Source: an optimization exercise on an open RTL-to-GDS flow (aim: small area). Production flows keep margins and buffers that such runs may drop. Where RTL was checked, it was by simulation tests only, not by an equivalence proof against the original. The series may have gaps, and a smaller design here may also do less where the tests do not look. The RTL of runs 3 to 6, 8 and 9 was laid out without a check of its function.

==> design/flow/design.v <==
module ultrasonic_sensor (
    input clk,
    input rst,
    input echo,
    output reg trigger,
    output reg [15:0] distance_cm,
    output reg distance_ready
);
    localparam CLK_FREQ = 50000000;       
    localparam TRIG_PULSE_CYCLES = 500;   
    localparam TIMEOUT_CYCLES = 1250000;   
    reg [31:0] timer;
    reg [31:0] pulse_width;
    reg echo_d, echo_dd;
    reg measuring;
    reg [8:0] state;
    always @(posedge clk or posedge rst) begin
        if (rst) begin
            trigger <= 0;
            distance_cm <= 0;
            distance_ready <= 0;
            timer <= 0;
            pulse_width <= 0;
            measuring <= 0;
            echo_d <= 0;
            echo_dd <= 0;
            state <= 0;
        end else begin
            echo_d <= echo;
            echo_dd <= echo_d;
            distance_ready <= 0;
            case (state)
                0: begin
                    trigger <= 1;
                    timer <= 0;
                    state <= 1;
                end
                1: begin
                    if (timer < TRIG_PULSE_CYCLES)
                        timer <= timer + 1;
                    else begin
                        trigger <= 0;
                        timer <= 0;
                        state <= 2;
                    end
                end
                2: begin
                    if (echo_d && !echo_dd) begin    
                        timer <= 0;
                        measuring <= 1;
                        state <= 3;
                    end else if (timer > TIMEOUT_CYCLES) begin
                        state <= 0;
                    end else
                        timer <= timer + 1;
                end
                3: begin
                    if (!echo_d && echo_dd) begin    
                        pulse_width <= timer;
                        measuring <= 0;
                        state <= 4;
                    end else if (timer > TIMEOUT_CYCLES) begin
                        state <= 0;
                    end else
                        timer <= timer + 1;
                end
                4: begin
                    distance_cm <= timer / 2900;
                    distance_ready <= 1;
                    state <= 0;
                end
            endcase
        end
    end
endmodule
module midi_note_sender (
    input clk,
    input rst,
    input [15:0] distance_cm,
    input distance_ready,
    output reg [7:0] midi_byte,
    output reg midi_send,
    input uart_ready,
    output busy,
    output started
);
    localparam [1:0] IDLE = 2'd0, SEND1 = 2'd1, SEND2 = 2'd2, SEND3 = 2'd3;
    reg [1:0] state;
    assign busy = (state != IDLE);
    assign started = (state == SEND2) || (state == SEND3);
    reg [7:0] note;
    always @(posedge clk or posedge rst) begin
        if (rst) begin
            state <= IDLE;
            midi_byte <= 0;
            midi_send <= 0;
        end else begin
            midi_send <= 0;
            case (state)
                IDLE: begin
                    if (distance_ready) begin
                        note <= (distance_cm < 5) ? 80 :
                                (distance_cm > 60) ? 50 :
                                80 - ((distance_cm - 5) * 30 / 55);
                        state <= SEND1;
                    end
                end
                SEND1: if (uart_ready) begin midi_byte <= 8'h90; midi_send <= 1; state <= SEND2; end
                SEND2: if (uart_ready) begin midi_byte <= note; midi_send <= 1; state <= SEND3; end
                SEND3: if (uart_ready) begin midi_byte <= 8'd100; midi_send <= 1; state <= IDLE; end
            endcase
        end
    end
endmodule
module midi_volume_sender (
    input clk,
    input rst,
    input [15:0] distance_cm,
    input distance_ready,
    output reg [7:0] midi_byte,
    output reg midi_send,
    input uart_ready,
    output busy,
    output started
);
    localparam [1:0] IDLE = 2'd0, SEND1 = 2'd1, SEND2 = 2'd2, SEND3 = 2'd3;
    reg [1:0] state;
    assign busy = (state != IDLE);
    assign started = (state == SEND2) || (state == SEND3);
    reg [7:0] volume;
    always @(posedge clk or posedge rst) begin
        if (rst) begin
            state <= IDLE;
            midi_byte <= 0;
            midi_send <= 0;
        end else begin
            midi_send <= 0;
            case (state)
                IDLE: begin
                    if (distance_ready) begin
                        volume <= (distance_cm < 5) ? 127 :
                                  (distance_cm > 60) ? 0 :
                                  127 - ((distance_cm - 5) * 127 / 55);
                        state <= SEND1;
                    end
                end
                SEND1: if (uart_ready) begin midi_byte <= 8'hB0; midi_send <= 1; state <= SEND2; end
                SEND2: if (uart_ready) begin midi_byte <= 8'h07; midi_send <= 1; state <= SEND3; end
                SEND3: if (uart_ready) begin midi_byte <= volume; midi_send <= 1; state <= IDLE; end
            endcase
        end
    end
endmodule
module uart_tx #(parameter CLK_FREQ = 50000000, BAUD_RATE = 31250) (
    input clk,
    input rst,
    input [7:0] data_in,
    input send,
    output reg tx,
    output reg ready
);
    localparam CLK_PER_BIT = CLK_FREQ / BAUD_RATE;
    reg [15:0] clk_count;
    reg [3:0] bit_index;
    reg [9:0] shift_reg;
    reg sending;
    always @(posedge clk or posedge rst) begin
        if (rst) begin
            tx <= 1;
            ready <= 1;
            clk_count <= 0;
            bit_index <= 0;
            shift_reg <= 0;
            sending <= 0;
        end else begin
            if (send && ready) begin
                shift_reg <= {1'b1, data_in, 1'b0};
                sending <= 1;
                ready <= 0;
                clk_count <= 0;
                bit_index <= 0;
            end else if (sending) begin
                if (clk_count == CLK_PER_BIT - 1) begin
                    clk_count <= 0;
                    tx <= shift_reg[0];
                    shift_reg <= {1'b0, shift_reg[9:1]};
                    if (bit_index == 9) begin
                        sending <= 0;
                        ready <= 1;
                    end else begin
                        bit_index <= bit_index + 1;
                    end
                end else begin
                    clk_count <= clk_count + 1;
                end
            end
        end
    end
endmodule
module top_module (
    input clk,
    input rst,
    input echo1, echo2,
    output trigger1, trigger2,
    output tx
);
    wire [15:0] distancia_tono, distancia_volumen;
    wire listo_tono, listo_volumen;
    wire [7:0] midi_byte_note, midi_byte_vol;
    wire midi_send_note, midi_send_vol;
    wire uart_ready;
    reg [7:0] midi_byte_mux;
    reg midi_send_mux;
    wire note_busy, note_started, vol_busy, vol_started;
    wire bus_free = uart_ready && !midi_send_note && !midi_send_vol;
    wire note_go = bus_free && !vol_started;
    wire vol_go = bus_free && (vol_started || !note_busy);
    ultrasonic_sensor sensor_tono (
        .clk(clk), .rst(rst),
        .echo(echo1), .trigger(trigger1),
        .distance_cm(distancia_tono),
        .distance_ready(listo_tono)
    );
    ultrasonic_sensor sensor_volumen (
        .clk(clk), .rst(rst),
        .echo(echo2), .trigger(trigger2),
        .distance_cm(distancia_volumen),
        .distance_ready(listo_volumen)
    );
    midi_note_sender note_midi (
        .clk(clk), .rst(rst),
        .distance_cm(distancia_tono),
        .distance_ready(listo_tono),
        .midi_byte(midi_byte_note),
        .midi_send(midi_send_note),
        .uart_ready(note_go),
        .busy(note_busy),
        .started(note_started)
    );
    midi_volume_sender volume_midi (
        .clk(clk), .rst(rst),
        .distance_cm(distancia_volumen),
        .distance_ready(listo_volumen),
        .midi_byte(midi_byte_vol),
        .midi_send(midi_send_vol),
        .uart_ready(vol_go),
        .busy(vol_busy),
        .started(vol_started)
    );
    uart_tx uart (
        .clk(clk), .rst(rst),
        .data_in(midi_byte_mux),
        .send(midi_send_mux),
        .tx(tx),
        .ready(uart_ready)
    );
    always @(*) begin
        if (midi_send_note) begin
            midi_byte_mux = midi_byte_note;
            midi_send_mux = 1;
        end else if (midi_send_vol) begin
            midi_byte_mux = midi_byte_vol;
            midi_send_mux = 1;
        end else begin
            midi_byte_mux = 8'd0;
            midi_send_mux = 0;
        end
    end
endmodule
==> design/flow/run.sh <==
#!/bin/bash
# synth_recipe.tcl (not shown) runs the flow's synth.tcl, then flattens the netlist and writes it again
# the make line also repeats each setting of config.mk as NAME=value (left out here)
make -C /OpenROAD-flow-scripts/flow DESIGN_CONFIG=/design/flow/config.mk WORK_HOME=/design/flow/orfs CLKGATE_MAP_FILE= SYNTH_SCRIPT=/design/flow/synth_recipe.tcl finish
==> design/flow/config.mk <==
export PLATFORM = sky130hd
export DESIGN_NAME = top_module
export DESIGN_NICKNAME = top_module
export VERILOG_FILES = /design/flow/design.v
export SDC_FILE = /design/flow/constraint.sdc
export NUM_CORES = 4
export LEC_CHECK = 0
export CAP_MARGIN = 20
export CORE_MARGIN = 2
export CORE_UTILIZATION = 40
export SLEW_MARGIN = 20
==> design/flow/constraint.sdc <==
create_clock -name core_clock -period 30.0 [get_ports {clk}]
set_input_delay 6.0000 -clock core_clock [delete_from_list [all_inputs] [get_ports {clk}]]
set_output_delay 6.0000 -clock core_clock [all_outputs]
set_load 0.01 [all_outputs]
Fig. 1: run 1, routing congestion
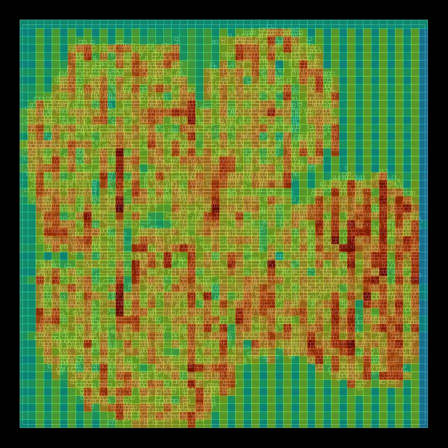
total track usage: 21.2%
met3 Resource Use GR: 1.15%

Fig. 2: run 1, cells colored by class
Scale: 1.5 px per um.
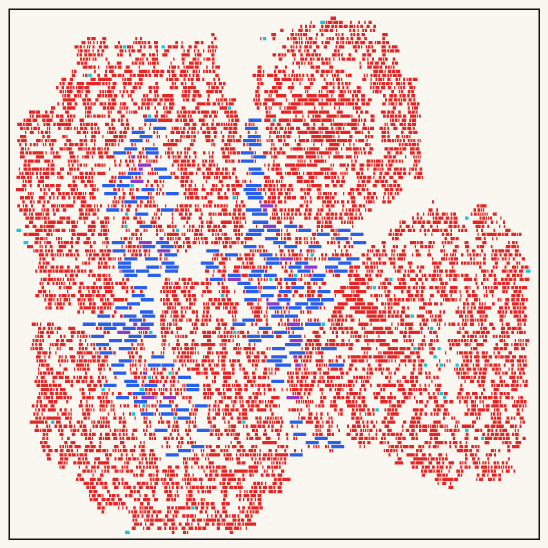
legend:
  blue:
    class: flops
    cells: 193
  purple:
    class: clock drivers and dummy loads
    cells: 32
  red:
    class: combinational and other logic
    cells: 6244
  cyan:
    class: other buffers and delay cells
    cells: 50
cell area after layout: 49900 um2
row count: 127
Core Area: 120000 um2
Seq/total area: 9.85%
Finished Core Util: 41.5%

Fig. 3: run 1, zoomed window
Window x 166 to 186, y 237 to 257 um. Cells in gray, sequential cells in the stronger gray; small squares are vias.
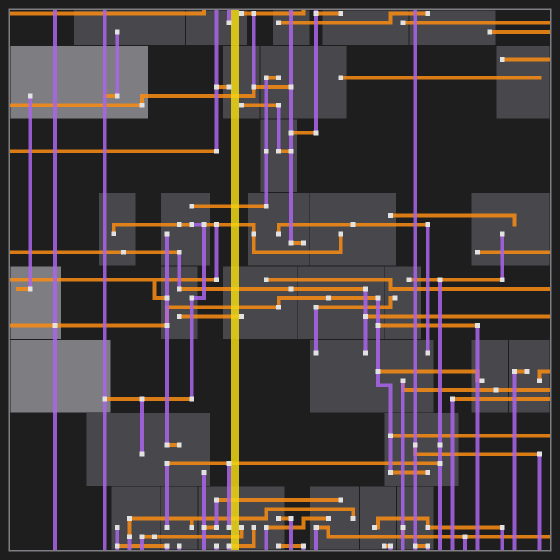
legend:
  yellow:
    layer: metal 4
  orange:
    layer: metal 1
  purple:
    layer: metal 2
most frequent: inv_1 (4), nor2_1 (4), o21ai_0 (3)
netlist names of flops here include: `sensor_volumen.distance_cm` (1)
cells with their middle in the window: 23
sequential cells in the window: 1

==> impl_metrics.toml, run 1 <==
[setup_path]
cp_common_cell = "a21oi_1"
critPathLaunch = "sensor_tono.distance_cm[0]$_DFFE_PP0P_"
worstRegToRegCells = 80
crit_type = "flip-flop to flip-flop"
endpoint = "note_midi.note[6]$_SDFFCE_PP1P_"
r2r_start = "sensor_tono.distance_cm[0]$_DFFE_PP0P_"
cpPeakStageDelay_ns = 0.86
critical-path-top-delay-family = "compound AO/OA/AOI/OAI gates"
critPathLaunchType = "flip-flop"

[cells_and_area]
seq_area_um2 = 4910
area_delta_synth_final_pct = 2.77
num-fill-cells = 12400
multi_input_area_um2 = 41100
top_regs = "sensor_tono.timer x32, sensor_volumen.timer x32"
inverters = 252
fin_cells = 8131
final_nets = 6675
drive_gt1_share_pct = 8.16
multi_input_area_share_pct = 82.3

[cts]
holdBufCountCts = 0
clock_latency_ns = 0.46
cts_htree_levels = 4
numCtsBuffers = 17
cts_setup_buffers = 0
ctsLongestPathBuffers = 2
cts_tree = "built"
cts.sinks = 193

[synthesis]
synth_top_family_by_area = "compound AO/OA/AOI/OAI gates"
synth-xor-area-share_pct = 9.10
yosys.area.top_type_share_pct = 9.02
yosys.area_share.simple_pct = 27.5
yosys.area.top_type = "dfrtp_1"
synth_edf_count = 16
yosys_warnings = 5
synthTopCellsByArea = "dfrtp_1 9.0%, xnor2_1 6.0%, nand2_1 5.2%"
synth_area_um2 = 48500
synth_compound_area_share_pct = 37.5
synth.most_common_cell = "nand2_1"

[global_routing]
grt_pass1_wl_um = 233000
grt_pass1_vias = 46200
grt-ovfl-total = 0
use_met2_pct = 35.0

[placement]
gp_congestion = 0.923
post_dp_cell_area_um2 = 49300
port-buffer-count = 6
dp.cells = 8098

[drt]
wl_per_cell_um = 17.1
route.met3.wl_um = 5450
highest_layer = "met4"
drt_iter0_drc = 4492

[floorplan]
tapCellCount = 1612
fp.dieH_um = 352

[sta]
finalCriticalPeriod_ns = 26.33
finalHoldViolCount = 0
setup_ws_ns = 3.67
grt_setup_unrepaired = "no"
clock_skew_ns = 0.0155

[outcome]
outcome = "timing/DRC/antenna clean"
==> run 2: changes to the inputs <==
==> design/flow/design.v (replaced) <==
module ultrasonic_sensor (
    input clk,
    input rst,
    input echo,
    output trigger,
    output [8:0] distance_cm,
    output distance_ready
);
    localparam [11:0] R500  = 12'd3630;
    localparam [11:0] R2899 = 12'd3674;
    localparam [11:0] R101  = 12'd29;
    localparam [8:0]  Q_TMO = 9'd431;    
    localparam [2:0] S0 = 3'd0, S1 = 3'd6, S2 = 3'd1, S3 = 3'd3, S4 = 3'd2, S0R = 3'd4;
    reg [2:0] state;
    reg echo_d, echo_dd;
    reg [11:0] r;
    reg [8:0] q;
    assign trigger = (state == S1);
    assign distance_ready = (state == S0R);
    assign distance_cm = q;
    wire rise = echo_d & ~echo_dd;
    wire fall = ~echo_d & echo_dd;
    wire wrap = (r == R2899);
    wire tmo = (q == Q_TMO) && (r == R101);
    wire p500 = (r == R500);
    wire [11:0] rstep = {r[10:0], ~(r[11] ^ r[10])};
    reg clr;
    always @(*) begin
        case (state)
            S1: clr = p500;
            S2: clr = rise;
            S3: clr = 1'b0;
            S4: clr = 1'b0;
            default: clr = 1'b1;
        endcase
    end
    wire qen = wrap & ((state == S2) | ((state == S3) & ~fall));
    always @(posedge clk) begin
        echo_d <= echo;
        echo_dd <= echo_d;
        r <= (clr | wrap) ? 12'd0 : rstep;
        q <= clr ? 9'd0 : q + qen;
    end
    always @(posedge clk or posedge rst) begin
        if (rst)
            state <= S0;
        else
            case (state)
                S0, S0R: state <= S1;
                S1: if (p500) state <= S2;
                S2: if (rise) state <= S3; else if (tmo) state <= S0;
                S3: if (fall) state <= S4; else if (tmo) state <= S0;
                S4: state <= S0R;
                default: state <= S0;
            endcase
    end
endmodule
module top_module (
    input clk,
    input rst,
    input echo1, echo2,
    output trigger1, trigger2,
    output tx
);
    wire [8:0] d1, d2;
    wire rdy1, rdy2;
    ultrasonic_sensor sensor_tono (
        .clk(clk), .rst(rst), .echo(echo1), .trigger(trigger1),
        .distance_cm(d1), .distance_ready(rdy1)
    );
    ultrasonic_sensor sensor_volumen (
        .clk(clk), .rst(rst), .echo(echo2), .trigger(trigger2),
        .distance_cm(d2), .distance_ready(rdy2)
    );
    function [5:0] kmap(input [8:0] d);
        kmap = (d < 5) ? 6'd0 : (d > 60) ? 6'd55 : d - 5;
    endfunction
    localparam [1:0] IDLE = 2'd0, SEND1 = 2'd1, SEND2 = 2'd2, SEND3 = 2'd3;
    reg [1:0] ns, vs;           
    reg [4:0] note_off;         
    reg [5:0] vol_k;            
    reg [5:0] vol_fly;          
    reg owner;                  
    reg [3:0] bi;
    reg [10:0] cnt;             
    localparam [10:0] C_T = 11'd1353;
    wire free = (bi == 4'd10);
    wire note_busy = (ns != IDLE);
    wire vol_busy = (vs != IDLE);
    wire vol_started = vs[1];
    wire note_go = free & ~vol_started;
    wire vol_go = free & (vol_started | ~note_busy);
    wire go = free & (note_busy | vol_busy);
    wire tick = (cnt == C_T);
    wire [10:0] cstep = {cnt[9:0], ~(cnt[10] ^ cnt[8])};
    always @(posedge clk) begin
        if (ns == IDLE && rdy1)
            note_off <= ({4'd0, kmap(d1)} * 10'd6) / 10'd11;
        if (vs == IDLE && rdy2)
            vol_k <= kmap(d2);
        if (free) begin
            vol_fly <= vol_k;
            owner <= note_busy & ~vol_started;
        end
        cnt <= go ? C_T : tick ? 11'd0 : cstep;
    end
    always @(posedge clk or posedge rst) begin
        if (rst) begin
            ns <= IDLE;
            vs <= IDLE;
            bi <= 4'd10;
        end else begin
            if (ns == IDLE) begin
                if (rdy1) ns <= SEND1;
            end else if (note_go)
                ns <= ns + 2'd1;
            if (vs == IDLE) begin
                if (rdy2) vs <= SEND1;
            end else if (vol_go)
                vs <= vs + 2'd1;
            if (free) begin
                if (go) bi <= 4'd15;
            end else if (tick)
                bi <= bi + 4'd1;
        end
    end
    wire [7:0] note_byte = 8'd80 - {3'd0, note_off};
    wire [12:0] vol_div = ({7'd0, vol_fly} * 13'd127) / 13'd55;
    wire [7:0] vol_byte = 8'd127 - vol_div[7:0];
    reg [7:0] cur;
    always @(*) begin
        if (owner)
            cur = (ns == SEND2) ? 8'h90 : (ns == SEND3) ? note_byte : 8'd100;
        else
            cur = (vs == SEND2) ? 8'hB0 : (vs == SEND3) ? 8'h07 : vol_byte;
    end
    reg txr;
    always @(*) begin
        case (bi)
            4'd1: txr = 1'b0;
            4'd2: txr = cur[0];
            4'd3: txr = cur[1];
            4'd4: txr = cur[2];
            4'd5: txr = cur[3];
            4'd6: txr = cur[4];
            4'd7: txr = cur[5];
            4'd8: txr = cur[6];
            4'd9: txr = cur[7];
            default: txr = 1'b1;
        endcase
    end
    assign tx = txr;
endmodule
==> impl_metrics.toml, run 2 <==
[placement]
port-buffer-count = 6
post_dp_cell_area_um2 = 8320
gp_congestion = 0.859
dp.cells = 1214

[global_routing]
use_met3_pct = 2.10
grt_pass1_vias = 6380
use_met2_pct = 26.2
grt-ovfl-total = 0
grt_pass1_wl_um = 30100

[synthesis]
synth.most_common_cell = "nor2_1"
yosys_warnings = 2
synth_compound_area_share_pct = 24.9
synthTopCellsByArea = "dfxtp_1 14%, ha_1 9.2%, edfxtp_1 6.7%"
synth-xor-area-share_pct = 6.09
yosys.area.top_type_share_pct = 14.2
synth_edf_count = 18
synth_area_um2 = 8040

[sta]
finalHoldViolCount = 0
setup_ws_ns = 13.76
clock_skew_ns = 0.0112
grt_setup_unrepaired = "no"

[cells_and_area]
num-fill-cells = 1990
multi_input_area_share_pct = 65.1
final_nets = 1038
area_delta_synth_final_pct = 7.55
sh_seq_area_pct = 23.5
inverters = 70
top_regs = "sensor_tono.r x12, sensor_volumen.r x12, cnt x11"
drive_gt1_share_pct = 7.67
fin_cells = 1230
final_cell_area_um2 = 8640

[setup_path]
critPathLaunch = "vol_fly[4]$_DFFE_PP_"
r2r_start = "sensor_tono.q[1]$_SDFF_PP0_"
worstRegToRegCells = 26
critPathLaunchType = "flip-flop"

[cts]
holdBufCountCts = 0
ctsLongestPathBuffers = 2
cts_tree = "built"
clock_latency_ns = 0.34
cts_htree_levels = 3

[drt]
route.met3.wl_um = 584
wl_per_cell_um = 14.2
drt_iter0_drc = 451

[outcome]
outcome = "timing/DRC/antenna clean"

[floorplan]
num_rows = 51
fp.dieH_um = 146
Fig. 4: run 2, M4 wires
Scale: 2 px per um.
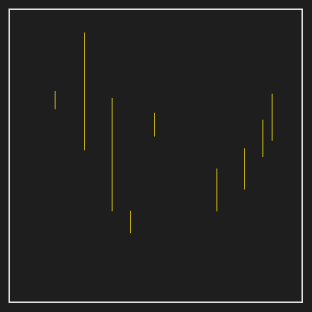
longest straight run: 58.5 um
nets with wire on the layer: 7
wire length on this layer: 229 um
share of all routed wire: 1.3%
Total Wirelength: 17400 um
DR vias: 6869

Fig. 5: run 2, M1 wires
Scale: 2 px per um.
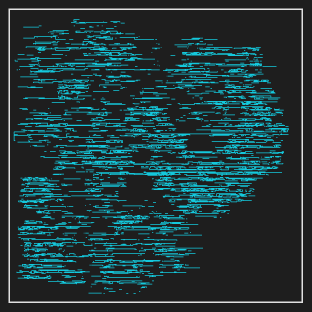
nets with wire on the layer: 974
main direction: horizontal
met1 GRT Util: 23.4%

Fig. 6: run 2, zoomed window
Window x 63 to 83, y 92 to 112 um. Cells in gray, sequential cells in the stronger gray; small squares are vias.
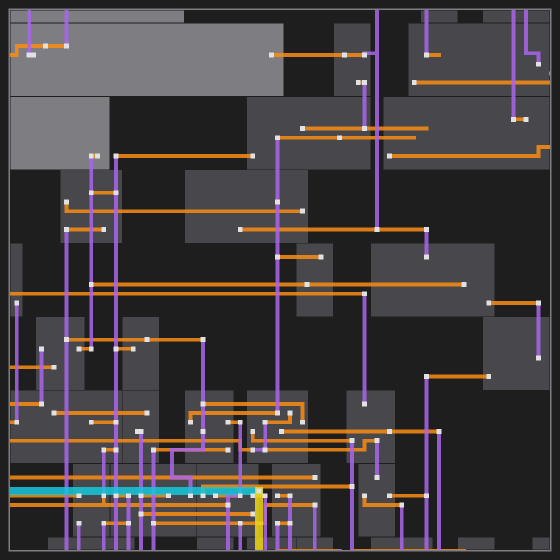
legend:
  yellow:
    layer: metal 4
  orange:
    layer: metal 1
  cyan:
    layer: metal 3
  purple:
    layer: metal 2
netlist names of flops here include: `vol_fly` (1)
cells with their middle in the window: 22
most frequent: ha_1 (5), inv_1 (4)
sequential cells in the window: 1

Fig. 7: run 2, cells colored by class
Scale: 3 px per um.
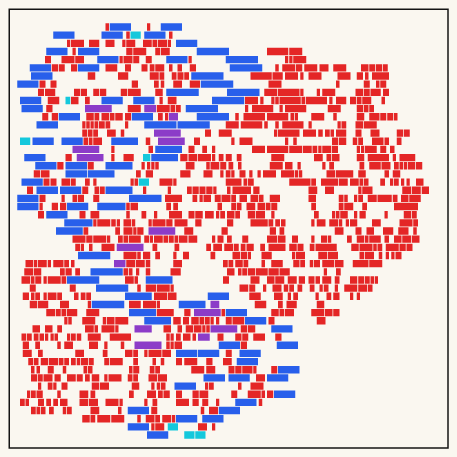
Core Area: 19600 um2
Finished Core Util: 44.1%

==> run 3: changes to the inputs <==
--- a/design/flow/design.v
+++ b/design/flow/design.v
@@ -75,6 +75,128 @@
     function [5:0] kmap(input [8:0] d);
         kmap = (d < 5) ? 6'd0 : (d > 60) ? 6'd55 : d - 5;
     endfunction
+    function [4:0] noff(input [5:0] k);
+        case (k)
+            6'd0: noff = 5'd0;
+            6'd1: noff = 5'd0;
+            6'd2: noff = 5'd1;
+            6'd3: noff = 5'd1;
+            6'd4: noff = 5'd2;
+            6'd5: noff = 5'd2;
+            6'd6: noff = 5'd3;
+            6'd7: noff = 5'd3;
+            6'd8: noff = 5'd4;
+            6'd9: noff = 5'd4;
+            6'd10: noff = 5'd5;
+            6'd11: noff = 5'd6;
+            6'd12: noff = 5'd6;
+            6'd13: noff = 5'd7;
+            6'd14: noff = 5'd7;
+            6'd15: noff = 5'd8;
+            6'd16: noff = 5'd8;
+            6'd17: noff = 5'd9;
+            6'd18: noff = 5'd9;
+            6'd19: noff = 5'd10;
+            6'd20: noff = 5'd10;
+            6'd21: noff = 5'd11;
+            6'd22: noff = 5'd12;
+            6'd23: noff = 5'd12;
+            6'd24: noff = 5'd13;
+            6'd25: noff = 5'd13;
+            6'd26: noff = 5'd14;
+            6'd27: noff = 5'd14;
+            6'd28: noff = 5'd15;
+            6'd29: noff = 5'd15;
+            6'd30: noff = 5'd16;
+            6'd31: noff = 5'd16;
+            6'd32: noff = 5'd17;
+            6'd33: noff = 5'd18;
+            6'd34: noff = 5'd18;
+            6'd35: noff = 5'd19;
+            6'd36: noff = 5'd19;
+            6'd37: noff = 5'd20;
+            6'd38: noff = 5'd20;
+            6'd39: noff = 5'd21;
+            6'd40: noff = 5'd21;
+            6'd41: noff = 5'd22;
+            6'd42: noff = 5'd22;
+            6'd43: noff = 5'd23;
+            6'd44: noff = 5'd24;
+            6'd45: noff = 5'd24;
+            6'd46: noff = 5'd25;
+            6'd47: noff = 5'd25;
+            6'd48: noff = 5'd26;
+            6'd49: noff = 5'd26;
+            6'd50: noff = 5'd27;
+            6'd51: noff = 5'd27;
+            6'd52: noff = 5'd28;
+            6'd53: noff = 5'd28;
+            6'd54: noff = 5'd29;
+            6'd55: noff = 5'd30;
+            default: noff = 5'bx;
+        endcase
+    endfunction
+    function [6:0] vtab(input [5:0] k);
+        case (k)
+            6'd0: vtab = 7'd127;
+            6'd1: vtab = 7'd125;
+            6'd2: vtab = 7'd123;
+            6'd3: vtab = 7'd121;
+            6'd4: vtab = 7'd118;
+            6'd5: vtab = 7'd116;
+            6'd6: vtab = 7'd114;
+            6'd7: vtab = 7'd111;
+            6'd8: vtab = 7'd109;
+            6'd9: vtab = 7'd107;
+            6'd10: vtab = 7'd104;
+            6'd11: vtab = 7'd102;
+            6'd12: vtab = 7'd100;
+            6'd13: vtab = 7'd97;
+            6'd14: vtab = 7'd95;
+            6'd15: vtab = 7'd93;
+            6'd16: vtab = 7'd91;
+            6'd17: vtab = 7'd88;
+            6'd18: vtab = 7'd86;
+            6'd19: vtab = 7'd84;
+            6'd20: vtab = 7'd81;
+            6'd21: vtab = 7'd79;
+            6'd22: vtab = 7'd77;
+            6'd23: vtab = 7'd74;
+            6'd24: vtab = 7'd72;
+            6'd25: vtab = 7'd70;
+            6'd26: vtab = 7'd67;
+            6'd27: vtab = 7'd65;
+            6'd28: vtab = 7'd63;
+            6'd29: vtab = 7'd61;
+            6'd30: vtab = 7'd58;
+            6'd31: vtab = 7'd56;
+            6'd32: vtab = 7'd54;
+            6'd33: vtab = 7'd51;
+            6'd34: vtab = 7'd49;
+            6'd35: vtab = 7'd47;
+            6'd36: vtab = 7'd44;
+            6'd37: vtab = 7'd42;
+            6'd38: vtab = 7'd40;
+            6'd39: vtab = 7'd37;
+            6'd40: vtab = 7'd35;
+            6'd41: vtab = 7'd33;
+            6'd42: vtab = 7'd31;
+            6'd43: vtab = 7'd28;
+            6'd44: vtab = 7'd26;
+            6'd45: vtab = 7'd24;
+            6'd46: vtab = 7'd21;
+            6'd47: vtab = 7'd19;
+            6'd48: vtab = 7'd17;
+            6'd49: vtab = 7'd14;
+            6'd50: vtab = 7'd12;
+            6'd51: vtab = 7'd10;
+            6'd52: vtab = 7'd7;
+            6'd53: vtab = 7'd5;
+            6'd54: vtab = 7'd3;
+            6'd55: vtab = 7'd0;
+            default: vtab = 7'bx;
+        endcase
+    endfunction
     localparam [1:0] IDLE = 2'd0, SEND1 = 2'd1, SEND2 = 2'd2, SEND3 = 2'd3;
     reg [1:0] ns, vs;           
     reg [4:0] note_off;         
@@ -95,7 +217,7 @@
     wire [10:0] cstep = {cnt[9:0], ~(cnt[10] ^ cnt[8])};
     always @(posedge clk) begin
         if (ns == IDLE && rdy1)
-            note_off <= ({4'd0, kmap(d1)} * 10'd6) / 10'd11;
+            note_off <= noff(kmap(d1));
         if (vs == IDLE && rdy2)
             vol_k <= kmap(d2);
         if (free) begin
@@ -125,8 +247,7 @@
         end
     end
     wire [7:0] note_byte = 8'd80 - {3'd0, note_off};
-    wire [12:0] vol_div = ({7'd0, vol_fly} * 13'd127) / 13'd55;
-    wire [7:0] vol_byte = 8'd127 - vol_div[7:0];
+    wire [7:0] vol_byte = {1'b0, vtab(vol_fly)};
     reg [7:0] cur;
     always @(*) begin
         if (owner)
--- a/design/flow/config.mk
+++ b/design/flow/config.mk
@@ -5,6 +5,7 @@
 export SDC_FILE = /design/flow/constraint.sdc
 export NUM_CORES = 4
 export LEC_CHECK = 0
+export ABC_AREA = 1
 export CAP_MARGIN = 20
 export CORE_MARGIN = 2
 export CORE_UTILIZATION = 40
==> impl_metrics.toml, run 3 <==
[sta]
whs_ns = 0.372
maxSlewViolCount = 0
clock_skew_ns = 0.00540
grt_setup_unrepaired = "no"
finalCriticalPeriod_ns = 8.35
finalHoldViolCount = 0
setup_ws_ns = 21.65

[cts]
ctsLongestPathBuffers = 2
cts_htree_levels = 3
holdBufCountCts = 0
cts_tree = "built"
numCtsBuffers = 9
cts.sinks = 96
clock_latency_ns = 0.34
cts_setup_buffers = 0

[cells_and_area]
inverters = 137
seq_area_um2 = 2170
fin_cells = 1000
sh_seq_area_pct = 34.4
final_nets = 859
multi_input_area_share_pct = 48.2
area_delta_synth_final_pct = 8.47
final_cell_mix = "192 x nand2_1, 128 x inv_1, 90 x nor2_1"
drive_gt1_share_pct = 7.35
num-fill-cells = 1483
top_regs = "sensor_tono.r x12, sensor_volumen.r x12, cnt x11"
final-clk-cell-share_pct = 4.74
multi_input_area_um2 = 3050

[setup_path]
endpoint = "tx"
critical-path-top-delay-family = "buffers and inverters"
r2r_start = "sensor_tono.q[1]$_SDFF_PP0_"
critPathLaunch = "bi[0]$_DFFE_PP0P_"
crit_type = "flip-flop to output pin"
critPathLaunchType = "flip-flop"
cpPeakStageDelay_ns = 0.53
r2r_end = "note_off[0]$_DFFE_PP_"
cp_common_cell = "nand3_1"
cp_slowest_cell = "clkdlybuf4s50_1"

[drt]
drtAntennaViolNets = 0
route.met3.wl_um = 253
highest_layer = "met4"
wl_per_cell_um = 10.7
drt_iter0_drc = 256

[floorplan]
core_area_um2 = 14400
tapCellCount = 184
fp.dieH_um = 125
start_util_pct = 40.6

[synthesis]
avgSynthCellArea_um2 = 7.23
synth.most_common_cell = "nand2_1"
yosysSeqAreaShare_pct = 37.3
synth_area_um2 = 5830
yosys.area.top_type_share_pct = 22.0
yosys.area.top_type = "dfxtp_1"
synth-xor-area-share_pct = 1.65
synth_top_family_by_area = "simple AND/OR/NAND/NOR gates"
yosys_warnings = 2
yosys.area_share.simple_pct = 32.1
synth_compound_area_share_pct = 9.07
synthTopCellsByArea = "dfxtp_1 22%, nand2_1 12%, ha_1 9.4%"
synth_edf_count = 18

[outcome]
outcome = "timing/DRC/antenna clean"

[global_routing]
grt_pass1_wl_um = 18900
grt_pass1_vias = 4331
grt-ovfl-total = 0
use_met2_pct = 22.4

[placement]
post_dp_cell_area_um2 = 6030
dpl_worst_slack_ns = 22.03
gp_congestion = 0.902
port-buffer-count = 6
Fig. 8: run 3, cells colored by class
Scale: 4 px per um.
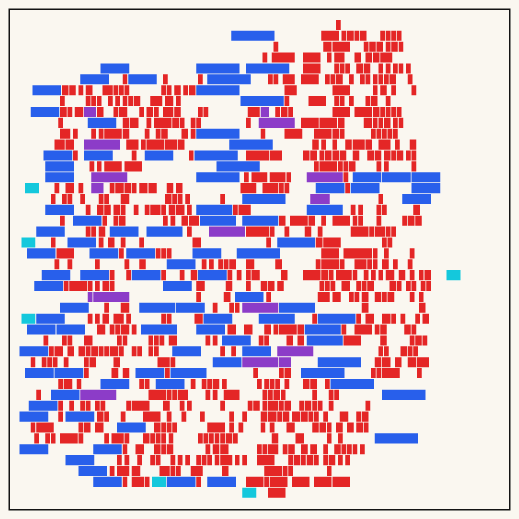
legend:
  purple:
    class: clock drivers and dummy loads
    cells: 16
  red:
    class: combinational and other logic
    cells: 698
  blue:
    class: flops
    cells: 96
  cyan:
    class: other buffers and delay cells
    cells: 6
row count: 44
cell area after layout: 6330 um2

Fig. 9: run 3, routing congestion
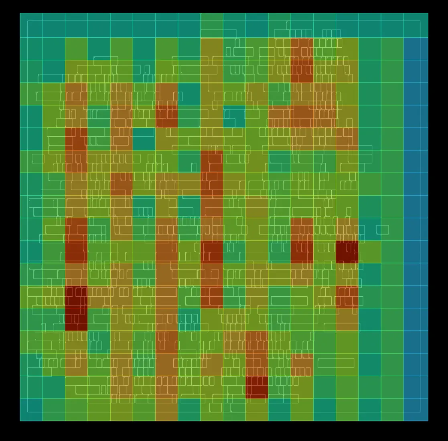
Finished Core Util: 44.0%
GR peak layer: met2
met1 GRT Util: 19.8%
met3 Resource Use GR: 1.98%
total track usage: 14.3%

Fig. 10: run 3, zoomed window
Window x 52 to 72, y 77 to 97 um. Cells in gray, sequential cells in the stronger gray; small squares are vias.
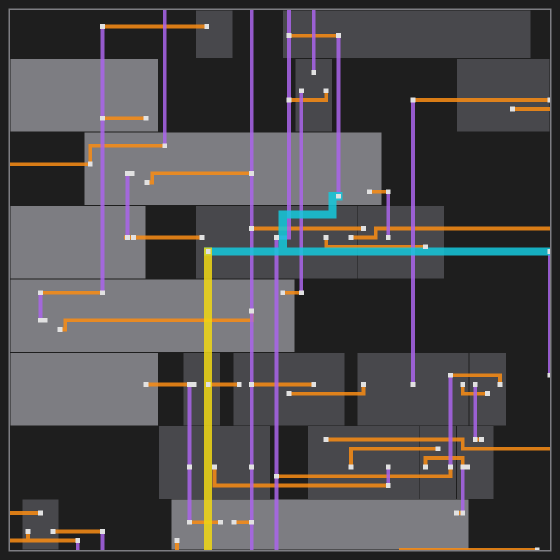
legend:
  cyan:
    layer: metal 3
  orange:
    layer: metal 1
  purple:
    layer: metal 2
  yellow:
    layer: metal 4
most frequent: nand2_4 (4)
sequential cells in the window: 3
netlist names of flops here include: `vol_fly` (3)
cells with their middle in the window: 18

Fig. 11: run 3, M4 wires
Scale: 3 px per um.
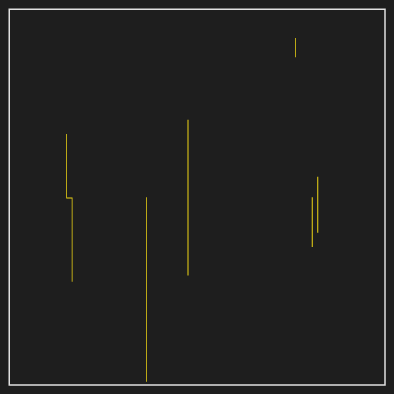
share of all routed wire: 1.9%
wire length on this layer: 205 um
nets with wire on the layer: 5
longest straight run: 61.2 um
main direction: vertical
DR vias: 4722
Total Wirelength: 10700 um

==> run 4: a larger rewrite; changed files in full <==
==> design/flow/design.v <==
module ultrasonic_sensor (
    input clk,
    input rst,
    input echo,
    output trigger,
    output [8:0] distance_cm,
    output distance_ready
);
    localparam [11:0] R500  = 12'd3630;
    localparam [11:0] R2899 = 12'd3674;
    localparam [11:0] R101  = 12'd29;
    localparam [8:0]  Q_TMO = 9'd431;    
    localparam [2:0] S0 = 3'd0, S1 = 3'd6, S2 = 3'd1, S3 = 3'd3, S4 = 3'd2, S0R = 3'd4;
    reg [2:0] state;
    reg echo_d, echo_dd;
    reg [11:0] r;
    reg [8:0] q;
    assign trigger = (state == S1);
    assign distance_ready = (state == S0R);
    assign distance_cm = q;
    wire rise = echo_d & ~echo_dd;
    wire fall = ~echo_d & echo_dd;
    wire wrap = (r == R2899);
    wire tmo = (q == Q_TMO) && (r == R101);
    wire p500 = (r == R500);
    wire [11:0] rstep = {r[10:0], ~(r[11] ^ r[10])};
    reg clr;
    always @(*) begin
        case (state)
            S1: clr = p500;
            S2: clr = rise;
            S3: clr = 1'b0;
            S4: clr = 1'b0;
            default: clr = 1'b1;
        endcase
    end
    wire qen = wrap & ((state == S2) | ((state == S3) & ~fall));
    always @(posedge clk) begin
        echo_d <= echo;
        echo_dd <= echo_d;
        r <= (clr | wrap) ? 12'd0 : rstep;
        q <= clr ? 9'd0 : q + qen;
    end
    always @(posedge clk or posedge rst) begin
        if (rst)
            state <= S0;
        else
            case (state)
                S0, S0R: state <= S1;
                S1: if (p500) state <= S2;
                S2: if (rise) state <= S3; else if (tmo) state <= S0;
                S3: if (fall) state <= S4; else if (tmo) state <= S0;
                S4: state <= S0R;
                default: state <= S0;
            endcase
    end
endmodule
module top_module (
    input clk,
    input rst,
    input echo1, echo2,
    output trigger1, trigger2,
    output tx
);
    wire [8:0] d1, d2;
    wire rdy1, rdy2;
    ultrasonic_sensor sensor_tono (
        .clk(clk), .rst(rst), .echo(echo1), .trigger(trigger1),
        .distance_cm(d1), .distance_ready(rdy1)
    );
    ultrasonic_sensor sensor_volumen (
        .clk(clk), .rst(rst), .echo(echo2), .trigger(trigger2),
        .distance_cm(d2), .distance_ready(rdy2)
    );
    function [5:0] kmap(input [8:0] d);
        kmap = (d < 5) ? 6'd0 : (d > 60) ? 6'd55 : d - 5;
    endfunction
    function [4:0] noff(input [5:0] k);
        begin
            noff[0] = (k == 6'd2) |
                (k == 6'd3) |
                (k == 6'd6) |
                (k == 6'd7) |
                (k == 6'd10) |
                (k == 6'd13) |
                (k == 6'd14) |
                (k == 6'd17) |
                (k == 6'd18) |
                (k == 6'd21) |
                (k == 6'd24) |
                (k == 6'd25) |
                (k == 6'd28) |
                (k == 6'd29) |
                (k == 6'd32) |
                (k == 6'd35) |
                (k == 6'd36) |
                (k == 6'd39) |
                (k == 6'd40) |
                (k == 6'd43) |
                (k == 6'd46) |
                (k == 6'd47) |
                (k == 6'd50) |
                (k == 6'd51) |
                (k == 6'd54);
            noff[1] = (k == 6'd4) |
                (k == 6'd5) |
                (k == 6'd6) |
                (k == 6'd7) |
                (k == 6'd11) |
                (k == 6'd12) |
                (k == 6'd13) |
                (k == 6'd14) |
                (k == 6'd19) |
                (k == 6'd20) |
                (k == 6'd21) |
                (k == 6'd26) |
                (k == 6'd27) |
                (k == 6'd28) |
                (k == 6'd29) |
                (k == 6'd33) |
                (k == 6'd34) |
                (k == 6'd35) |
                (k == 6'd36) |
                (k == 6'd41) |
                (k == 6'd42) |
                (k == 6'd43) |
                (k == 6'd48) |
                (k == 6'd49) |
                (k == 6'd50) |
                (k == 6'd51) |
                (k == 6'd55);
            noff[2] = (k == 6'd8) |
                (k == 6'd9) |
                (k == 6'd10) |
                (k == 6'd11) |
                (k == 6'd12) |
                (k == 6'd13) |
                (k == 6'd14) |
                (k == 6'd22) |
                (k == 6'd23) |
                (k == 6'd24) |
                (k == 6'd25) |
                (k == 6'd26) |
                (k == 6'd27) |
                (k == 6'd28) |
                (k == 6'd29) |
                (k == 6'd37) |
                (k == 6'd38) |
                (k == 6'd39) |
                (k == 6'd40) |
                (k == 6'd41) |
                (k == 6'd42) |
                (k == 6'd43) |
                (k == 6'd52) |
                (k == 6'd53) |
                (k == 6'd54) |
                (k == 6'd55);
            noff[3] = (k == 6'd15) |
                (k == 6'd16) |
                (k == 6'd17) |
                (k == 6'd18) |
                (k == 6'd19) |
                (k == 6'd20) |
                (k == 6'd21) |
                (k == 6'd22) |
                (k == 6'd23) |
                (k == 6'd24) |
                (k == 6'd25) |
                (k == 6'd26) |
                (k == 6'd27) |
                (k == 6'd28) |
                (k == 6'd29) |
                (k == 6'd44) |
                (k == 6'd45) |
                (k == 6'd46) |
                (k == 6'd47) |
                (k == 6'd48) |
                (k == 6'd49) |
                (k == 6'd50) |
                (k == 6'd51) |
                (k == 6'd52) |
                (k == 6'd53) |
                (k == 6'd54) |
                (k == 6'd55);
            noff[4] = (k == 6'd30) |
                (k == 6'd31) |
                (k == 6'd32) |
                (k == 6'd33) |
                (k == 6'd34) |
                (k == 6'd35) |
                (k == 6'd36) |
                (k == 6'd37) |
                (k == 6'd38) |
                (k == 6'd39) |
                (k == 6'd40) |
                (k == 6'd41) |
                (k == 6'd42) |
                (k == 6'd43) |
                (k == 6'd44) |
                (k == 6'd45) |
                (k == 6'd46) |
                (k == 6'd47) |
                (k == 6'd48) |
                (k == 6'd49) |
                (k == 6'd50) |
                (k == 6'd51) |
                (k == 6'd52) |
                (k == 6'd53) |
                (k == 6'd54) |
                (k == 6'd55);
        end
    endfunction
    function [6:0] vtab(input [5:0] k);
        begin
            vtab[0] = (k == 6'd0) |
                (k == 6'd1) |
                (k == 6'd2) |
                (k == 6'd3) |
                (k == 6'd7) |
                (k == 6'd8) |
                (k == 6'd9) |
                (k == 6'd13) |
                (k == 6'd14) |
                (k == 6'd15) |
                (k == 6'd16) |
                (k == 6'd20) |
                (k == 6'd21) |
                (k == 6'd22) |
                (k == 6'd26) |
                (k == 6'd27) |
                (k == 6'd28) |
                (k == 6'd29) |
                (k == 6'd33) |
                (k == 6'd34) |
                (k == 6'd35) |
                (k == 6'd39) |
                (k == 6'd40) |
                (k == 6'd41) |
                (k == 6'd42) |
                (k == 6'd46) |
                (k == 6'd47) |
                (k == 6'd48) |
                (k == 6'd52) |
                (k == 6'd53) |
                (k == 6'd54);
            vtab[1] = (k == 6'd0) |
                (k == 6'd2) |
                (k == 6'd4) |
                (k == 6'd6) |
                (k == 6'd7) |
                (k == 6'd9) |
                (k == 6'd11) |
                (k == 6'd14) |
                (k == 6'd16) |
                (k == 6'd18) |
                (k == 6'd21) |
                (k == 6'd23) |
                (k == 6'd25) |
                (k == 6'd26) |
                (k == 6'd28) |
                (k == 6'd30) |
                (k == 6'd32) |
                (k == 6'd33) |
                (k == 6'd35) |
                (k == 6'd37) |
                (k == 6'd40) |
                (k == 6'd42) |
                (k == 6'd44) |
                (k == 6'd47) |
                (k == 6'd49) |
                (k == 6'd51) |
                (k == 6'd52) |
                (k == 6'd54);
            vtab[2] = (k == 6'd0) |
                (k == 6'd1) |
                (k == 6'd4) |
                (k == 6'd5) |
                (k == 6'd7) |
                (k == 6'd8) |
                (k == 6'd11) |
                (k == 6'd12) |
                (k == 6'd14) |
                (k == 6'd15) |
                (k == 6'd18) |
                (k == 6'd19) |
                (k == 6'd21) |
                (k == 6'd22) |
                (k == 6'd25) |
                (k == 6'd28) |
                (k == 6'd29) |
                (k == 6'd32) |
                (k == 6'd35) |
                (k == 6'd36) |
                (k == 6'd39) |
                (k == 6'd42) |
                (k == 6'd43) |
                (k == 6'd46) |
                (k == 6'd49) |
                (k == 6'd50) |
                (k == 6'd52) |
                (k == 6'd53);
            vtab[3] = (k == 6'd0) |
                (k == 6'd1) |
                (k == 6'd2) |
                (k == 6'd3) |
                (k == 6'd7) |
                (k == 6'd8) |
                (k == 6'd9) |
                (k == 6'd10) |
                (k == 6'd14) |
                (k == 6'd15) |
                (k == 6'd16) |
                (k == 6'd17) |
                (k == 6'd21) |
                (k == 6'd22) |
                (k == 6'd23) |
                (k == 6'd24) |
                (k == 6'd28) |
                (k == 6'd29) |
                (k == 6'd30) |
                (k == 6'd31) |
                (k == 6'd35) |
                (k == 6'd36) |
                (k == 6'd37) |
                (k == 6'd38) |
                (k == 6'd42) |
                (k == 6'd43) |
                (k == 6'd44) |
                (k == 6'd45) |
                (k == 6'd49) |
                (k == 6'd50) |
                (k == 6'd51);
            vtab[4] = (k == 6'd0) |
                (k == 6'd1) |
                (k == 6'd2) |
                (k == 6'd3) |
                (k == 6'd4) |
                (k == 6'd5) |
                (k == 6'd6) |
                (k == 6'd14) |
                (k == 6'd15) |
                (k == 6'd16) |
                (k == 6'd17) |
                (k == 6'd18) |
                (k == 6'd19) |
                (k == 6'd20) |
                (k == 6'd28) |
                (k == 6'd29) |
                (k == 6'd30) |
                (k == 6'd31) |
                (k == 6'd32) |
                (k == 6'd33) |
                (k == 6'd34) |
                (k == 6'd42) |
                (k == 6'd43) |
                (k == 6'd44) |
                (k == 6'd45) |
                (k == 6'd46) |
                (k == 6'd47) |
                (k == 6'd48);
            vtab[5] = (k == 6'd0) |
                (k == 6'd1) |
                (k == 6'd2) |
                (k == 6'd3) |
                (k == 6'd4) |
                (k == 6'd5) |
                (k == 6'd6) |
                (k == 6'd7) |
                (k == 6'd8) |
                (k == 6'd9) |
                (k == 6'd10) |
                (k == 6'd11) |
                (k == 6'd12) |
                (k == 6'd13) |
                (k == 6'd28) |
                (k == 6'd29) |
                (k == 6'd30) |
                (k == 6'd31) |
                (k == 6'd32) |
                (k == 6'd33) |
                (k == 6'd34) |
                (k == 6'd35) |
                (k == 6'd36) |
                (k == 6'd37) |
                (k == 6'd38) |
                (k == 6'd39) |
                (k == 6'd40) |
                (k == 6'd41);
            vtab[6] = (k == 6'd0) |
                (k == 6'd1) |
                (k == 6'd2) |
                (k == 6'd3) |
                (k == 6'd4) |
                (k == 6'd5) |
                (k == 6'd6) |
                (k == 6'd7) |
                (k == 6'd8) |
                (k == 6'd9) |
                (k == 6'd10) |
                (k == 6'd11) |
                (k == 6'd12) |
                (k == 6'd13) |
                (k == 6'd14) |
                (k == 6'd15) |
                (k == 6'd16) |
                (k == 6'd17) |
                (k == 6'd18) |
                (k == 6'd19) |
                (k == 6'd20) |
                (k == 6'd21) |
                (k == 6'd22) |
                (k == 6'd23) |
                (k == 6'd24) |
                (k == 6'd25) |
                (k == 6'd26) |
                (k == 6'd27);
        end
    endfunction
    localparam [1:0] IDLE = 2'd0, SEND1 = 2'd1, SEND2 = 2'd2, SEND3 = 2'd3;
    reg [1:0] ns, vs;           
    reg [4:0] note_off;         
    reg [5:0] vol_k;            
    reg [5:0] vol_fly;          
    reg owner;                  
    reg [3:0] bi;
    reg [10:0] cnt;             
    localparam [10:0] C_T = 11'd1353;
    wire free = (bi == 4'd0);
    wire note_busy = (ns != IDLE);
    wire vol_busy = (vs != IDLE);
    wire vol_started = vs[1];
    wire note_go = free & ~vol_started;
    wire vol_go = free & (vol_started | ~note_busy);
    wire go = free & (note_busy | vol_busy);
    wire tick = (cnt == C_T);
    wire [10:0] cstep = {cnt[9:0], ~(cnt[10] ^ cnt[8])};
    always @(posedge clk) begin
        if (ns == IDLE && rdy1)
            note_off <= noff(kmap(d1));
        if (vs == IDLE && rdy2)
            vol_k <= kmap(d2);
        if (free) begin
            vol_fly <= vol_k;
            owner <= note_busy & ~vol_started;
        end
        cnt <= go ? C_T : tick ? 11'd0 : cstep;
    end
    always @(posedge clk or posedge rst) begin
        if (rst) begin
            ns <= IDLE;
            vs <= IDLE;
            bi <= 4'd0;
        end else begin
            if (ns == IDLE) begin
                if (rdy1) ns <= SEND1;
            end else if (note_go)
                ns <= ns + 2'd1;
            if (vs == IDLE) begin
                if (rdy2) vs <= SEND1;
            end else if (vol_go)
                vs <= vs + 2'd1;
            if (free) begin
                if (go) bi <= 4'd5;
            end else if (tick)
                bi <= bi + 4'd1;
        end
    end
    wire [7:0] note_byte = 8'd80 - {3'd0, note_off};
    wire [7:0] vol_byte = {1'b0, vtab(vol_fly)};
    reg [7:0] cur;
    always @(*) begin
        if (owner)
            cur = (ns == SEND2) ? 8'h90 : (ns == SEND3) ? note_byte : 8'd100;
        else
            cur = (vs == SEND2) ? 8'hB0 : (vs == SEND3) ? 8'h07 : vol_byte;
    end
    assign tx = bi[3] ? cur[bi[2:0]] : ~(bi[2] & bi[1] & bi[0]);
endmodule
==> design/flow/config.mk <==
export PLATFORM = sky130hd
export DESIGN_NAME = top_module
export DESIGN_NICKNAME = top_module
export VERILOG_FILES = /design/flow/design.v
export SDC_FILE = /design/flow/constraint.sdc
export NUM_CORES = 4
export LEC_CHECK = 0
export ABC_AREA = 1
export CAP_MARGIN = 20
export CORE_MARGIN = 2
export CORE_UTILIZATION = 40
export CTS_BUF_LIST = sky130_fd_sc_hd__clkbuf_8
export CTS_CLUSTER_DIAMETER = 100
export CTS_CLUSTER_SIZE = 50
export SLEW_MARGIN = 20
==> impl_metrics.toml, run 4 <==
[cts]
cts_htree_levels = 3
cts_setup_buffers = 0
cts_tree = "built"
holdBufCountCts = 0
cts.sinks = 89
numCtsBuffers = 9
clock_latency_ns = 0.35

[synthesis]
synth_top_family_by_area = "simple AND/OR/NAND/NOR gates"
yosys.area.top_type = "dfxtp_1"
yosys_warnings = 2
yosys.area_share.simple_pct = 40.5
synth_edf_count = 18
synth_cells = 859
synth.most_common_cell = "nand2_1"
synth_compound_area_share_pct = 7.90
synthTopCellsByArea = "dfxtp_1 20%, nand2_1 15%, nor2_1 9.6%"
synth_area_um2 = 5670

[cells_and_area]
final-clk-cell-share_pct = 3.69
num-fill-cells = 1468
fin_cells = 1052
final_nets = 893
multi_input_area_share_pct = 50.4
top_regs = "sensor_tono.r x12, sensor_volumen.r x12, cnt x11"
inverters = 132
area_delta_synth_final_pct = 8.10
multi_input_area_um2 = 3090

[floorplan]
num_io_pins = 7
start_util_pct = 40.9
num_rows = 43
tapCellCount = 180
fp.dieH_um = 123

[setup_path]
cpPeakStageDelay_ns = 0.71
cp_slowest_cell = "nor2_1"
critical-path-top-delay-family = "simple AND/OR/NAND/NOR gates"
critPathLaunch = "vol_fly[4]$_DFFE_PP_"
r2r_start = "bi[0]$_DFFE_PP0P_"
worstRegToRegCells = 8
cp_common_cell = "nand2_1"
critPathLaunchType = "flip-flop"
end_kind = "output pin"

[sta]
grt_setup_unrepaired = "no"
maxSlewViolCount = 0
setup_ws_ns = 20.82
relSlewSlack_pct = 41.2
clock_skew_ns = 0.00985
finalCriticalPeriod_ns = 9.18
whs_ns = 0.371
finalHoldViolCount = 0

[global_routing]
grt_use_total_pct = 16.8
grt_pass1_wl_um = 20700
use_met2_pct = 25.8
gr-max-usage-layer = "met2"
grt_pass1_vias = 4669
grt-ovfl-total = 0
use_met3_pct = 2.68

[placement]
dpl_worst_slack_ns = 21.25
post_dp_cell_area_um2 = 5900
dp.cells = 1036
gp_congestion = 0.952
port-buffer-count = 6

[worst_hold_path]
holdCritPathClass = "flip-flop to flip-flop"

[drt]
drc = 0
drtAntennaViolNets = 0

[outcome]
outcome = "timing/DRC/antenna clean"
Fig. 12: run 4, routing congestion
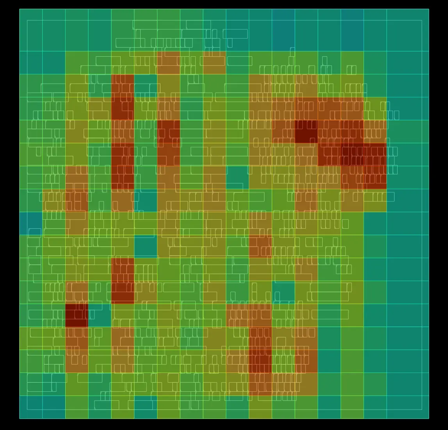
drt wl/cell: 11.5 um
Finished Core Util: 44.2%
met1 GRT Util: 23.8%

Fig. 13: run 4, M4 wires
Scale: 3 px per um.
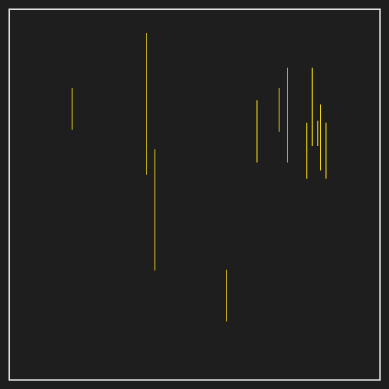
share of all routed wire: 2.3%
longest straight run: 46.9 um
wire length on this layer: 276 um
Total Wirelength: 12100 um
DR vias: 5230

Fig. 14: run 4, cells colored by class
Scale: 4 px per um.
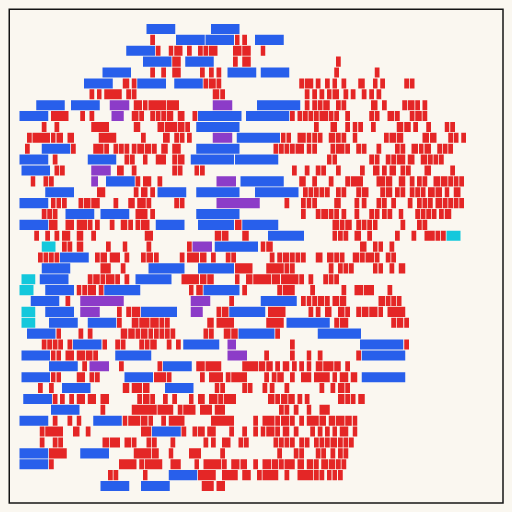
legend:
  purple:
    class: clock drivers and dummy loads
    cells: 16
  cyan:
    class: other buffers and delay cells
    cells: 6
  blue:
    class: flops
    cells: 89
  red:
    class: combinational and other logic
    cells: 761
Seq/total area: 33.1%
cell area after layout: 6130 um2
Core Area: 13900 um2

Fig. 15: run 4, zoomed window
Window x 52 to 72, y 76 to 96 um. Cells in gray, sequential cells in the stronger gray; small squares are vias.
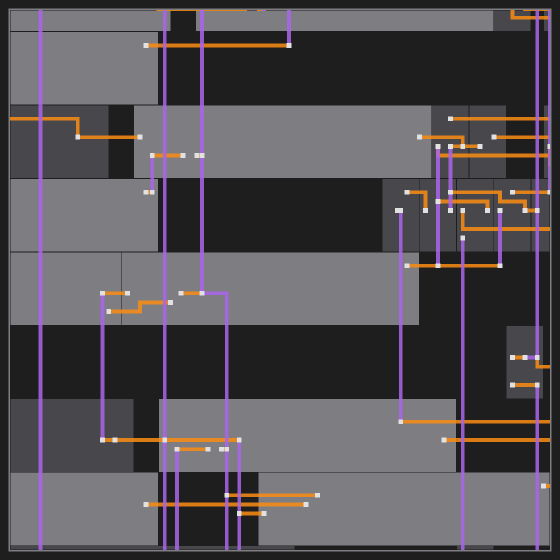
legend:
  orange:
    layer: metal 1
  purple:
    layer: metal 2
sequential cells in the window: 4
most frequent: nor2_1 (4), edfxtp_1 (4)
netlist names of flops here include: `vol_fly` (4)
cells with their middle in the window: 13

==> run 5: changes to the inputs <==
--- a/design/flow/config.mk
+++ b/design/flow/config.mk
@@ -9,7 +9,7 @@
 export CAP_MARGIN = 20
 export CORE_MARGIN = 2
 export CORE_UTILIZATION = 40
-export CTS_BUF_LIST = sky130_fd_sc_hd__clkbuf_8
-export CTS_CLUSTER_DIAMETER = 100
-export CTS_CLUSTER_SIZE = 50
+export CTS_BUF_LIST = sky130_fd_sc_hd__clkbuf_16
+export CTS_CLUSTER_DIAMETER = 500
+export CTS_CLUSTER_SIZE = 100
 export SLEW_MARGIN = 20
==> impl_metrics.toml, run 5 <==
[floorplan]
fp.dieH_um = 123
num_io_pins = 7
tapCellCount = 180
core_area_um2 = 13900

[sta]
clock_skew_ns = 0.00606
finalHoldViolCount = 0
finalCriticalPeriod_ns = 9.17
whs_ns = 0.368
setup_ws_ns = 20.83
relSlewSlack_pct = 40.7

[setup_path]
endpoint = "tx"
critical-path-top-delay-family = "simple AND/OR/NAND/NOR gates"
r2r_start = "bi[0]$_DFFE_PP0P_"
cpPeakStageDelay_ns = 0.72
cp_common_cell = "nand2_1"
critPathLaunchType = "flip-flop"
cp_slowest_cell = "nor2_1"
crit_type = "flip-flop to output pin"
r2r_end = "bi[2]$_DFFE_PP0P_"

[drt]
drt_iter0_drc = 388
route.met3.wl_um = 748
drc = 0

[synthesis]
yosys.area.top_type_share_pct = 20.1
synthTopCellsByArea = "dfxtp_1 20%, nand2_1 15%, nor2_1 9.6%"
synth_top_family_by_area = "simple AND/OR/NAND/NOR gates"
avgSynthCellArea_um2 = 6.60
yosysSeqAreaShare_pct = 35.8
synth_compound_area_share_pct = 7.90
yosys.area.top_type = "dfxtp_1"
synth_edf_count = 18
yosys.area_share.simple_pct = 40.5
yosys_warnings = 2

[cells_and_area]
multi_input_area_um2 = 3090
seq_area_um2 = 2030
final_nets = 893
drive_gt1_share_pct = 7.00
area_delta_synth_final_pct = 9.62

[cts]
ctsLongestPathBuffers = 2
cts_setup_buffers = 0
holdBufCountCts = 0
clock_latency_ns = 0.33
cts_htree_levels = 3
numCtsBuffers = 9

[outcome]
outcome = "timing/DRC/antenna clean"

[placement]
dpl_worst_slack_ns = 21.25
dp.cells = 1036
gp_congestion = 0.952
post_dp_cell_area_um2 = 5900

[global_routing]
grt_pass1_vias = 4641
Fig. 16: run 5, routing congestion
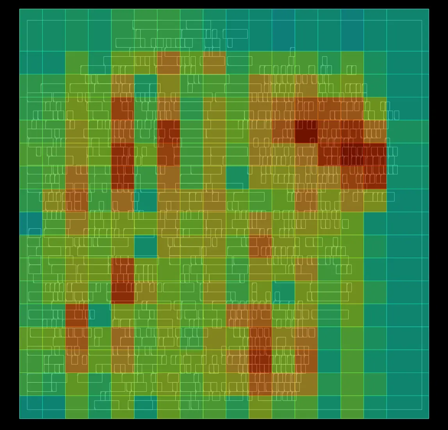
met3 Resource Use GR: 2.68%
GRT met2 Usage: 25.6%
met1 GRT Util: 23.8%

Fig. 17: run 5, M4 wires
Scale: 3 px per um.
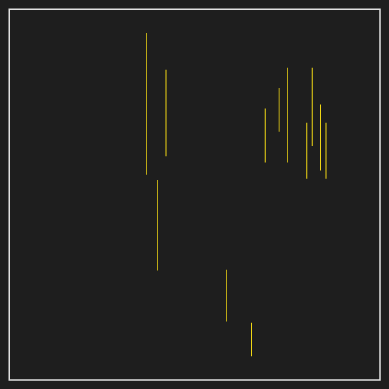
Total Wirelength: 12000 um
DR vias: 5224

Fig. 18: run 5, cells colored by class
Scale: 4 px per um.
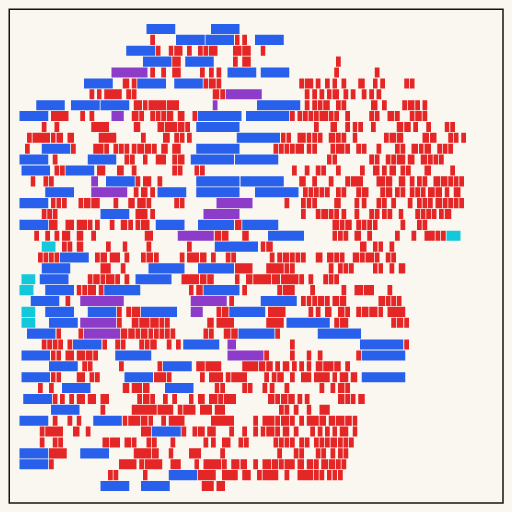
legend:
  blue:
    class: flops
    cells: 89
  purple:
    class: clock drivers and dummy loads
    cells: 16
  red:
    class: combinational and other logic
    cells: 761
  cyan:
    class: other buffers and delay cells
    cells: 6
Finished Core Util: 44.8%
row count: 43
Seq/total area: 32.7%
cell area after layout: 6220 um2

Fig. 19: run 5, M1 wires
Scale: 3 px per um.
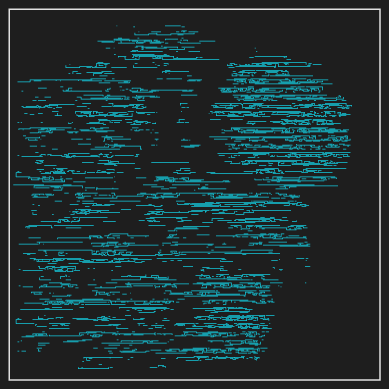
longest straight run: 28.5 um
wire length on this layer: 5920 um

==> run 6: changes to the inputs <==
==> design/flow/flow/run.sh (new file) <==
#!/bin/bash
# Own layout flow: the standard synthesis, then its combinational logic re-mapped
# for area (registers untouched), then the standard ORFS steps with a smaller
# clock tree (no dummy loads).
set -euo pipefail
HERE=$(pwd)
LIB=$FLOW_HOME/platforms/sky130hd/lib/sky130_fd_sc_hd__tt_025C_1v80.lib
R=$HERE/orfs/results/sky130hd/top_module/base

bash standard.sh synth > 1_standard_synth.log 2>&1
cp $R/1_2_yosys.v $HERE/1_2_yosys.standard.v

python3 flow/comblib.py $LIB $HERE/comb.lib > comblib.log 2>&1
bash flow/resynth.sh $HERE/1_2_yosys.standard.v $HERE/1_2_yosys.resynth.v $LIB $HERE/comb.lib flow/dontuse.txt flow/deepsyn.abc > resynth.log 2>&1
rm -f $HERE/comb.lib

cp $HERE/1_2_yosys.resynth.v $R/1_2_yosys.v
rm -f $R/1_synth.odb $R/1_synth.sdc
bash standard.sh synth > 1_synth_odb.log 2>&1

CTS="-sink_clustering_enable -repair_clock_nets -dont_use_dummy_load"
if [[ -f flow/cts_args ]]; then CTS=$(cat flow/cts_args); fi
bash standard.sh "CTS_ARGS=$CTS" finish > finish.log 2>&1
==> design/flow/flow/comblib.py (new file) <==
# writes a liberty holding only the combinational cells of the input liberty
import re, sys
src = open(sys.argv[1]).read()
out = []
i = 0
pat = re.compile(r'\n\s*cell\s*\(\s*"?([\w]+)"?\s*\)\s*\{')
pos = 0
m = pat.search(src, pos)
head = src[:m.start()] if m else src
out.append(head)
while m:
    start = m.start()
    j = m.end(); depth = 1
    while depth:
        c = src[j]
        if c == '{': depth += 1
        elif c == '}': depth -= 1
        j += 1
    body = src[start:j]
    if not re.search(r'\b(ff|latch|statetable|ff_bank|latch_bank)\s*\(', body):
        out.append(body)
    pos = j
    m = pat.search(src, pos)
    if not m:
        out.append(src[pos:])
open(sys.argv[2], 'w').write(''.join(out))
==> design/flow/flow/cts_args (new file) <==
-sink_clustering_enable -repair_clock_nets -dont_use_dummy_load -buf_list sky130_fd_sc_hd__clkbuf_8 -sink_clustering_size 50 -sink_clustering_max_diameter 100
==> design/flow/flow/deepsyn.abc (new file) <==
strash
&get -n
&deepsyn -T 60
&put
dch -f
map -a
==> design/flow/flow/dontuse.txt (new file) <==
sky130_fd_sc_hd__fill_1
sky130_fd_sc_hd__fill_2
sky130_fd_sc_hd__fill_4
sky130_fd_sc_hd__fill_8
sky130_fd_sc_hd__lpflow_bleeder_1
sky130_fd_sc_hd__lpflow_clkbufkapwr_1
sky130_fd_sc_hd__lpflow_clkbufkapwr_16
sky130_fd_sc_hd__lpflow_clkbufkapwr_2
sky130_fd_sc_hd__lpflow_clkbufkapwr_4
sky130_fd_sc_hd__lpflow_clkbufkapwr_8
sky130_fd_sc_hd__lpflow_clkinvkapwr_1
sky130_fd_sc_hd__lpflow_clkinvkapwr_16
sky130_fd_sc_hd__lpflow_clkinvkapwr_2
sky130_fd_sc_hd__lpflow_clkinvkapwr_4
sky130_fd_sc_hd__lpflow_clkinvkapwr_8
sky130_fd_sc_hd__lpflow_decapkapwr_12
sky130_fd_sc_hd__lpflow_decapkapwr_3
sky130_fd_sc_hd__lpflow_decapkapwr_4
sky130_fd_sc_hd__lpflow_decapkapwr_6
sky130_fd_sc_hd__lpflow_decapkapwr_8
sky130_fd_sc_hd__lpflow_inputiso0n_1
sky130_fd_sc_hd__lpflow_inputiso0p_1
sky130_fd_sc_hd__lpflow_inputiso1n_1
sky130_fd_sc_hd__lpflow_inputiso1p_1
sky130_fd_sc_hd__lpflow_inputisolatch_1
sky130_fd_sc_hd__lpflow_isobufsrc_1
sky130_fd_sc_hd__lpflow_isobufsrc_16
sky130_fd_sc_hd__lpflow_isobufsrc_2
sky130_fd_sc_hd__lpflow_isobufsrc_4
sky130_fd_sc_hd__lpflow_isobufsrc_8
sky130_fd_sc_hd__lpflow_isobufsrckapwr_16
sky130_fd_sc_hd__lpflow_lsbuf_lh_hl_isowell_tap_1
sky130_fd_sc_hd__lpflow_lsbuf_lh_hl_isowell_tap_2
sky130_fd_sc_hd__lpflow_lsbuf_lh_hl_isowell_tap_4
sky130_fd_sc_hd__lpflow_lsbuf_lh_isowell_4
sky130_fd_sc_hd__lpflow_lsbuf_lh_isowell_tap_1
sky130_fd_sc_hd__lpflow_lsbuf_lh_isowell_tap_2
sky130_fd_sc_hd__lpflow_lsbuf_lh_isowell_tap_4
sky130_fd_sc_hd__probe_p_8
sky130_fd_sc_hd__probec_p_8
==> design/flow/flow/resynth.sh (new file) <==
#!/bin/bash
# resynth.sh IN.v OUT.v LIB COMBLIB DONTUSE ABCSCRIPT
# Re-maps the combinational logic of a mapped netlist; register cells are kept
# as they are (same instances, names and cell types).
set -euo pipefail
IN=$1; OUT=$2; LIB=$3; CLIB=$4; ABC=$6
DU=$(sed 's/^/-dont_use /' $5 | tr '\n' ' ')
yosys -p "
read_liberty -lib $LIB
read_liberty -overwrite -ignore_miss_func $CLIB
read_verilog $IN
hierarchy -check -top top_module
flatten
opt_clean -purge
stat -liberty $LIB
abc -liberty $LIB $DU -script $ABC
opt_clean -purge
hilomap -singleton -hicell sky130_fd_sc_hd__conb_1 HI -locell sky130_fd_sc_hd__conb_1 LO
splitnets
opt_clean -purge
insbuf -buf sky130_fd_sc_hd__buf_4 A X
rename -enumerate
stat -liberty $LIB
write_verilog -noattr -nohex -nodec $OUT
"
# the written netlist must consist of library cells only
yosys -p "read_liberty -lib $LIB; read_verilog $OUT; hierarchy -check -top top_module; check -assert -mapped"
==> design/flow/standard.sh (new file) <==
#!/bin/bash
# synth_recipe.tcl (not shown) runs the flow's synth.tcl, then flattens the netlist and writes it again
# the make line also repeats each setting of config.mk as NAME=value (left out here)
make -C /OpenROAD-flow-scripts/flow DESIGN_CONFIG=/design/flow/config.mk WORK_HOME=/design/flow/orfs CLKGATE_MAP_FILE= SYNTH_SCRIPT=/design/flow/synth_recipe.tcl "${@:-finish}"
--- a/design/flow/config.mk
+++ b/design/flow/config.mk
@@ -9,7 +9,4 @@
 export CAP_MARGIN = 20
 export CORE_MARGIN = 2
 export CORE_UTILIZATION = 40
-export CTS_BUF_LIST = sky130_fd_sc_hd__clkbuf_16
-export CTS_CLUSTER_DIAMETER = 500
-export CTS_CLUSTER_SIZE = 100
 export SLEW_MARGIN = 20
removed: design/flow/run.sh
==> impl_metrics.toml, run 6 <==
[outcome]
outcome = "timing/DRC/antenna clean"

[worst_hold_path]
holdCritPathClass = "flip-flop to flip-flop"

[sta]
finalCriticalPeriod_ns = 9.29
whs_ns = 0.374
finalHoldViolCount = 0

[synthesis]
synth_area_um2 = 3970
avgSynthCellArea_um2 = 7.75

[cts]
numCtsBuffers = 9
cts.sinks = 89
clock_latency_ns = 0.34
holdBufCountCts = 0
cts_setup_buffers = 0

[setup_path]
crit_type = "flip-flop to output pin"
endpoint = "tx"
r2r_start = "sensor_volumen.r[10]$_SDFF_PP0_"
critPathLaunch = "vol_fly[4]$_DFFE_PP_"
end_kind = "output pin"

[floorplan]
tapCellCount = 133
num_io_pins = 7

[placement]
dp.cells = 654
post_dp_cell_area_um2 = 4210
port-buffer-count = 6
dpl_worst_slack_ns = 21.09

[drt]
highest_layer = "met4"
wl_per_cell_um = 11.4
route.met3.wl_um = 243

[cells_and_area]
final-clk-cell-share_pct = 2.85
multi_input_area_um2 = 1590
drive_gt1_share_pct = 3.96
final_nets = 536
multi_input_area_share_pct = 36.6
seq_area_um2 = 2030
fin_cells = 663

[global_routing]
grt-ovfl-total = 0
gr-max-usage-layer = "met2"
grt_pass1_wl_um = 13500
grt_pass1_vias = 3095
Fig. 20: run 6, M4 wires
Scale: 4 px per um.
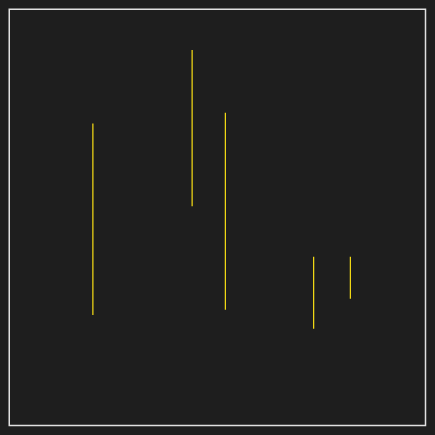
Total Wirelength: 7590 um
DR vias: 3310

Fig. 21: run 6, cells colored by class
Scale: 4 px per um.
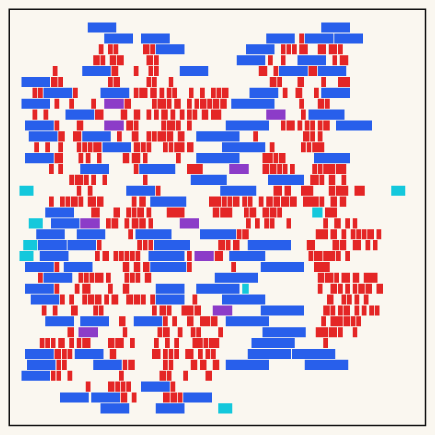
legend:
  red:
    class: combinational and other logic
    cells: 424
  blue:
    class: flops
    cells: 89
  purple:
    class: clock drivers
    cells: 9
  cyan:
    class: other buffers and delay cells
    cells: 8
Finished Core Util: 44.6%
Seq/total area: 46.8%
row count: 36
Core Area: 9730 um2
cell area after layout: 4340 um2

Fig. 22: run 6, routing congestion
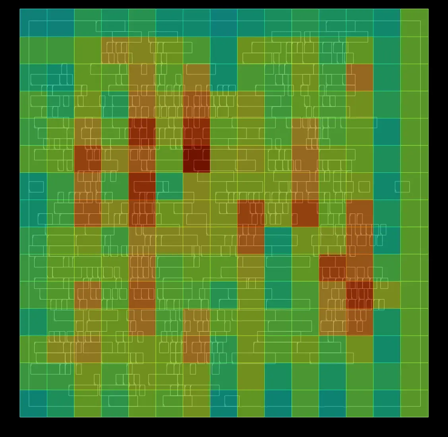
total track usage: 14.9%
met1 GRT Util: 18.9%
GRT met2 Usage: 24.6%

Fig. 23: run 6, M1 wires
Scale: 4 px per um.
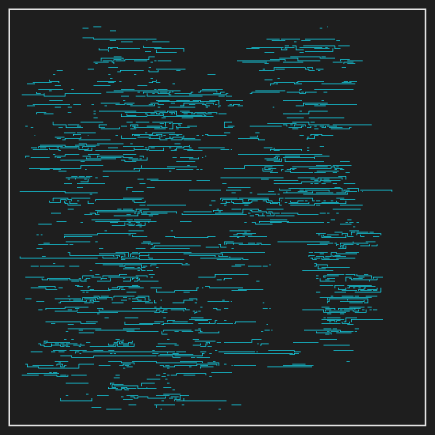
wire length on this layer: 3770 um
nets with wire on the layer: 520
share of all routed wire: 50%
longest straight run: 23.0 um

==> run 7: changes to the inputs <==
--- a/design/flow/design.v
+++ b/design/flow/design.v
@@ -6,53 +6,51 @@
     output [8:0] distance_cm,
     output distance_ready
 );
-    localparam [11:0] R500  = 12'd3630;
-    localparam [11:0] R2899 = 12'd3674;
-    localparam [11:0] R101  = 12'd29;
-    localparam [8:0]  Q_TMO = 9'd431;    
-    localparam [2:0] S0 = 3'd0, S1 = 3'd6, S2 = 3'd1, S3 = 3'd3, S4 = 3'd2, S0R = 3'd4;
-    reg [2:0] state;
-    reg echo_d, echo_dd;
-    reg [11:0] r;
-    reg [8:0] q;
-    assign trigger = (state == S1);
-    assign distance_ready = (state == S0R);
+    localparam [2:0] PM_ST = 3'd0;
+    localparam [11:0] PM_R = 12'd2730;
+    localparam [8:0] PM_Q = 9'd0;
+    localparam [1:0] PM_E = 2'd0;
+    localparam [11:0] R0 = 12'd3118;
+    reg [2:0] state_s;
+    reg [1:0] e_s;
+    reg [11:0] r_s;
+    reg [8:0] q_s;
+    wire [2:0] st = state_s ^ PM_ST;
+    wire [1:0] e = e_s ^ PM_E;          
+    wire [11:0] r = r_s ^ PM_R;
+    wire [8:0] q = q_s ^ PM_Q;
+    wire s_1 = st[2] & st[1];
+    wire s_0r = st[2] & ~st[1];
+    wire s_0 = ~st[2] & ~st[1] & ~st[0];
+    wire s_2 = ~st[2] & ~st[1] & st[0];
+    wire s_3 = ~st[2] & st[1] & st[0];
+    wire s_4 = ~st[2] & st[1] & ~st[0];
+    assign trigger = s_1;
+    assign distance_ready = s_0r;
     assign distance_cm = q;
-    wire rise = echo_d & ~echo_dd;
-    wire fall = ~echo_d & echo_dd;
-    wire wrap = (r == R2899);
-    wire tmo = (q == Q_TMO) && (r == R101);
-    wire p500 = (r == R500);
-    wire [11:0] rstep = {r[10:0], ~(r[11] ^ r[10])};
-    reg clr;
-    always @(*) begin
-        case (state)
-            S1: clr = p500;
-            S2: clr = rise;
-            S3: clr = 1'b0;
-            S4: clr = 1'b0;
-            default: clr = 1'b1;
-        endcase
-    end
-    wire qen = wrap & ((state == S2) | ((state == S3) & ~fall));
+    wire rise = e[0] & ~e[1];
+    wire fall = ~e[0] & e[1];
+    wire wrap = (r[0] & r[1] & r[2] & ~r[3] & ~r[5] & ~r[6] & ~r[7] & ~r[8] & r[9] & r[10]);    
+    wire p500 = (r[0] & r[1] & r[2] & r[3] & r[5] & ~r[7] & ~r[8]);    
+    wire tmo = q[0] & q[1] & q[2] & q[3] & q[5] & q[7] & q[8] & (r[4] & ~r[6] & r[8] & r[11]);    
+    wire clr = s_0 | s_0r | (s_1 & p500) | (s_2 & rise);
+    wire qen = wrap & (s_2 | (s_3 & ~fall));
+    wire [11:0] r_n = clr ? R0 : {r[10:0], ~(r[11] ^ r[10]) ^ wrap};
+    wire [8:0] q_n = clr ? 9'd0 : q + {8'd0, qen};
+    wire [2:0] st_n;
+    assign st_n[2] = s_0 | s_0r | (s_1 & ~p500) | s_4;
+    assign st_n[1] = s_0 | s_0r | (s_1 & ~p500) | (s_2 & rise) | (s_3 & (fall | ~tmo));
+    assign st_n[0] = (s_1 & p500) | (s_2 & (rise | ~tmo)) | (s_3 & ~fall & ~tmo);
     always @(posedge clk) begin
-        echo_d <= echo;
-        echo_dd <= echo_d;
-        r <= (clr | wrap) ? 12'd0 : rstep;
-        q <= clr ? 9'd0 : q + qen;
+        e_s <= {e[0], echo} ^ PM_E;
+        r_s <= r_n ^ PM_R;
+        q_s <= q_n ^ PM_Q;
     end
     always @(posedge clk or posedge rst) begin
         if (rst)
-            state <= S0;
+            state_s <= PM_ST;
         else
-            case (state)
-                S0, S0R: state <= S1;
-                S1: if (p500) state <= S2;
-                S2: if (rise) state <= S3; else if (tmo) state <= S0;
-                S3: if (fall) state <= S4; else if (tmo) state <= S0;
-                S4: state <= S0R;
-                default: state <= S0;
-            endcase
+            state_s <= st_n ^ PM_ST;
     end
 endmodule
 module top_module (
@@ -416,53 +414,57 @@
                 (k == 6'd27);
         end
     endfunction
-    localparam [1:0] IDLE = 2'd0, SEND1 = 2'd1, SEND2 = 2'd2, SEND3 = 2'd3;
-    reg [1:0] ns, vs;           
-    reg [4:0] note_off;         
-    reg [5:0] vol_k;            
-    reg [5:0] vol_fly;          
-    reg owner;                  
-    reg [3:0] bi;
-    reg [10:0] cnt;             
-    localparam [10:0] C_T = 11'd1353;
-    wire free = (bi == 4'd0);
-    wire note_busy = (ns != IDLE);
-    wire vol_busy = (vs != IDLE);
+    localparam [1:0] PM_NS = 2'd0, PM_VS = 2'd0;
+    localparam [4:0] PM_NO = 5'd0;
+    localparam [5:0] PM_VK = 6'd0, PM_VF = 6'd0;
+    localparam PM_OW = 1'd0;
+    localparam [3:0] PM_BI = 4'd0;
+    localparam [10:0] PM_C = 11'd1365;
+    reg [1:0] ns_s, vs_s;
+    reg [4:0] note_off_s;       
+    reg [5:0] vol_k_s;          
+    reg [5:0] vol_fly_s;        
+    reg owner_s;                
+    reg [3:0] bi_s;
+    reg [10:0] cnt_s;
+    wire [1:0] ns = ns_s ^ PM_NS, vs = vs_s ^ PM_VS;
+    wire [4:0] note_off = note_off_s ^ PM_NO;
+    wire [5:0] vol_k = vol_k_s ^ PM_VK, vol_fly = vol_fly_s ^ PM_VF;
+    wire owner = owner_s ^ PM_OW;
+    wire [3:0] bi = bi_s ^ PM_BI;
+    wire [10:0] cnt = cnt_s ^ PM_C;
+    wire free = ~bi[3] & ~bi[2];
+    wire note_busy = ns[1] | ns[0];
+    wire vol_busy = vs[1] | vs[0];
     wire vol_started = vs[1];
     wire note_go = free & ~vol_started;
     wire vol_go = free & (vol_started | ~note_busy);
     wire go = free & (note_busy | vol_busy);
-    wire tick = (cnt == C_T);
-    wire [10:0] cstep = {cnt[9:0], ~(cnt[10] ^ cnt[8])};
+    wire tick = (cnt[0] & cnt[3] & cnt[4] & ~cnt[5] & cnt[6] & cnt[7] & ~cnt[8] & ~cnt[9] & cnt[10]);
+    wire [1:0] ns_n = ~note_busy ? {1'b0, rdy1} : note_go ? ns + 2'd1 : ns;
+    wire [1:0] vs_n = ~vol_busy ? {1'b0, rdy2} : vol_go ? vs + 2'd1 : vs;
+    wire [3:0] bi_n = free ? (go ? 4'd5 : 4'd0) : tick ? bi + 4'd1 : bi;
+    wire [10:0] cnt_n = go ? 11'd1241 : {cnt[9:0], ~(cnt[10] ^ cnt[8]) ^ tick};
     always @(posedge clk) begin
-        if (ns == IDLE && rdy1)
-            note_off <= noff(kmap(d1));
-        if (vs == IDLE && rdy2)
-            vol_k <= kmap(d2);
+        if (~note_busy & rdy1)
+            note_off_s <= noff(kmap(d1)) ^ PM_NO;
+        if (~vol_busy & rdy2)
+            vol_k_s <= kmap(d2) ^ PM_VK;
         if (free) begin
-            vol_fly <= vol_k;
-            owner <= note_busy & ~vol_started;
+            vol_fly_s <= vol_k ^ PM_VF;
+            owner_s <= (note_busy & ~vol_started) ^ PM_OW;
         end
-        cnt <= go ? C_T : tick ? 11'd0 : cstep;
+        cnt_s <= cnt_n ^ PM_C;
     end
     always @(posedge clk or posedge rst) begin
         if (rst) begin
-            ns <= IDLE;
-            vs <= IDLE;
-            bi <= 4'd0;
+            ns_s <= PM_NS;
+            vs_s <= PM_VS;
+            bi_s <= PM_BI;
         end else begin
-            if (ns == IDLE) begin
-                if (rdy1) ns <= SEND1;
-            end else if (note_go)
-                ns <= ns + 2'd1;
-            if (vs == IDLE) begin
-                if (rdy2) vs <= SEND1;
-            end else if (vol_go)
-                vs <= vs + 2'd1;
-            if (free) begin
-                if (go) bi <= 4'd5;
-            end else if (tick)
-                bi <= bi + 4'd1;
+            ns_s <= ns_n ^ PM_NS;
+            vs_s <= vs_n ^ PM_VS;
+            bi_s <= bi_n ^ PM_BI;
         end
     end
     wire [7:0] note_byte = 8'd80 - {3'd0, note_off};
@@ -470,9 +472,9 @@
     reg [7:0] cur;
     always @(*) begin
         if (owner)
-            cur = (ns == SEND2) ? 8'h90 : (ns == SEND3) ? note_byte : 8'd100;
+            cur = (ns == 2'd2) ? 8'h90 : (ns == 2'd3) ? note_byte : 8'd100;
         else
-            cur = (vs == SEND2) ? 8'hB0 : (vs == SEND3) ? 8'h07 : vol_byte;
+            cur = (vs == 2'd2) ? 8'hB0 : (vs == 2'd3) ? 8'h07 : vol_byte;
     end
     assign tx = bi[3] ? cur[bi[2:0]] : ~(bi[2] & bi[1] & bi[0]);
 endmodule
==> impl_metrics.toml, run 7 <==
[outcome]
outcome = "timing/DRC/antenna clean"

[drt]
route.met3.wl_um = 248
drc = 0
highest_layer = "met4"

[cells_and_area]
sh_seq_area_pct = 48.8
seq_area_um2 = 2030
final-clk-cell-share_pct = 2.97
top_regs = "sensor_tono.r_s x12, sensor_volumen.r_s x12, cnt_s x11"
drive_gt1_share_pct = 2.44
fin_cells = 620
area_delta_synth_final_pct = 9.39
multi_input_area_um2 = 1520
final_cell_mix = "100 x nor2_1, 73 x clkinv_1, 59 x nand2_1"
final_nets = 497
inverters = 73

[setup_path]
endpoint = "tx"
worstRegToRegCells = 5
critPathLaunchType = "flip-flop"
cp_slowest_cell = "clkdlybuf4s50_1"
r2r_end = "bi_s[2]$_DFFE_PP0P_"
crit_type = "flip-flop to output pin"
cpPeakStageDelay_ns = 0.57
r2r_start = "bi_s[2]$_DFFE_PP0P_"

[sta]
maxSlewViolCount = 0
setup_ws_ns = 20.60
grt_setup_unrepaired = "no"
relSlewSlack_pct = 42.6
finalCriticalPeriod_ns = 9.40
whs_ns = 0.366

[placement]
gp_congestion = 0.874
dpl_worst_slack_ns = 21.01
dp.cells = 611
post_dp_cell_area_um2 = 4030

[global_routing]
gr-max-usage-layer = "met2"
grt-ovfl-total = 0
grt_pass1_vias = 2892

[cts]
holdBufCountCts = 0
cts_tree = "built"
cts.sinks = 89
cts_setup_buffers = 0
numCtsBuffers = 9
cts_htree_levels = 3

[floorplan]
fp.dieH_um = 102
start_util_pct = 41.2
num_io_pins = 7
tapCellCount = 129
core_area_um2 = 9240

[synthesis]
synth_area_um2 = 3810
synth_cells = 476
Fig. 24: run 7, zoomed window
Window x 41 to 61, y 61 to 81 um. Cells in gray, sequential cells in the stronger gray; small squares are vias.
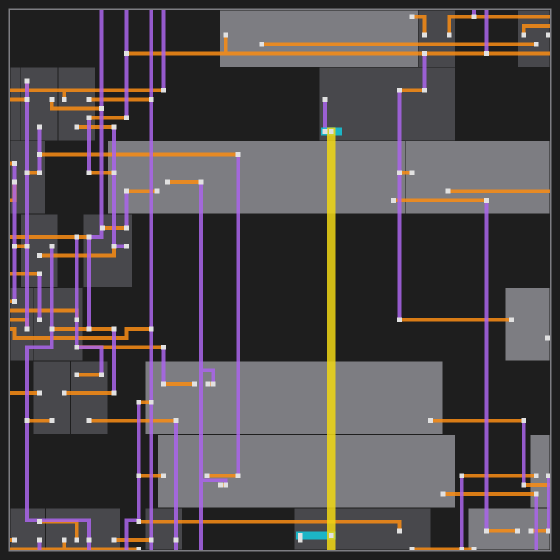
legend:
  yellow:
    layer: metal 4
  orange:
    layer: metal 1
  purple:
    layer: metal 2
  cyan:
    layer: metal 3
cells with their middle in the window: 20
sequential cells in the window: 5
netlist names of flops here include: `vol_k_s` (3), `cnt_s` (2)
most frequent: nand2_1 (7), edfxtp_1 (3)

Fig. 25: run 7, cells colored by class
Scale: 4 px per um.
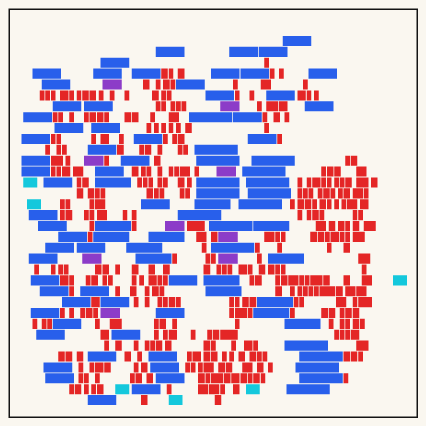
legend:
  purple:
    class: clock drivers
    cells: 9
  blue:
    class: flops
    cells: 89
  red:
    class: combinational and other logic
    cells: 387
  cyan:
    class: other buffers and delay cells
    cells: 6
row count: 35
Finished Core Util: 45.1%
cell area after layout: 4170 um2

Fig. 26: run 7, M1 wires
Scale: 4 px per um.
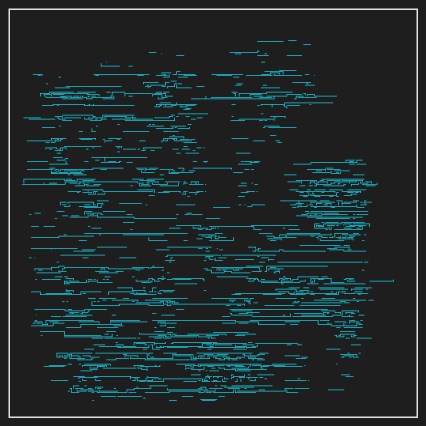
main direction: horizontal
nets with wire on the layer: 475
wire length on this layer: 3670 um
DR vias: 3099
met1 GRT Util: 21.2%
Total Wirelength: 7370 um

Fig. 27: run 7, routing congestion
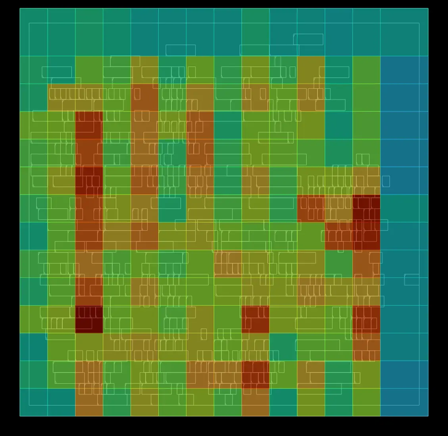
met3 Resource Use GR: 2.55%
total track usage: 15.5%
drt wl/cell: 11.9 um
GRT met2 Usage: 23.9%

==> run 8: changes to the inputs <==
--- a/design/flow/design.v
+++ b/design/flow/design.v
@@ -73,9 +73,9 @@
     function [5:0] kmap(input [8:0] d);
         kmap = (d < 5) ? 6'd0 : (d > 60) ? 6'd55 : d - 5;
     endfunction
-    function [4:0] noff(input [5:0] k);
+    function [4:0] ncap(input [5:0] k);
         begin
-            noff[0] = (k == 6'd2) |
+            ncap[0] = (k == 6'd2) |
                 (k == 6'd3) |
                 (k == 6'd6) |
                 (k == 6'd7) |
@@ -100,61 +100,42 @@
                 (k == 6'd50) |
                 (k == 6'd51) |
                 (k == 6'd54);
-            noff[1] = (k == 6'd4) |
+            ncap[1] = (k == 6'd2) |
+                (k == 6'd3) |
+                (k == 6'd4) |
                 (k == 6'd5) |
-                (k == 6'd6) |
-                (k == 6'd7) |
+                (k == 6'd10) |
                 (k == 6'd11) |
                 (k == 6'd12) |
-                (k == 6'd13) |
-                (k == 6'd14) |
+                (k == 6'd17) |
+                (k == 6'd18) |
                 (k == 6'd19) |
                 (k == 6'd20) |
-                (k == 6'd21) |
-                (k == 6'd26) |
-                (k == 6'd27) |
-                (k == 6'd28) |
-                (k == 6'd29) |
-                (k == 6'd33) |
-                (k == 6'd34) |
-                (k == 6'd35) |
-                (k == 6'd36) |
-                (k == 6'd41) |
-                (k == 6'd42) |
-                (k == 6'd43) |
-                (k == 6'd48) |
-                (k == 6'd49) |
-                (k == 6'd50) |
-                (k == 6'd51) |
-                (k == 6'd55);
-            noff[2] = (k == 6'd8) |
-                (k == 6'd9) |
-                (k == 6'd10) |
-                (k == 6'd11) |
-                (k == 6'd12) |
-                (k == 6'd13) |
-                (k == 6'd14) |
-                (k == 6'd22) |
-                (k == 6'd23) |
                 (k == 6'd24) |
                 (k == 6'd25) |
                 (k == 6'd26) |
                 (k == 6'd27) |
-                (k == 6'd28) |
-                (k == 6'd29) |
-                (k == 6'd37) |
-                (k == 6'd38) |
+                (k == 6'd32) |
+                (k == 6'd33) |
+                (k == 6'd34) |
                 (k == 6'd39) |
                 (k == 6'd40) |
                 (k == 6'd41) |
                 (k == 6'd42) |
-                (k == 6'd43) |
-                (k == 6'd52) |
-                (k == 6'd53) |
+                (k == 6'd46) |
+                (k == 6'd47) |
+                (k == 6'd48) |
+                (k == 6'd49) |
                 (k == 6'd54) |
                 (k == 6'd55);
-            noff[3] = (k == 6'd15) |
-                (k == 6'd16) |
+            ncap[2] = (k == 6'd2) |
+                (k == 6'd3) |
+                (k == 6'd4) |
+                (k == 6'd5) |
+                (k == 6'd6) |
+                (k == 6'd7) |
+                (k == 6'd8) |
+                (k == 6'd9) |
                 (k == 6'd17) |
                 (k == 6'd18) |
                 (k == 6'd19) |
@@ -162,26 +143,6 @@
                 (k == 6'd21) |
                 (k == 6'd22) |
                 (k == 6'd23) |
-                (k == 6'd24) |
-                (k == 6'd25) |
-                (k == 6'd26) |
-                (k == 6'd27) |
-                (k == 6'd28) |
-                (k == 6'd29) |
-                (k == 6'd44) |
-                (k == 6'd45) |
-                (k == 6'd46) |
-                (k == 6'd47) |
-                (k == 6'd48) |
-                (k == 6'd49) |
-                (k == 6'd50) |
-                (k == 6'd51) |
-                (k == 6'd52) |
-                (k == 6'd53) |
-                (k == 6'd54) |
-                (k == 6'd55);
-            noff[4] = (k == 6'd30) |
-                (k == 6'd31) |
                 (k == 6'd32) |
                 (k == 6'd33) |
                 (k == 6'd34) |
@@ -189,13 +150,6 @@
                 (k == 6'd36) |
                 (k == 6'd37) |
                 (k == 6'd38) |
-                (k == 6'd39) |
-                (k == 6'd40) |
-                (k == 6'd41) |
-                (k == 6'd42) |
-                (k == 6'd43) |
-                (k == 6'd44) |
-                (k == 6'd45) |
                 (k == 6'd46) |
                 (k == 6'd47) |
                 (k == 6'd48) |
@@ -203,45 +157,67 @@
                 (k == 6'd50) |
                 (k == 6'd51) |
                 (k == 6'd52) |
-                (k == 6'd53) |
-                (k == 6'd54) |
-                (k == 6'd55);
-        end
-    endfunction
-    function [6:0] vtab(input [5:0] k);
-        begin
-            vtab[0] = (k == 6'd0) |
-                (k == 6'd1) |
-                (k == 6'd2) |
+                (k == 6'd53);
+            ncap[3] = (k == 6'd2) |
                 (k == 6'd3) |
+                (k == 6'd4) |
+                (k == 6'd5) |
+                (k == 6'd6) |
                 (k == 6'd7) |
                 (k == 6'd8) |
                 (k == 6'd9) |
+                (k == 6'd10) |
+                (k == 6'd11) |
+                (k == 6'd12) |
                 (k == 6'd13) |
                 (k == 6'd14) |
                 (k == 6'd15) |
                 (k == 6'd16) |
-                (k == 6'd20) |
-                (k == 6'd21) |
-                (k == 6'd22) |
-                (k == 6'd26) |
-                (k == 6'd27) |
-                (k == 6'd28) |
-                (k == 6'd29) |
+                (k == 6'd32) |
                 (k == 6'd33) |
                 (k == 6'd34) |
                 (k == 6'd35) |
+                (k == 6'd36) |
+                (k == 6'd37) |
+                (k == 6'd38) |
                 (k == 6'd39) |
                 (k == 6'd40) |
                 (k == 6'd41) |
                 (k == 6'd42) |
+                (k == 6'd43) |
+                (k == 6'd44) |
+                (k == 6'd45);
+            ncap[4] = (k == 6'd0) |
+                (k == 6'd1) |
+                (k == 6'd32) |
+                (k == 6'd33) |
+                (k == 6'd34) |
+                (k == 6'd35) |
+                (k == 6'd36) |
+                (k == 6'd37) |
+                (k == 6'd38) |
+                (k == 6'd39) |
+                (k == 6'd40) |
+                (k == 6'd41) |
+                (k == 6'd42) |
+                (k == 6'd43) |
+                (k == 6'd44) |
+                (k == 6'd45) |
                 (k == 6'd46) |
                 (k == 6'd47) |
                 (k == 6'd48) |
+                (k == 6'd49) |
+                (k == 6'd50) |
+                (k == 6'd51) |
                 (k == 6'd52) |
                 (k == 6'd53) |
-                (k == 6'd54);
-            vtab[1] = (k == 6'd0) |
+                (k == 6'd54) |
+                (k == 6'd55);
+        end
+    endfunction
+    function [5:0] vcap(input [5:0] k);
+        begin
+            vcap[0] = (k == 6'd0) |
                 (k == 6'd2) |
                 (k == 6'd4) |
                 (k == 6'd6) |
@@ -269,7 +245,7 @@
                 (k == 6'd51) |
                 (k == 6'd52) |
                 (k == 6'd54);
-            vtab[2] = (k == 6'd0) |
+            vcap[1] = (k == 6'd0) |
                 (k == 6'd1) |
                 (k == 6'd4) |
                 (k == 6'd5) |
@@ -297,7 +273,7 @@
                 (k == 6'd50) |
                 (k == 6'd52) |
                 (k == 6'd53);
-            vtab[3] = (k == 6'd0) |
+            vcap[2] = (k == 6'd0) |
                 (k == 6'd1) |
                 (k == 6'd2) |
                 (k == 6'd3) |
@@ -328,7 +304,7 @@
                 (k == 6'd49) |
                 (k == 6'd50) |
                 (k == 6'd51);
-            vtab[4] = (k == 6'd0) |
+            vcap[3] = (k == 6'd0) |
                 (k == 6'd1) |
                 (k == 6'd2) |
                 (k == 6'd3) |
@@ -356,7 +332,7 @@
                 (k == 6'd46) |
                 (k == 6'd47) |
                 (k == 6'd48);
-            vtab[5] = (k == 6'd0) |
+            vcap[4] = (k == 6'd0) |
                 (k == 6'd1) |
                 (k == 6'd2) |
                 (k == 6'd3) |
@@ -384,7 +360,7 @@
                 (k == 6'd39) |
                 (k == 6'd40) |
                 (k == 6'd41);
-            vtab[6] = (k == 6'd0) |
+            vcap[5] = (k == 6'd0) |
                 (k == 6'd1) |
                 (k == 6'd2) |
                 (k == 6'd3) |
@@ -414,6 +390,39 @@
                 (k == 6'd27);
         end
     endfunction
+    function vlsb(input [5:0] e);
+        vlsb = (e == 6'd1) |
+            (e == 6'd2) |
+            (e == 6'd3) |
+            (e == 6'd8) |
+            (e == 6'd9) |
+            (e == 6'd10) |
+            (e == 6'd15) |
+            (e == 6'd16) |
+            (e == 6'd17) |
+            (e == 6'd18) |
+            (e == 6'd23) |
+            (e == 6'd24) |
+            (e == 6'd25) |
+            (e == 6'd30) |
+            (e == 6'd31) |
+            (e == 6'd32) |
+            (e == 6'd33) |
+            (e == 6'd38) |
+            (e == 6'd39) |
+            (e == 6'd40) |
+            (e == 6'd45) |
+            (e == 6'd46) |
+            (e == 6'd47) |
+            (e == 6'd48) |
+            (e == 6'd53) |
+            (e == 6'd54) |
+            (e == 6'd55) |
+            (e == 6'd60) |
+            (e == 6'd61) |
+            (e == 6'd62) |
+            (e == 6'd63);
+    endfunction
     localparam [1:0] PM_NS = 2'd0, PM_VS = 2'd0;
     localparam [4:0] PM_NO = 5'd0;
     localparam [5:0] PM_VK = 6'd0, PM_VF = 6'd0;
@@ -447,9 +456,9 @@
     wire [10:0] cnt_n = go ? 11'd1241 : {cnt[9:0], ~(cnt[10] ^ cnt[8]) ^ tick};
     always @(posedge clk) begin
         if (~note_busy & rdy1)
-            note_off_s <= noff(kmap(d1)) ^ PM_NO;
+            note_off_s <= ncap(kmap(d1)) ^ PM_NO;
         if (~vol_busy & rdy2)
-            vol_k_s <= kmap(d2) ^ PM_VK;
+            vol_k_s <= vcap(kmap(d2)) ^ PM_VK;
         if (free) begin
             vol_fly_s <= vol_k ^ PM_VF;
             owner_s <= (note_busy & ~vol_started) ^ PM_OW;
@@ -467,8 +476,9 @@
             bi_s <= bi_n ^ PM_BI;
         end
     end
-    wire [7:0] note_byte = 8'd80 - {3'd0, note_off};
-    wire [7:0] vol_byte = {1'b0, vtab(vol_fly)};
+    wire note_hi = note_off[4] & (note_off[3] | note_off[2] | note_off[1]);
+    wire [7:0] note_byte = {1'b0, ~note_hi, note_hi, note_off};
+    wire [7:0] vol_byte = {1'b0, vol_fly, vlsb(vol_fly)};
     reg [7:0] cur;
     always @(*) begin
         if (owner)
--- a/design/flow/flow/run.sh
+++ b/design/flow/flow/run.sh
@@ -20,4 +20,6 @@
 
 CTS="-sink_clustering_enable -repair_clock_nets -dont_use_dummy_load"
 if [[ -f flow/cts_args ]]; then CTS=$(cat flow/cts_args); fi
-bash standard.sh "CTS_ARGS=$CTS" finish > finish.log 2>&1
+EXTRA=()
+if [[ -f flow/make_args ]]; then mapfile -t EXTRA < flow/make_args; fi
+bash standard.sh "CTS_ARGS=$CTS" "${EXTRA[@]}" finish > finish.log 2>&1
==> design/flow/flow/make_args (new file) <==
BUFFER_PORTS_ARGS=-buffer_cell sky130_fd_sc_hd__buf_1
==> impl_metrics.toml, run 8 <==
[drt]
highest_layer = "met4"
drc = 0
drt_iter0_drc = 137
drtAntennaViolNets = 0
route.met3.wl_um = 240
wl_met1_um = 3760

[global_routing]
grt_pass1_vias = 2821
grt-ovfl-total = 0
gr-max-usage-layer = "met2"
grt_pass1_wl_um = 12500

[setup_path]
critical-path-top-delay-family = "simple AND/OR/NAND/NOR gates"
critPathLaunchType = "flip-flop"
required_ns = 24.00
cp_common_cell = "nor2_1"
endpoint = "tx"
r2r_start = "sensor_volumen.q_s[3]$_SDFF_PP0_"
r2r_end = "vol_k_s[2]$_DFFE_PP_"
worstRegToRegCells = 11
end_kind = "output pin"
critPathLaunch = "bi_s[2]$_DFFE_PP0P_"
cpPeakStageDelay_ns = 0.57
cp_slowest_cell = "nor2_1"
crit_type = "flip-flop to output pin"

[placement]
dpl.hpwl_um = 5580
dp.cells = 592
dpl_worst_slack_ns = 22.27
port-buffer-count = 6
gp_congestion = 0.862
post_dp_cell_area_um2 = 3920

[cts]
numCtsBuffers = 9
ctsLongestPathBuffers = 2
clock_latency_ns = 0.34
holdBufCountCts = 0
cts_tree = "built"
cts_htree_levels = 3
cts.sinks = 89
cts_resized = 0
cts_setup_buffers = 0

[run]
cap_violations = 0

[synthesis]
synth_cells = 474
avgSynthCellArea_um2 = 7.91
yosys_warnings = 2
synth_area_um2 = 3750

[cells_and_area]
final_nets = 496
inverters = 68
multi_input_area_share_pct = 36.3
num-fill-cells = 912
final_cell_mix = "108 x nor2_1, 68 x clkinv_1, 59 x nand2_1"
multi_input_area_um2 = 1470
final-clk-cell-share_pct = 3.06
drive_gt1_share_pct = 2.65
seq_cell_count = 89
seq_area_um2 = 2030
top_regs = "sensor_tono.r_s x12, sensor_volumen.r_s x12, cnt_s x11"
fin_cells = 601

[floorplan]
num_rows = 35
start_util_pct = 41.0
fp.dieH_um = 101
tapCellCount = 111
num_io_pins = 7

[sta]
fin_tns_setup_ns = 0
grt_setup_unrepaired = "no"
finalCriticalPeriod_ns = 8.07
relSlewSlack_pct = 39.5
maxSlewViolCount = 0
whs_ns = 0.353
clock_skew_ns = 0.0208
finalHoldViolCount = 0
setup_viol = 0

[worst_hold_path]
hold_start = "cnt_s[2]$_DFF_P_"
hold_path_end = "cnt_s[3]$_SDFF_PP1_"
holdCritPathClass = "flip-flop to flip-flop"

[outcome]
outcome = "timing/DRC/antenna clean"
Fig. 28: run 8, routing congestion
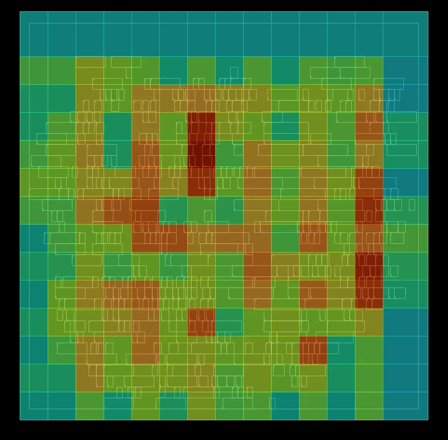
drt wl/cell: 12.0 um
Finished Core Util: 44.2%
GRT met2 Usage: 23.2%
met3 Resource Use GR: 3.68%
total track usage: 15.6%

Fig. 29: run 8, M1 wires
Scale: 4 px per um.
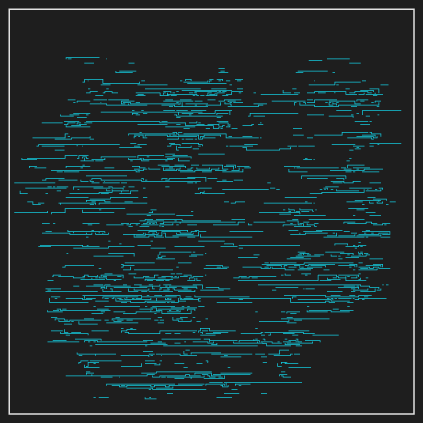
share of all routed wire: 52%
wire length on this layer: 3760 um
nets with wire on the layer: 477
longest straight run: 25.5 um
main direction: horizontal
met1 GRT Util: 21.7%
DR vias: 3057
Total Wirelength: 7240 um

Fig. 30: run 8, cells colored by class
Scale: 4 px per um.
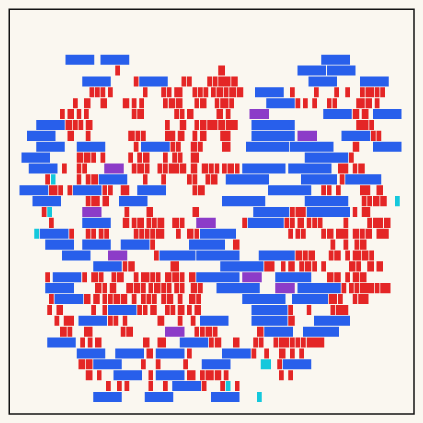
legend:
  purple:
    class: clock drivers
    cells: 9
  red:
    class: combinational and other logic
    cells: 385
  blue:
    class: flops
    cells: 89
  cyan:
    class: other buffers and delay cells
    cells: 7
cell area after layout: 4050 um2
Core Area: 9150 um2
Seq/total area: 50.2%

Fig. 31: run 8, cells by drive strength
Scale: 4 px per um.
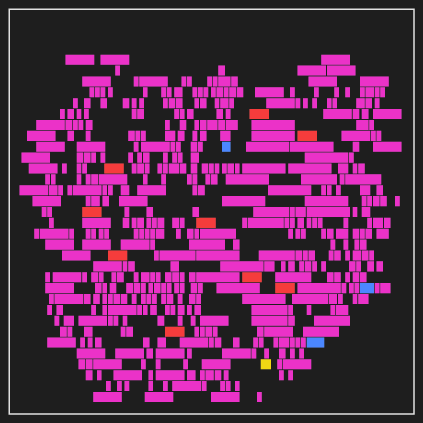
legend:
  red:
    size: _6 and larger
    cells: 9
  yellow:
    size: _3 and _4 cells
    cells: 1
  blue:
    size: _2 cells
    cells: 3
  magenta:
    size: _0 and _1 cells
    cells: 477
setup ws final: 21.93 ns
non-clock buffer count: 7
Area Growth Syn to Fin: 7.97%

==> run 9: changes to the inputs <==
==> design/flow/flow/cts_args (replaced) <==
-sink_clustering_enable -repair_clock_nets -dont_use_dummy_load -buf_list sky130_fd_sc_hd__clkbuf_4 -sink_clustering_size 50 -sink_clustering_max_diameter 100
--- a/design/flow/config.mk
+++ b/design/flow/config.mk
@@ -8,5 +8,6 @@
 export ABC_AREA = 1
 export CAP_MARGIN = 20
 export CORE_MARGIN = 2
-export CORE_UTILIZATION = 40
+export CORE_UTILIZATION = 65
+export PLACE_DENSITY = 0.8
 export SLEW_MARGIN = 20
==> impl_metrics.toml, run 9 <==
[cts]
cts_tree = "built"
holdBufCountCts = 0
clock_latency_ns = 0.40
cts_setup_buffers = 0

[cells_and_area]
num-fill-cells = 467
multi_input_area_share_pct = 37.2
sh_seq_area_pct = 51.4
fin_cells = 563
final_cell_mix = "108 x nor2_1, 68 x clkinv_1, 59 x nand2_1"
top_regs = "sensor_tono.r_s x12, sensor_volumen.r_s x12, cnt_s x11"

[setup_path]
required_ns = 24.00
cp_slowest_cell = "nor2_1"
r2r_start = "sensor_volumen.q_s[4]$_SDFF_PP0_"
end_kind = "output pin"
cpPeakStageDelay_ns = 0.57
crit_type = "flip-flop to output pin"
r2r_end = "vol_k_s[1]$_DFFE_PP_"
endpoint = "tx"

[floorplan]
core_area_um2 = 5540
fp.dieH_um = 80.0
start_util_pct = 67.7

[global_routing]
gr-max-usage-layer = "met2"

[placement]
dp.cells = 554
dpl_worst_slack_ns = 22.32
gp_congestion = 0.892

[sta]
finalCriticalPeriod_ns = 8.12
fin_tns_setup_ns = 0
maxSlewViolCount = 0
clock_skew_ns = 0.0247
whs_ns = 0.367

[synthesis]
avgSynthCellArea_um2 = 7.91

[outcome]
outcome = "timing/DRC/antenna clean"

[drt]
wl_met1_um = 3280
drc = 0
route.met3.wl_um = 308

[worst_hold_path]
holdCritPathClass = "flip-flop to flip-flop"
Fig. 32: run 9, cells by drive strength
Scale: 6 px per um.
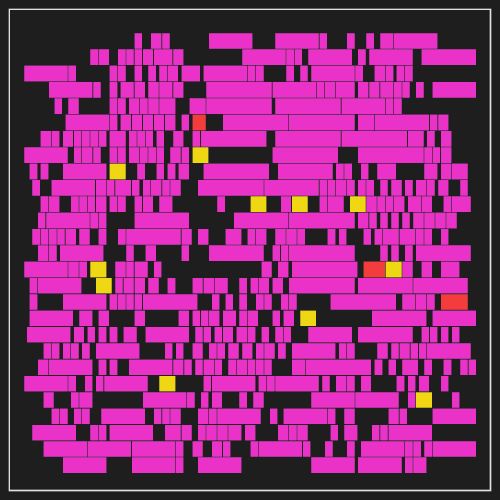
legend:
  yellow:
    size: _3 and _4 cells
    cells: 11
  red:
    size: _2 cells
    cells: 3
  magenta:
    size: _0 and _1 cells
    cells: 477
setup ws final: 21.88 ns
cell area after layout: 3950 um2
Area Growth Syn to Fin: 5.37%
non-clock buffer count: 8

Fig. 33: run 9, cells colored by class
Scale: 6 px per um.
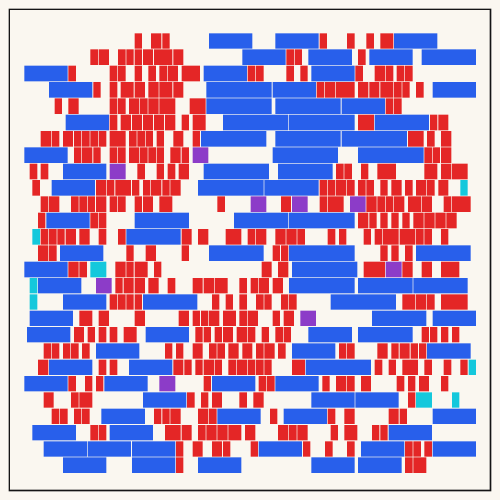
Finished Core Util: 71.3%
row count: 27

Fig. 34: run 9, zoomed window
Window x 30 to 50, y 46 to 66 um. Cells in gray, sequential cells in the stronger gray; small squares are vias.
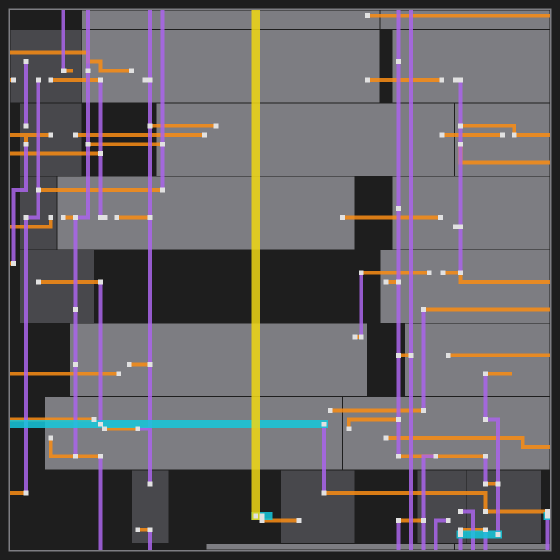

Fig. 35: run 9, M1 wires
Scale: 4 px per um.
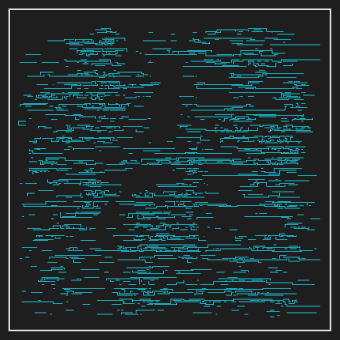
DR vias: 3159
met1 GRT Util: 32.1%
Total Wirelength: 7000 um

==> run 10: changes to the inputs <==
--- a/design/flow/design.v
+++ b/design/flow/design.v
@@ -423,56 +423,73 @@
             (e == 6'd62) |
             (e == 6'd63);
     endfunction
-    localparam [1:0] PM_NS = 2'd0, PM_VS = 2'd0;
+    localparam [2:0] PM_SS = 3'd0;
     localparam [4:0] PM_NO = 5'd0;
     localparam [5:0] PM_VK = 6'd0, PM_VF = 6'd0;
     localparam PM_OW = 1'd0;
     localparam [3:0] PM_BI = 4'd0;
     localparam [10:0] PM_C = 11'd1365;
-    reg [1:0] ns_s, vs_s;
+    reg [2:0] ss_s;
+    reg owner_s;
     reg [4:0] note_off_s;       
     reg [5:0] vol_k_s;          
     reg [5:0] vol_fly_s;        
-    reg owner_s;                
     reg [3:0] bi_s;
     reg [10:0] cnt_s;
-    wire [1:0] ns = ns_s ^ PM_NS, vs = vs_s ^ PM_VS;
+    wire [2:0] ss = ss_s ^ PM_SS;
+    wire st = ss[2], pn = ss[1], pv = ss[0];
     wire [4:0] note_off = note_off_s ^ PM_NO;
     wire [5:0] vol_k = vol_k_s ^ PM_VK, vol_fly = vol_fly_s ^ PM_VF;
     wire owner = owner_s ^ PM_OW;
     wire [3:0] bi = bi_s ^ PM_BI;
     wire [10:0] cnt = cnt_s ^ PM_C;
     wire free = ~bi[3] & ~bi[2];
-    wire note_busy = ns[1] | ns[0];
-    wire vol_busy = vs[1] | vs[0];
-    wire vol_started = vs[1];
-    wire note_go = free & ~vol_started;
-    wire vol_go = free & (vol_started | ~note_busy);
-    wire go = free & (note_busy | vol_busy);
+    wire note_idle = ~pn & ~(st & owner);
+    wire vol_idle = ~pv & ~(st & ~owner);
+    wire cap1 = note_idle & rdy1;
+    wire cap2 = vol_idle & rdy2;
+    wire go = free & (st | pn | pv);
+    wire go_note = st ? owner : pn;
     wire tick = (cnt[0] & cnt[3] & cnt[4] & ~cnt[5] & cnt[6] & cnt[7] & ~cnt[8] & ~cnt[9] & cnt[10]);
-    wire [1:0] ns_n = ~note_busy ? {1'b0, rdy1} : note_go ? ns + 2'd1 : ns;
-    wire [1:0] vs_n = ~vol_busy ? {1'b0, rdy2} : vol_go ? vs + 2'd1 : vs;
+    reg [2:0] ss_n;
+    always @(*) begin
+        ss_n = ss;
+        if (go) begin
+            if (st) begin
+                if (owner) begin
+                    if (pn) ss_n = {1'b0, 1'b0, pv};      
+                    else ss_n = {1'b1, 1'b1, pv};         
+                end else begin
+                    if (pv) ss_n = {1'b0, pn, 1'b0};      
+                    else ss_n = {1'b1, pn, 1'b1};         
+                end
+            end else if (pn)
+                ss_n = {1'b1, 1'b0, pv};                  
+            else
+                ss_n = {1'b1, 1'b0, 1'b0};                
+        end
+        if (cap1) ss_n[1] = 1'b1;
+        if (cap2) ss_n[0] = 1'b1;
+    end
     wire [3:0] bi_n = free ? (go ? 4'd5 : 4'd0) : tick ? bi + 4'd1 : bi;
     wire [10:0] cnt_n = go ? 11'd1241 : {cnt[9:0], ~(cnt[10] ^ cnt[8]) ^ tick};
     always @(posedge clk) begin
-        if (~note_busy & rdy1)
+        if (cap1)
             note_off_s <= ncap(kmap(d1)) ^ PM_NO;
-        if (~vol_busy & rdy2)
+        if (cap2)
             vol_k_s <= vcap(kmap(d2)) ^ PM_VK;
-        if (free) begin
+        if (free)
             vol_fly_s <= vol_k ^ PM_VF;
-            owner_s <= (note_busy & ~vol_started) ^ PM_OW;
-        end
+        if (go)
+            owner_s <= go_note ^ PM_OW;
         cnt_s <= cnt_n ^ PM_C;
     end
     always @(posedge clk or posedge rst) begin
         if (rst) begin
-            ns_s <= PM_NS;
-            vs_s <= PM_VS;
+            ss_s <= PM_SS;
             bi_s <= PM_BI;
         end else begin
-            ns_s <= ns_n ^ PM_NS;
-            vs_s <= vs_n ^ PM_VS;
+            ss_s <= ss_n ^ PM_SS;
             bi_s <= bi_n ^ PM_BI;
         end
     end
@@ -482,9 +499,9 @@
     reg [7:0] cur;
     always @(*) begin
         if (owner)
-            cur = (ns == 2'd2) ? 8'h90 : (ns == 2'd3) ? note_byte : 8'd100;
+            cur = ~st ? 8'd100 : pn ? note_byte : 8'h90;
         else
-            cur = (vs == 2'd2) ? 8'hB0 : (vs == 2'd3) ? 8'h07 : vol_byte;
+            cur = ~st ? vol_byte : pv ? 8'h07 : 8'hB0;
     end
     assign tx = bi[3] ? cur[bi[2:0]] : ~(bi[2] & bi[1] & bi[0]);
 endmodule
==> design/flow/flow/cts_args (replaced) <==
-sink_clustering_enable -repair_clock_nets -dont_use_dummy_load -buf_list sky130_fd_sc_hd__clkbuf_8 -sink_clustering_size 50 -sink_clustering_max_diameter 100
--- a/design/flow/config.mk
+++ b/design/flow/config.mk
@@ -8,6 +8,5 @@
 export ABC_AREA = 1
 export CAP_MARGIN = 20
 export CORE_MARGIN = 2
-export CORE_UTILIZATION = 65
-export PLACE_DENSITY = 0.8
+export CORE_UTILIZATION = 40
 export SLEW_MARGIN = 20
==> impl_metrics.toml, run 10 <==
[outcome]
outcome = "timing/DRC/antenna clean"

[setup_path]
r2r_start = "sensor_volumen.q_s[4]$_SDFF_PP0_"
endpoint = "tx"
cpPeakStageDelay_ns = 0.49
path_buf_inv = 2
critPathLaunch = "ss_s[2]$_DFFE_PP0P_"
crit_type = "flip-flop to output pin"
worstRegToRegCells = 12
end_kind = "output pin"
required_ns = 24.00
critPathLaunchType = "flip-flop"
cp_slowest_cell = "dfrtp_1"
critical-path-top-delay-family = "simple AND/OR/NAND/NOR gates"

[placement]
post_dp_cell_area_um2 = 3870
gp_congestion = 0.873
port-buffer-count = 6
dp.cells = 578
dpl_worst_slack_ns = 22.28

[cells_and_area]
inverters = 76
multi_input_area_um2 = 1420
final-clk-cell-share_pct = 3.10
num-fill-cells = 912
bufAreaShareNonClock_pct = 0.563
seq_area_um2 = 2010
final_nets = 482
final_cell_mix = "100 x nor2_1, 76 x clkinv_1, 57 x dfxtp_1"
multi_input_area_share_pct = 35.6
top_regs = "sensor_tono.r_s x12, sensor_volumen.r_s x12, cnt_s x11"
seq_cell_count = 88
drive_gt1_share_pct = 3.78

[cts]
numCtsBuffers = 9
cts.sinks = 88
cts_tree = "built"
cts_htree_levels = 3
clock_latency_ns = 0.34
holdBufCountCts = 0
cts_resized = 0
cts_setup_buffers = 0
ctsLongestPathBuffers = 2

[drt]
highest_layer = "met4"
post_drt_via_cell_ratio = 5.10
drtAntennaViolNets = 0
vias = 2993
drc = 0
wl_met1_um = 3520
route.met3.wl_um = 255

[worst_hold_path]
hold_start = "sensor_tono.e_s[0]$_DFF_P_"
hold_path_end = "sensor_tono.e_s[1]$_DFF_P_"
holdCritPathClass = "flip-flop to flip-flop"

[synthesis]
avgSynthCellArea_um2 = 8.04
synth_cells = 461
synth_area_um2 = 3710

[sta]
relSlewSlack_pct = 39.0
fin_tns_setup_ns = 0
grt_setup_unrepaired = "no"
maxSlewViolCount = 0
setup_viol = 0
finalCriticalPeriod_ns = 8.11
finalHoldViolCount = 0
whs_ns = 0.359
clock_skew_ns = 0.0244

[global_routing]
gr-max-usage-layer = "met2"
grt-ovfl-total = 0
grt_pass1_vias = 2842
grt_pass1_wl_um = 12400

[floorplan]
num_io_pins = 7
start_util_pct = 40.7
tapCellCount = 111
num_rows = 35
fp.dieH_um = 100

[run]
cap_violations = 0
Fig. 36: run 10, cells colored by class
Scale: 4 px per um.
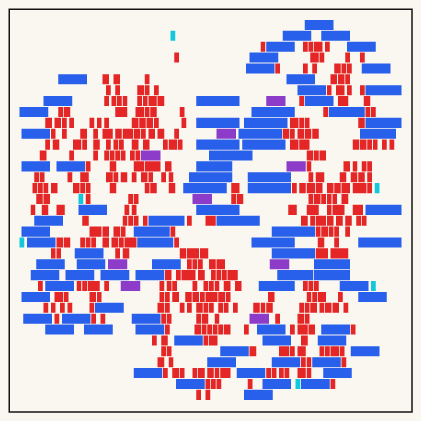
legend:
  purple:
    class: clock drivers
    cells: 9
  cyan:
    class: other buffers and delay cells
    cells: 6
  blue:
    class: flops
    cells: 88
  red:
    class: combinational and other logic
    cells: 373
Core Area: 9110 um2
Seq/total area: 50.2%
Finished Core Util: 43.9%
cell area after layout: 4000 um2

Fig. 37: run 10, routing congestion
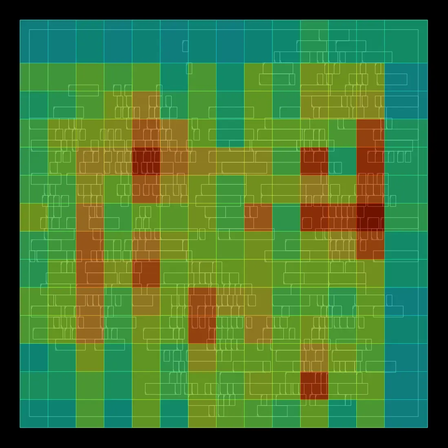
GRT met2 Usage: 24.3%
met1 GRT Util: 20.1%
total track usage: 15.3%
drt wl/cell: 12.0 um
met3 Resource Use GR: 4.11%

Fig. 38: run 10, cells by drive strength
Scale: 4 px per um.
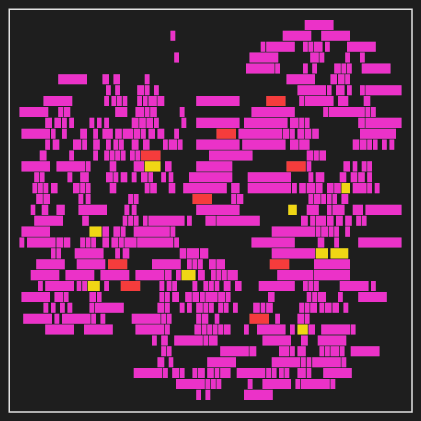
legend:
  red:
    size: _6 and larger
    cells: 9
  magenta:
    size: _0 and _1 cells
    cells: 458
  yellow:
    size: _2 cells
    cells: 9
setup ws final: 21.89 ns
non-clock buffer count: 6
Area Growth Syn to Fin: 7.86%

Fig. 39: run 10, zoomed window
Window x 40 to 60, y 60 to 80 um. Cells in gray, sequential cells in the stronger gray; small squares are vias.
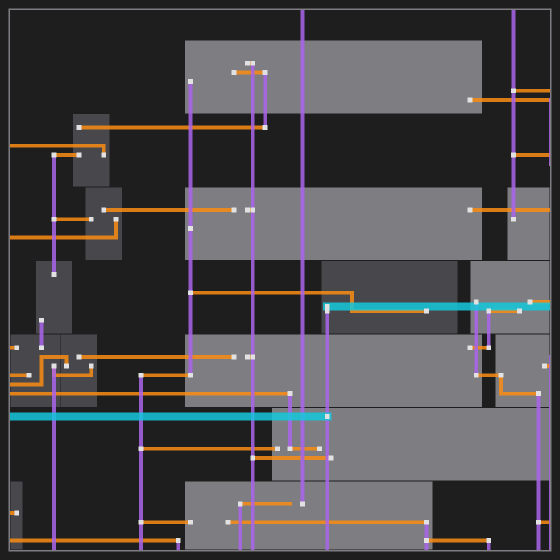
legend:
  cyan:
    layer: metal 3
  purple:
    layer: metal 2
  orange:
    layer: metal 1
cells with their middle in the window: 11
sequential cells in the window: 5
most frequent: edfxtp_1 (4), nor2_1 (3)
netlist names of flops here include: `vol_k_s` (4), `ss_s` (1)


==> gallery <==
Zoomed window.
Plate I
Window x 42 to 62, y 63 to 83 um. Cells in gray, sequential cells in the stronger gray; small squares are vias.
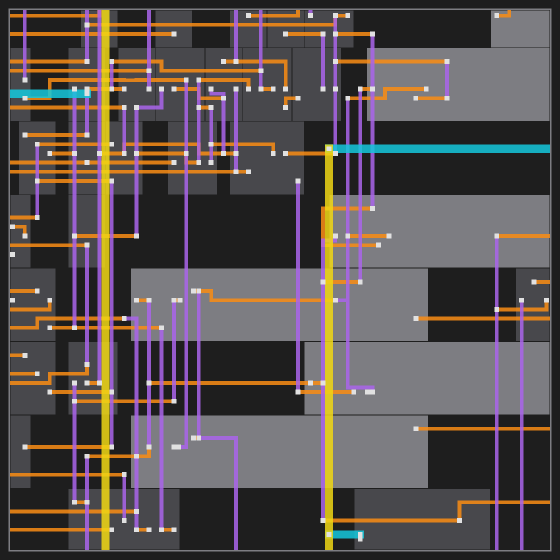
Plate II
Window x 52 to 72, y 76 to 96 um. Cells in gray, sequential cells in the stronger gray; small squares are vias.
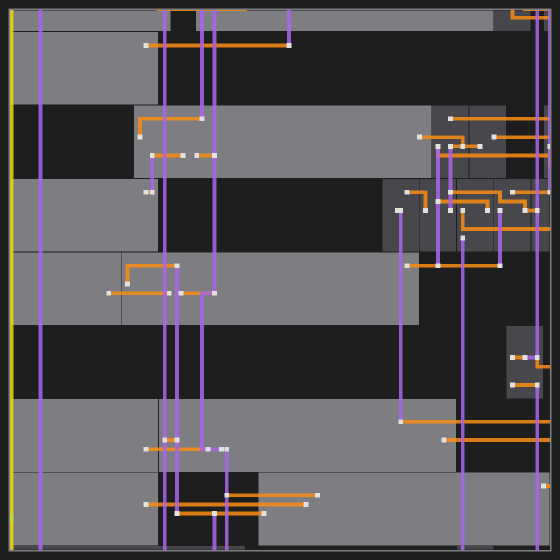
Plate III
Window x 40 to 60, y 61 to 81 um. Cells in gray, sequential cells in the stronger gray; small squares are vias.
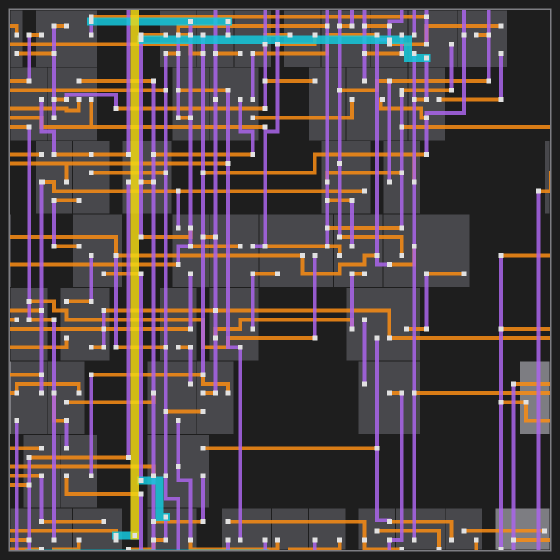
For run 5, see Plate II.
For run 6, see Plate I.
For run 8, see Plate III.

Key to Plate II:
legend:
  cyan:
    layer: metal 3
  purple:
    layer: metal 2
  yellow:
    layer: metal 4
  orange:
    layer: metal 1
netlist names of flops here include: `vol_fly` (4)
sequential cells in the window: 4
most frequent: nor2_1 (4), edfxtp_1 (4), inv_1 (2)
cells with their middle in the window: 11

## what the ideal ports hide
In the flow no input, the clock included, has a driving cell. The finished layouts below were timed again as built, in two steps.
Step 1: set_driving_cell puts a clkbuf_16 on clk and a buf_2 on each other input, an assumption about the parent block.
Step 2 adds t to the input delays and takes it off the output delays; t is the mean of the earliest and latest rising clock arrival at the registers after step 1. Input paths then give back, and output paths get back, about the clock's delay inside the block.
Slacks: ideal ports / drivers / drivers and shift; pairs: ideal ports / drivers.
run	shift t [ns]	setup slack, ns	latest minus earliest clock arrival (ns)
run 1	0.516	3.670 / 3.670 / 3.670	0.020 / 0.020
run 2	0.377	13.756 / 13.715 / 14.092	0.012 / 0.011
run 3	0.376	21.654 / 21.615 / 21.991	0.008 / 0.008
run 4	0.377	20.822 / 20.789 / 21.166	0.010 / 0.011
run 5	0.367	20.831 / 20.794 / 21.161	0.007 / 0.006
run 6	0.370	20.708 / 20.675 / 21.045	0.016 / 0.016
run 7	0.365	20.602 / 20.572 / 20.937	0.018 / 0.019
run 8	0.365	21.935 / 21.904 / 22.269	0.021 / 0.020
run 9	0.414	21.883 / 21.858 / 22.272	0.026 / 0.027
run 10	0.360	21.888 / 21.858 / 22.218	0.027 / 0.027
After both steps every run listed still meets setup and hold.
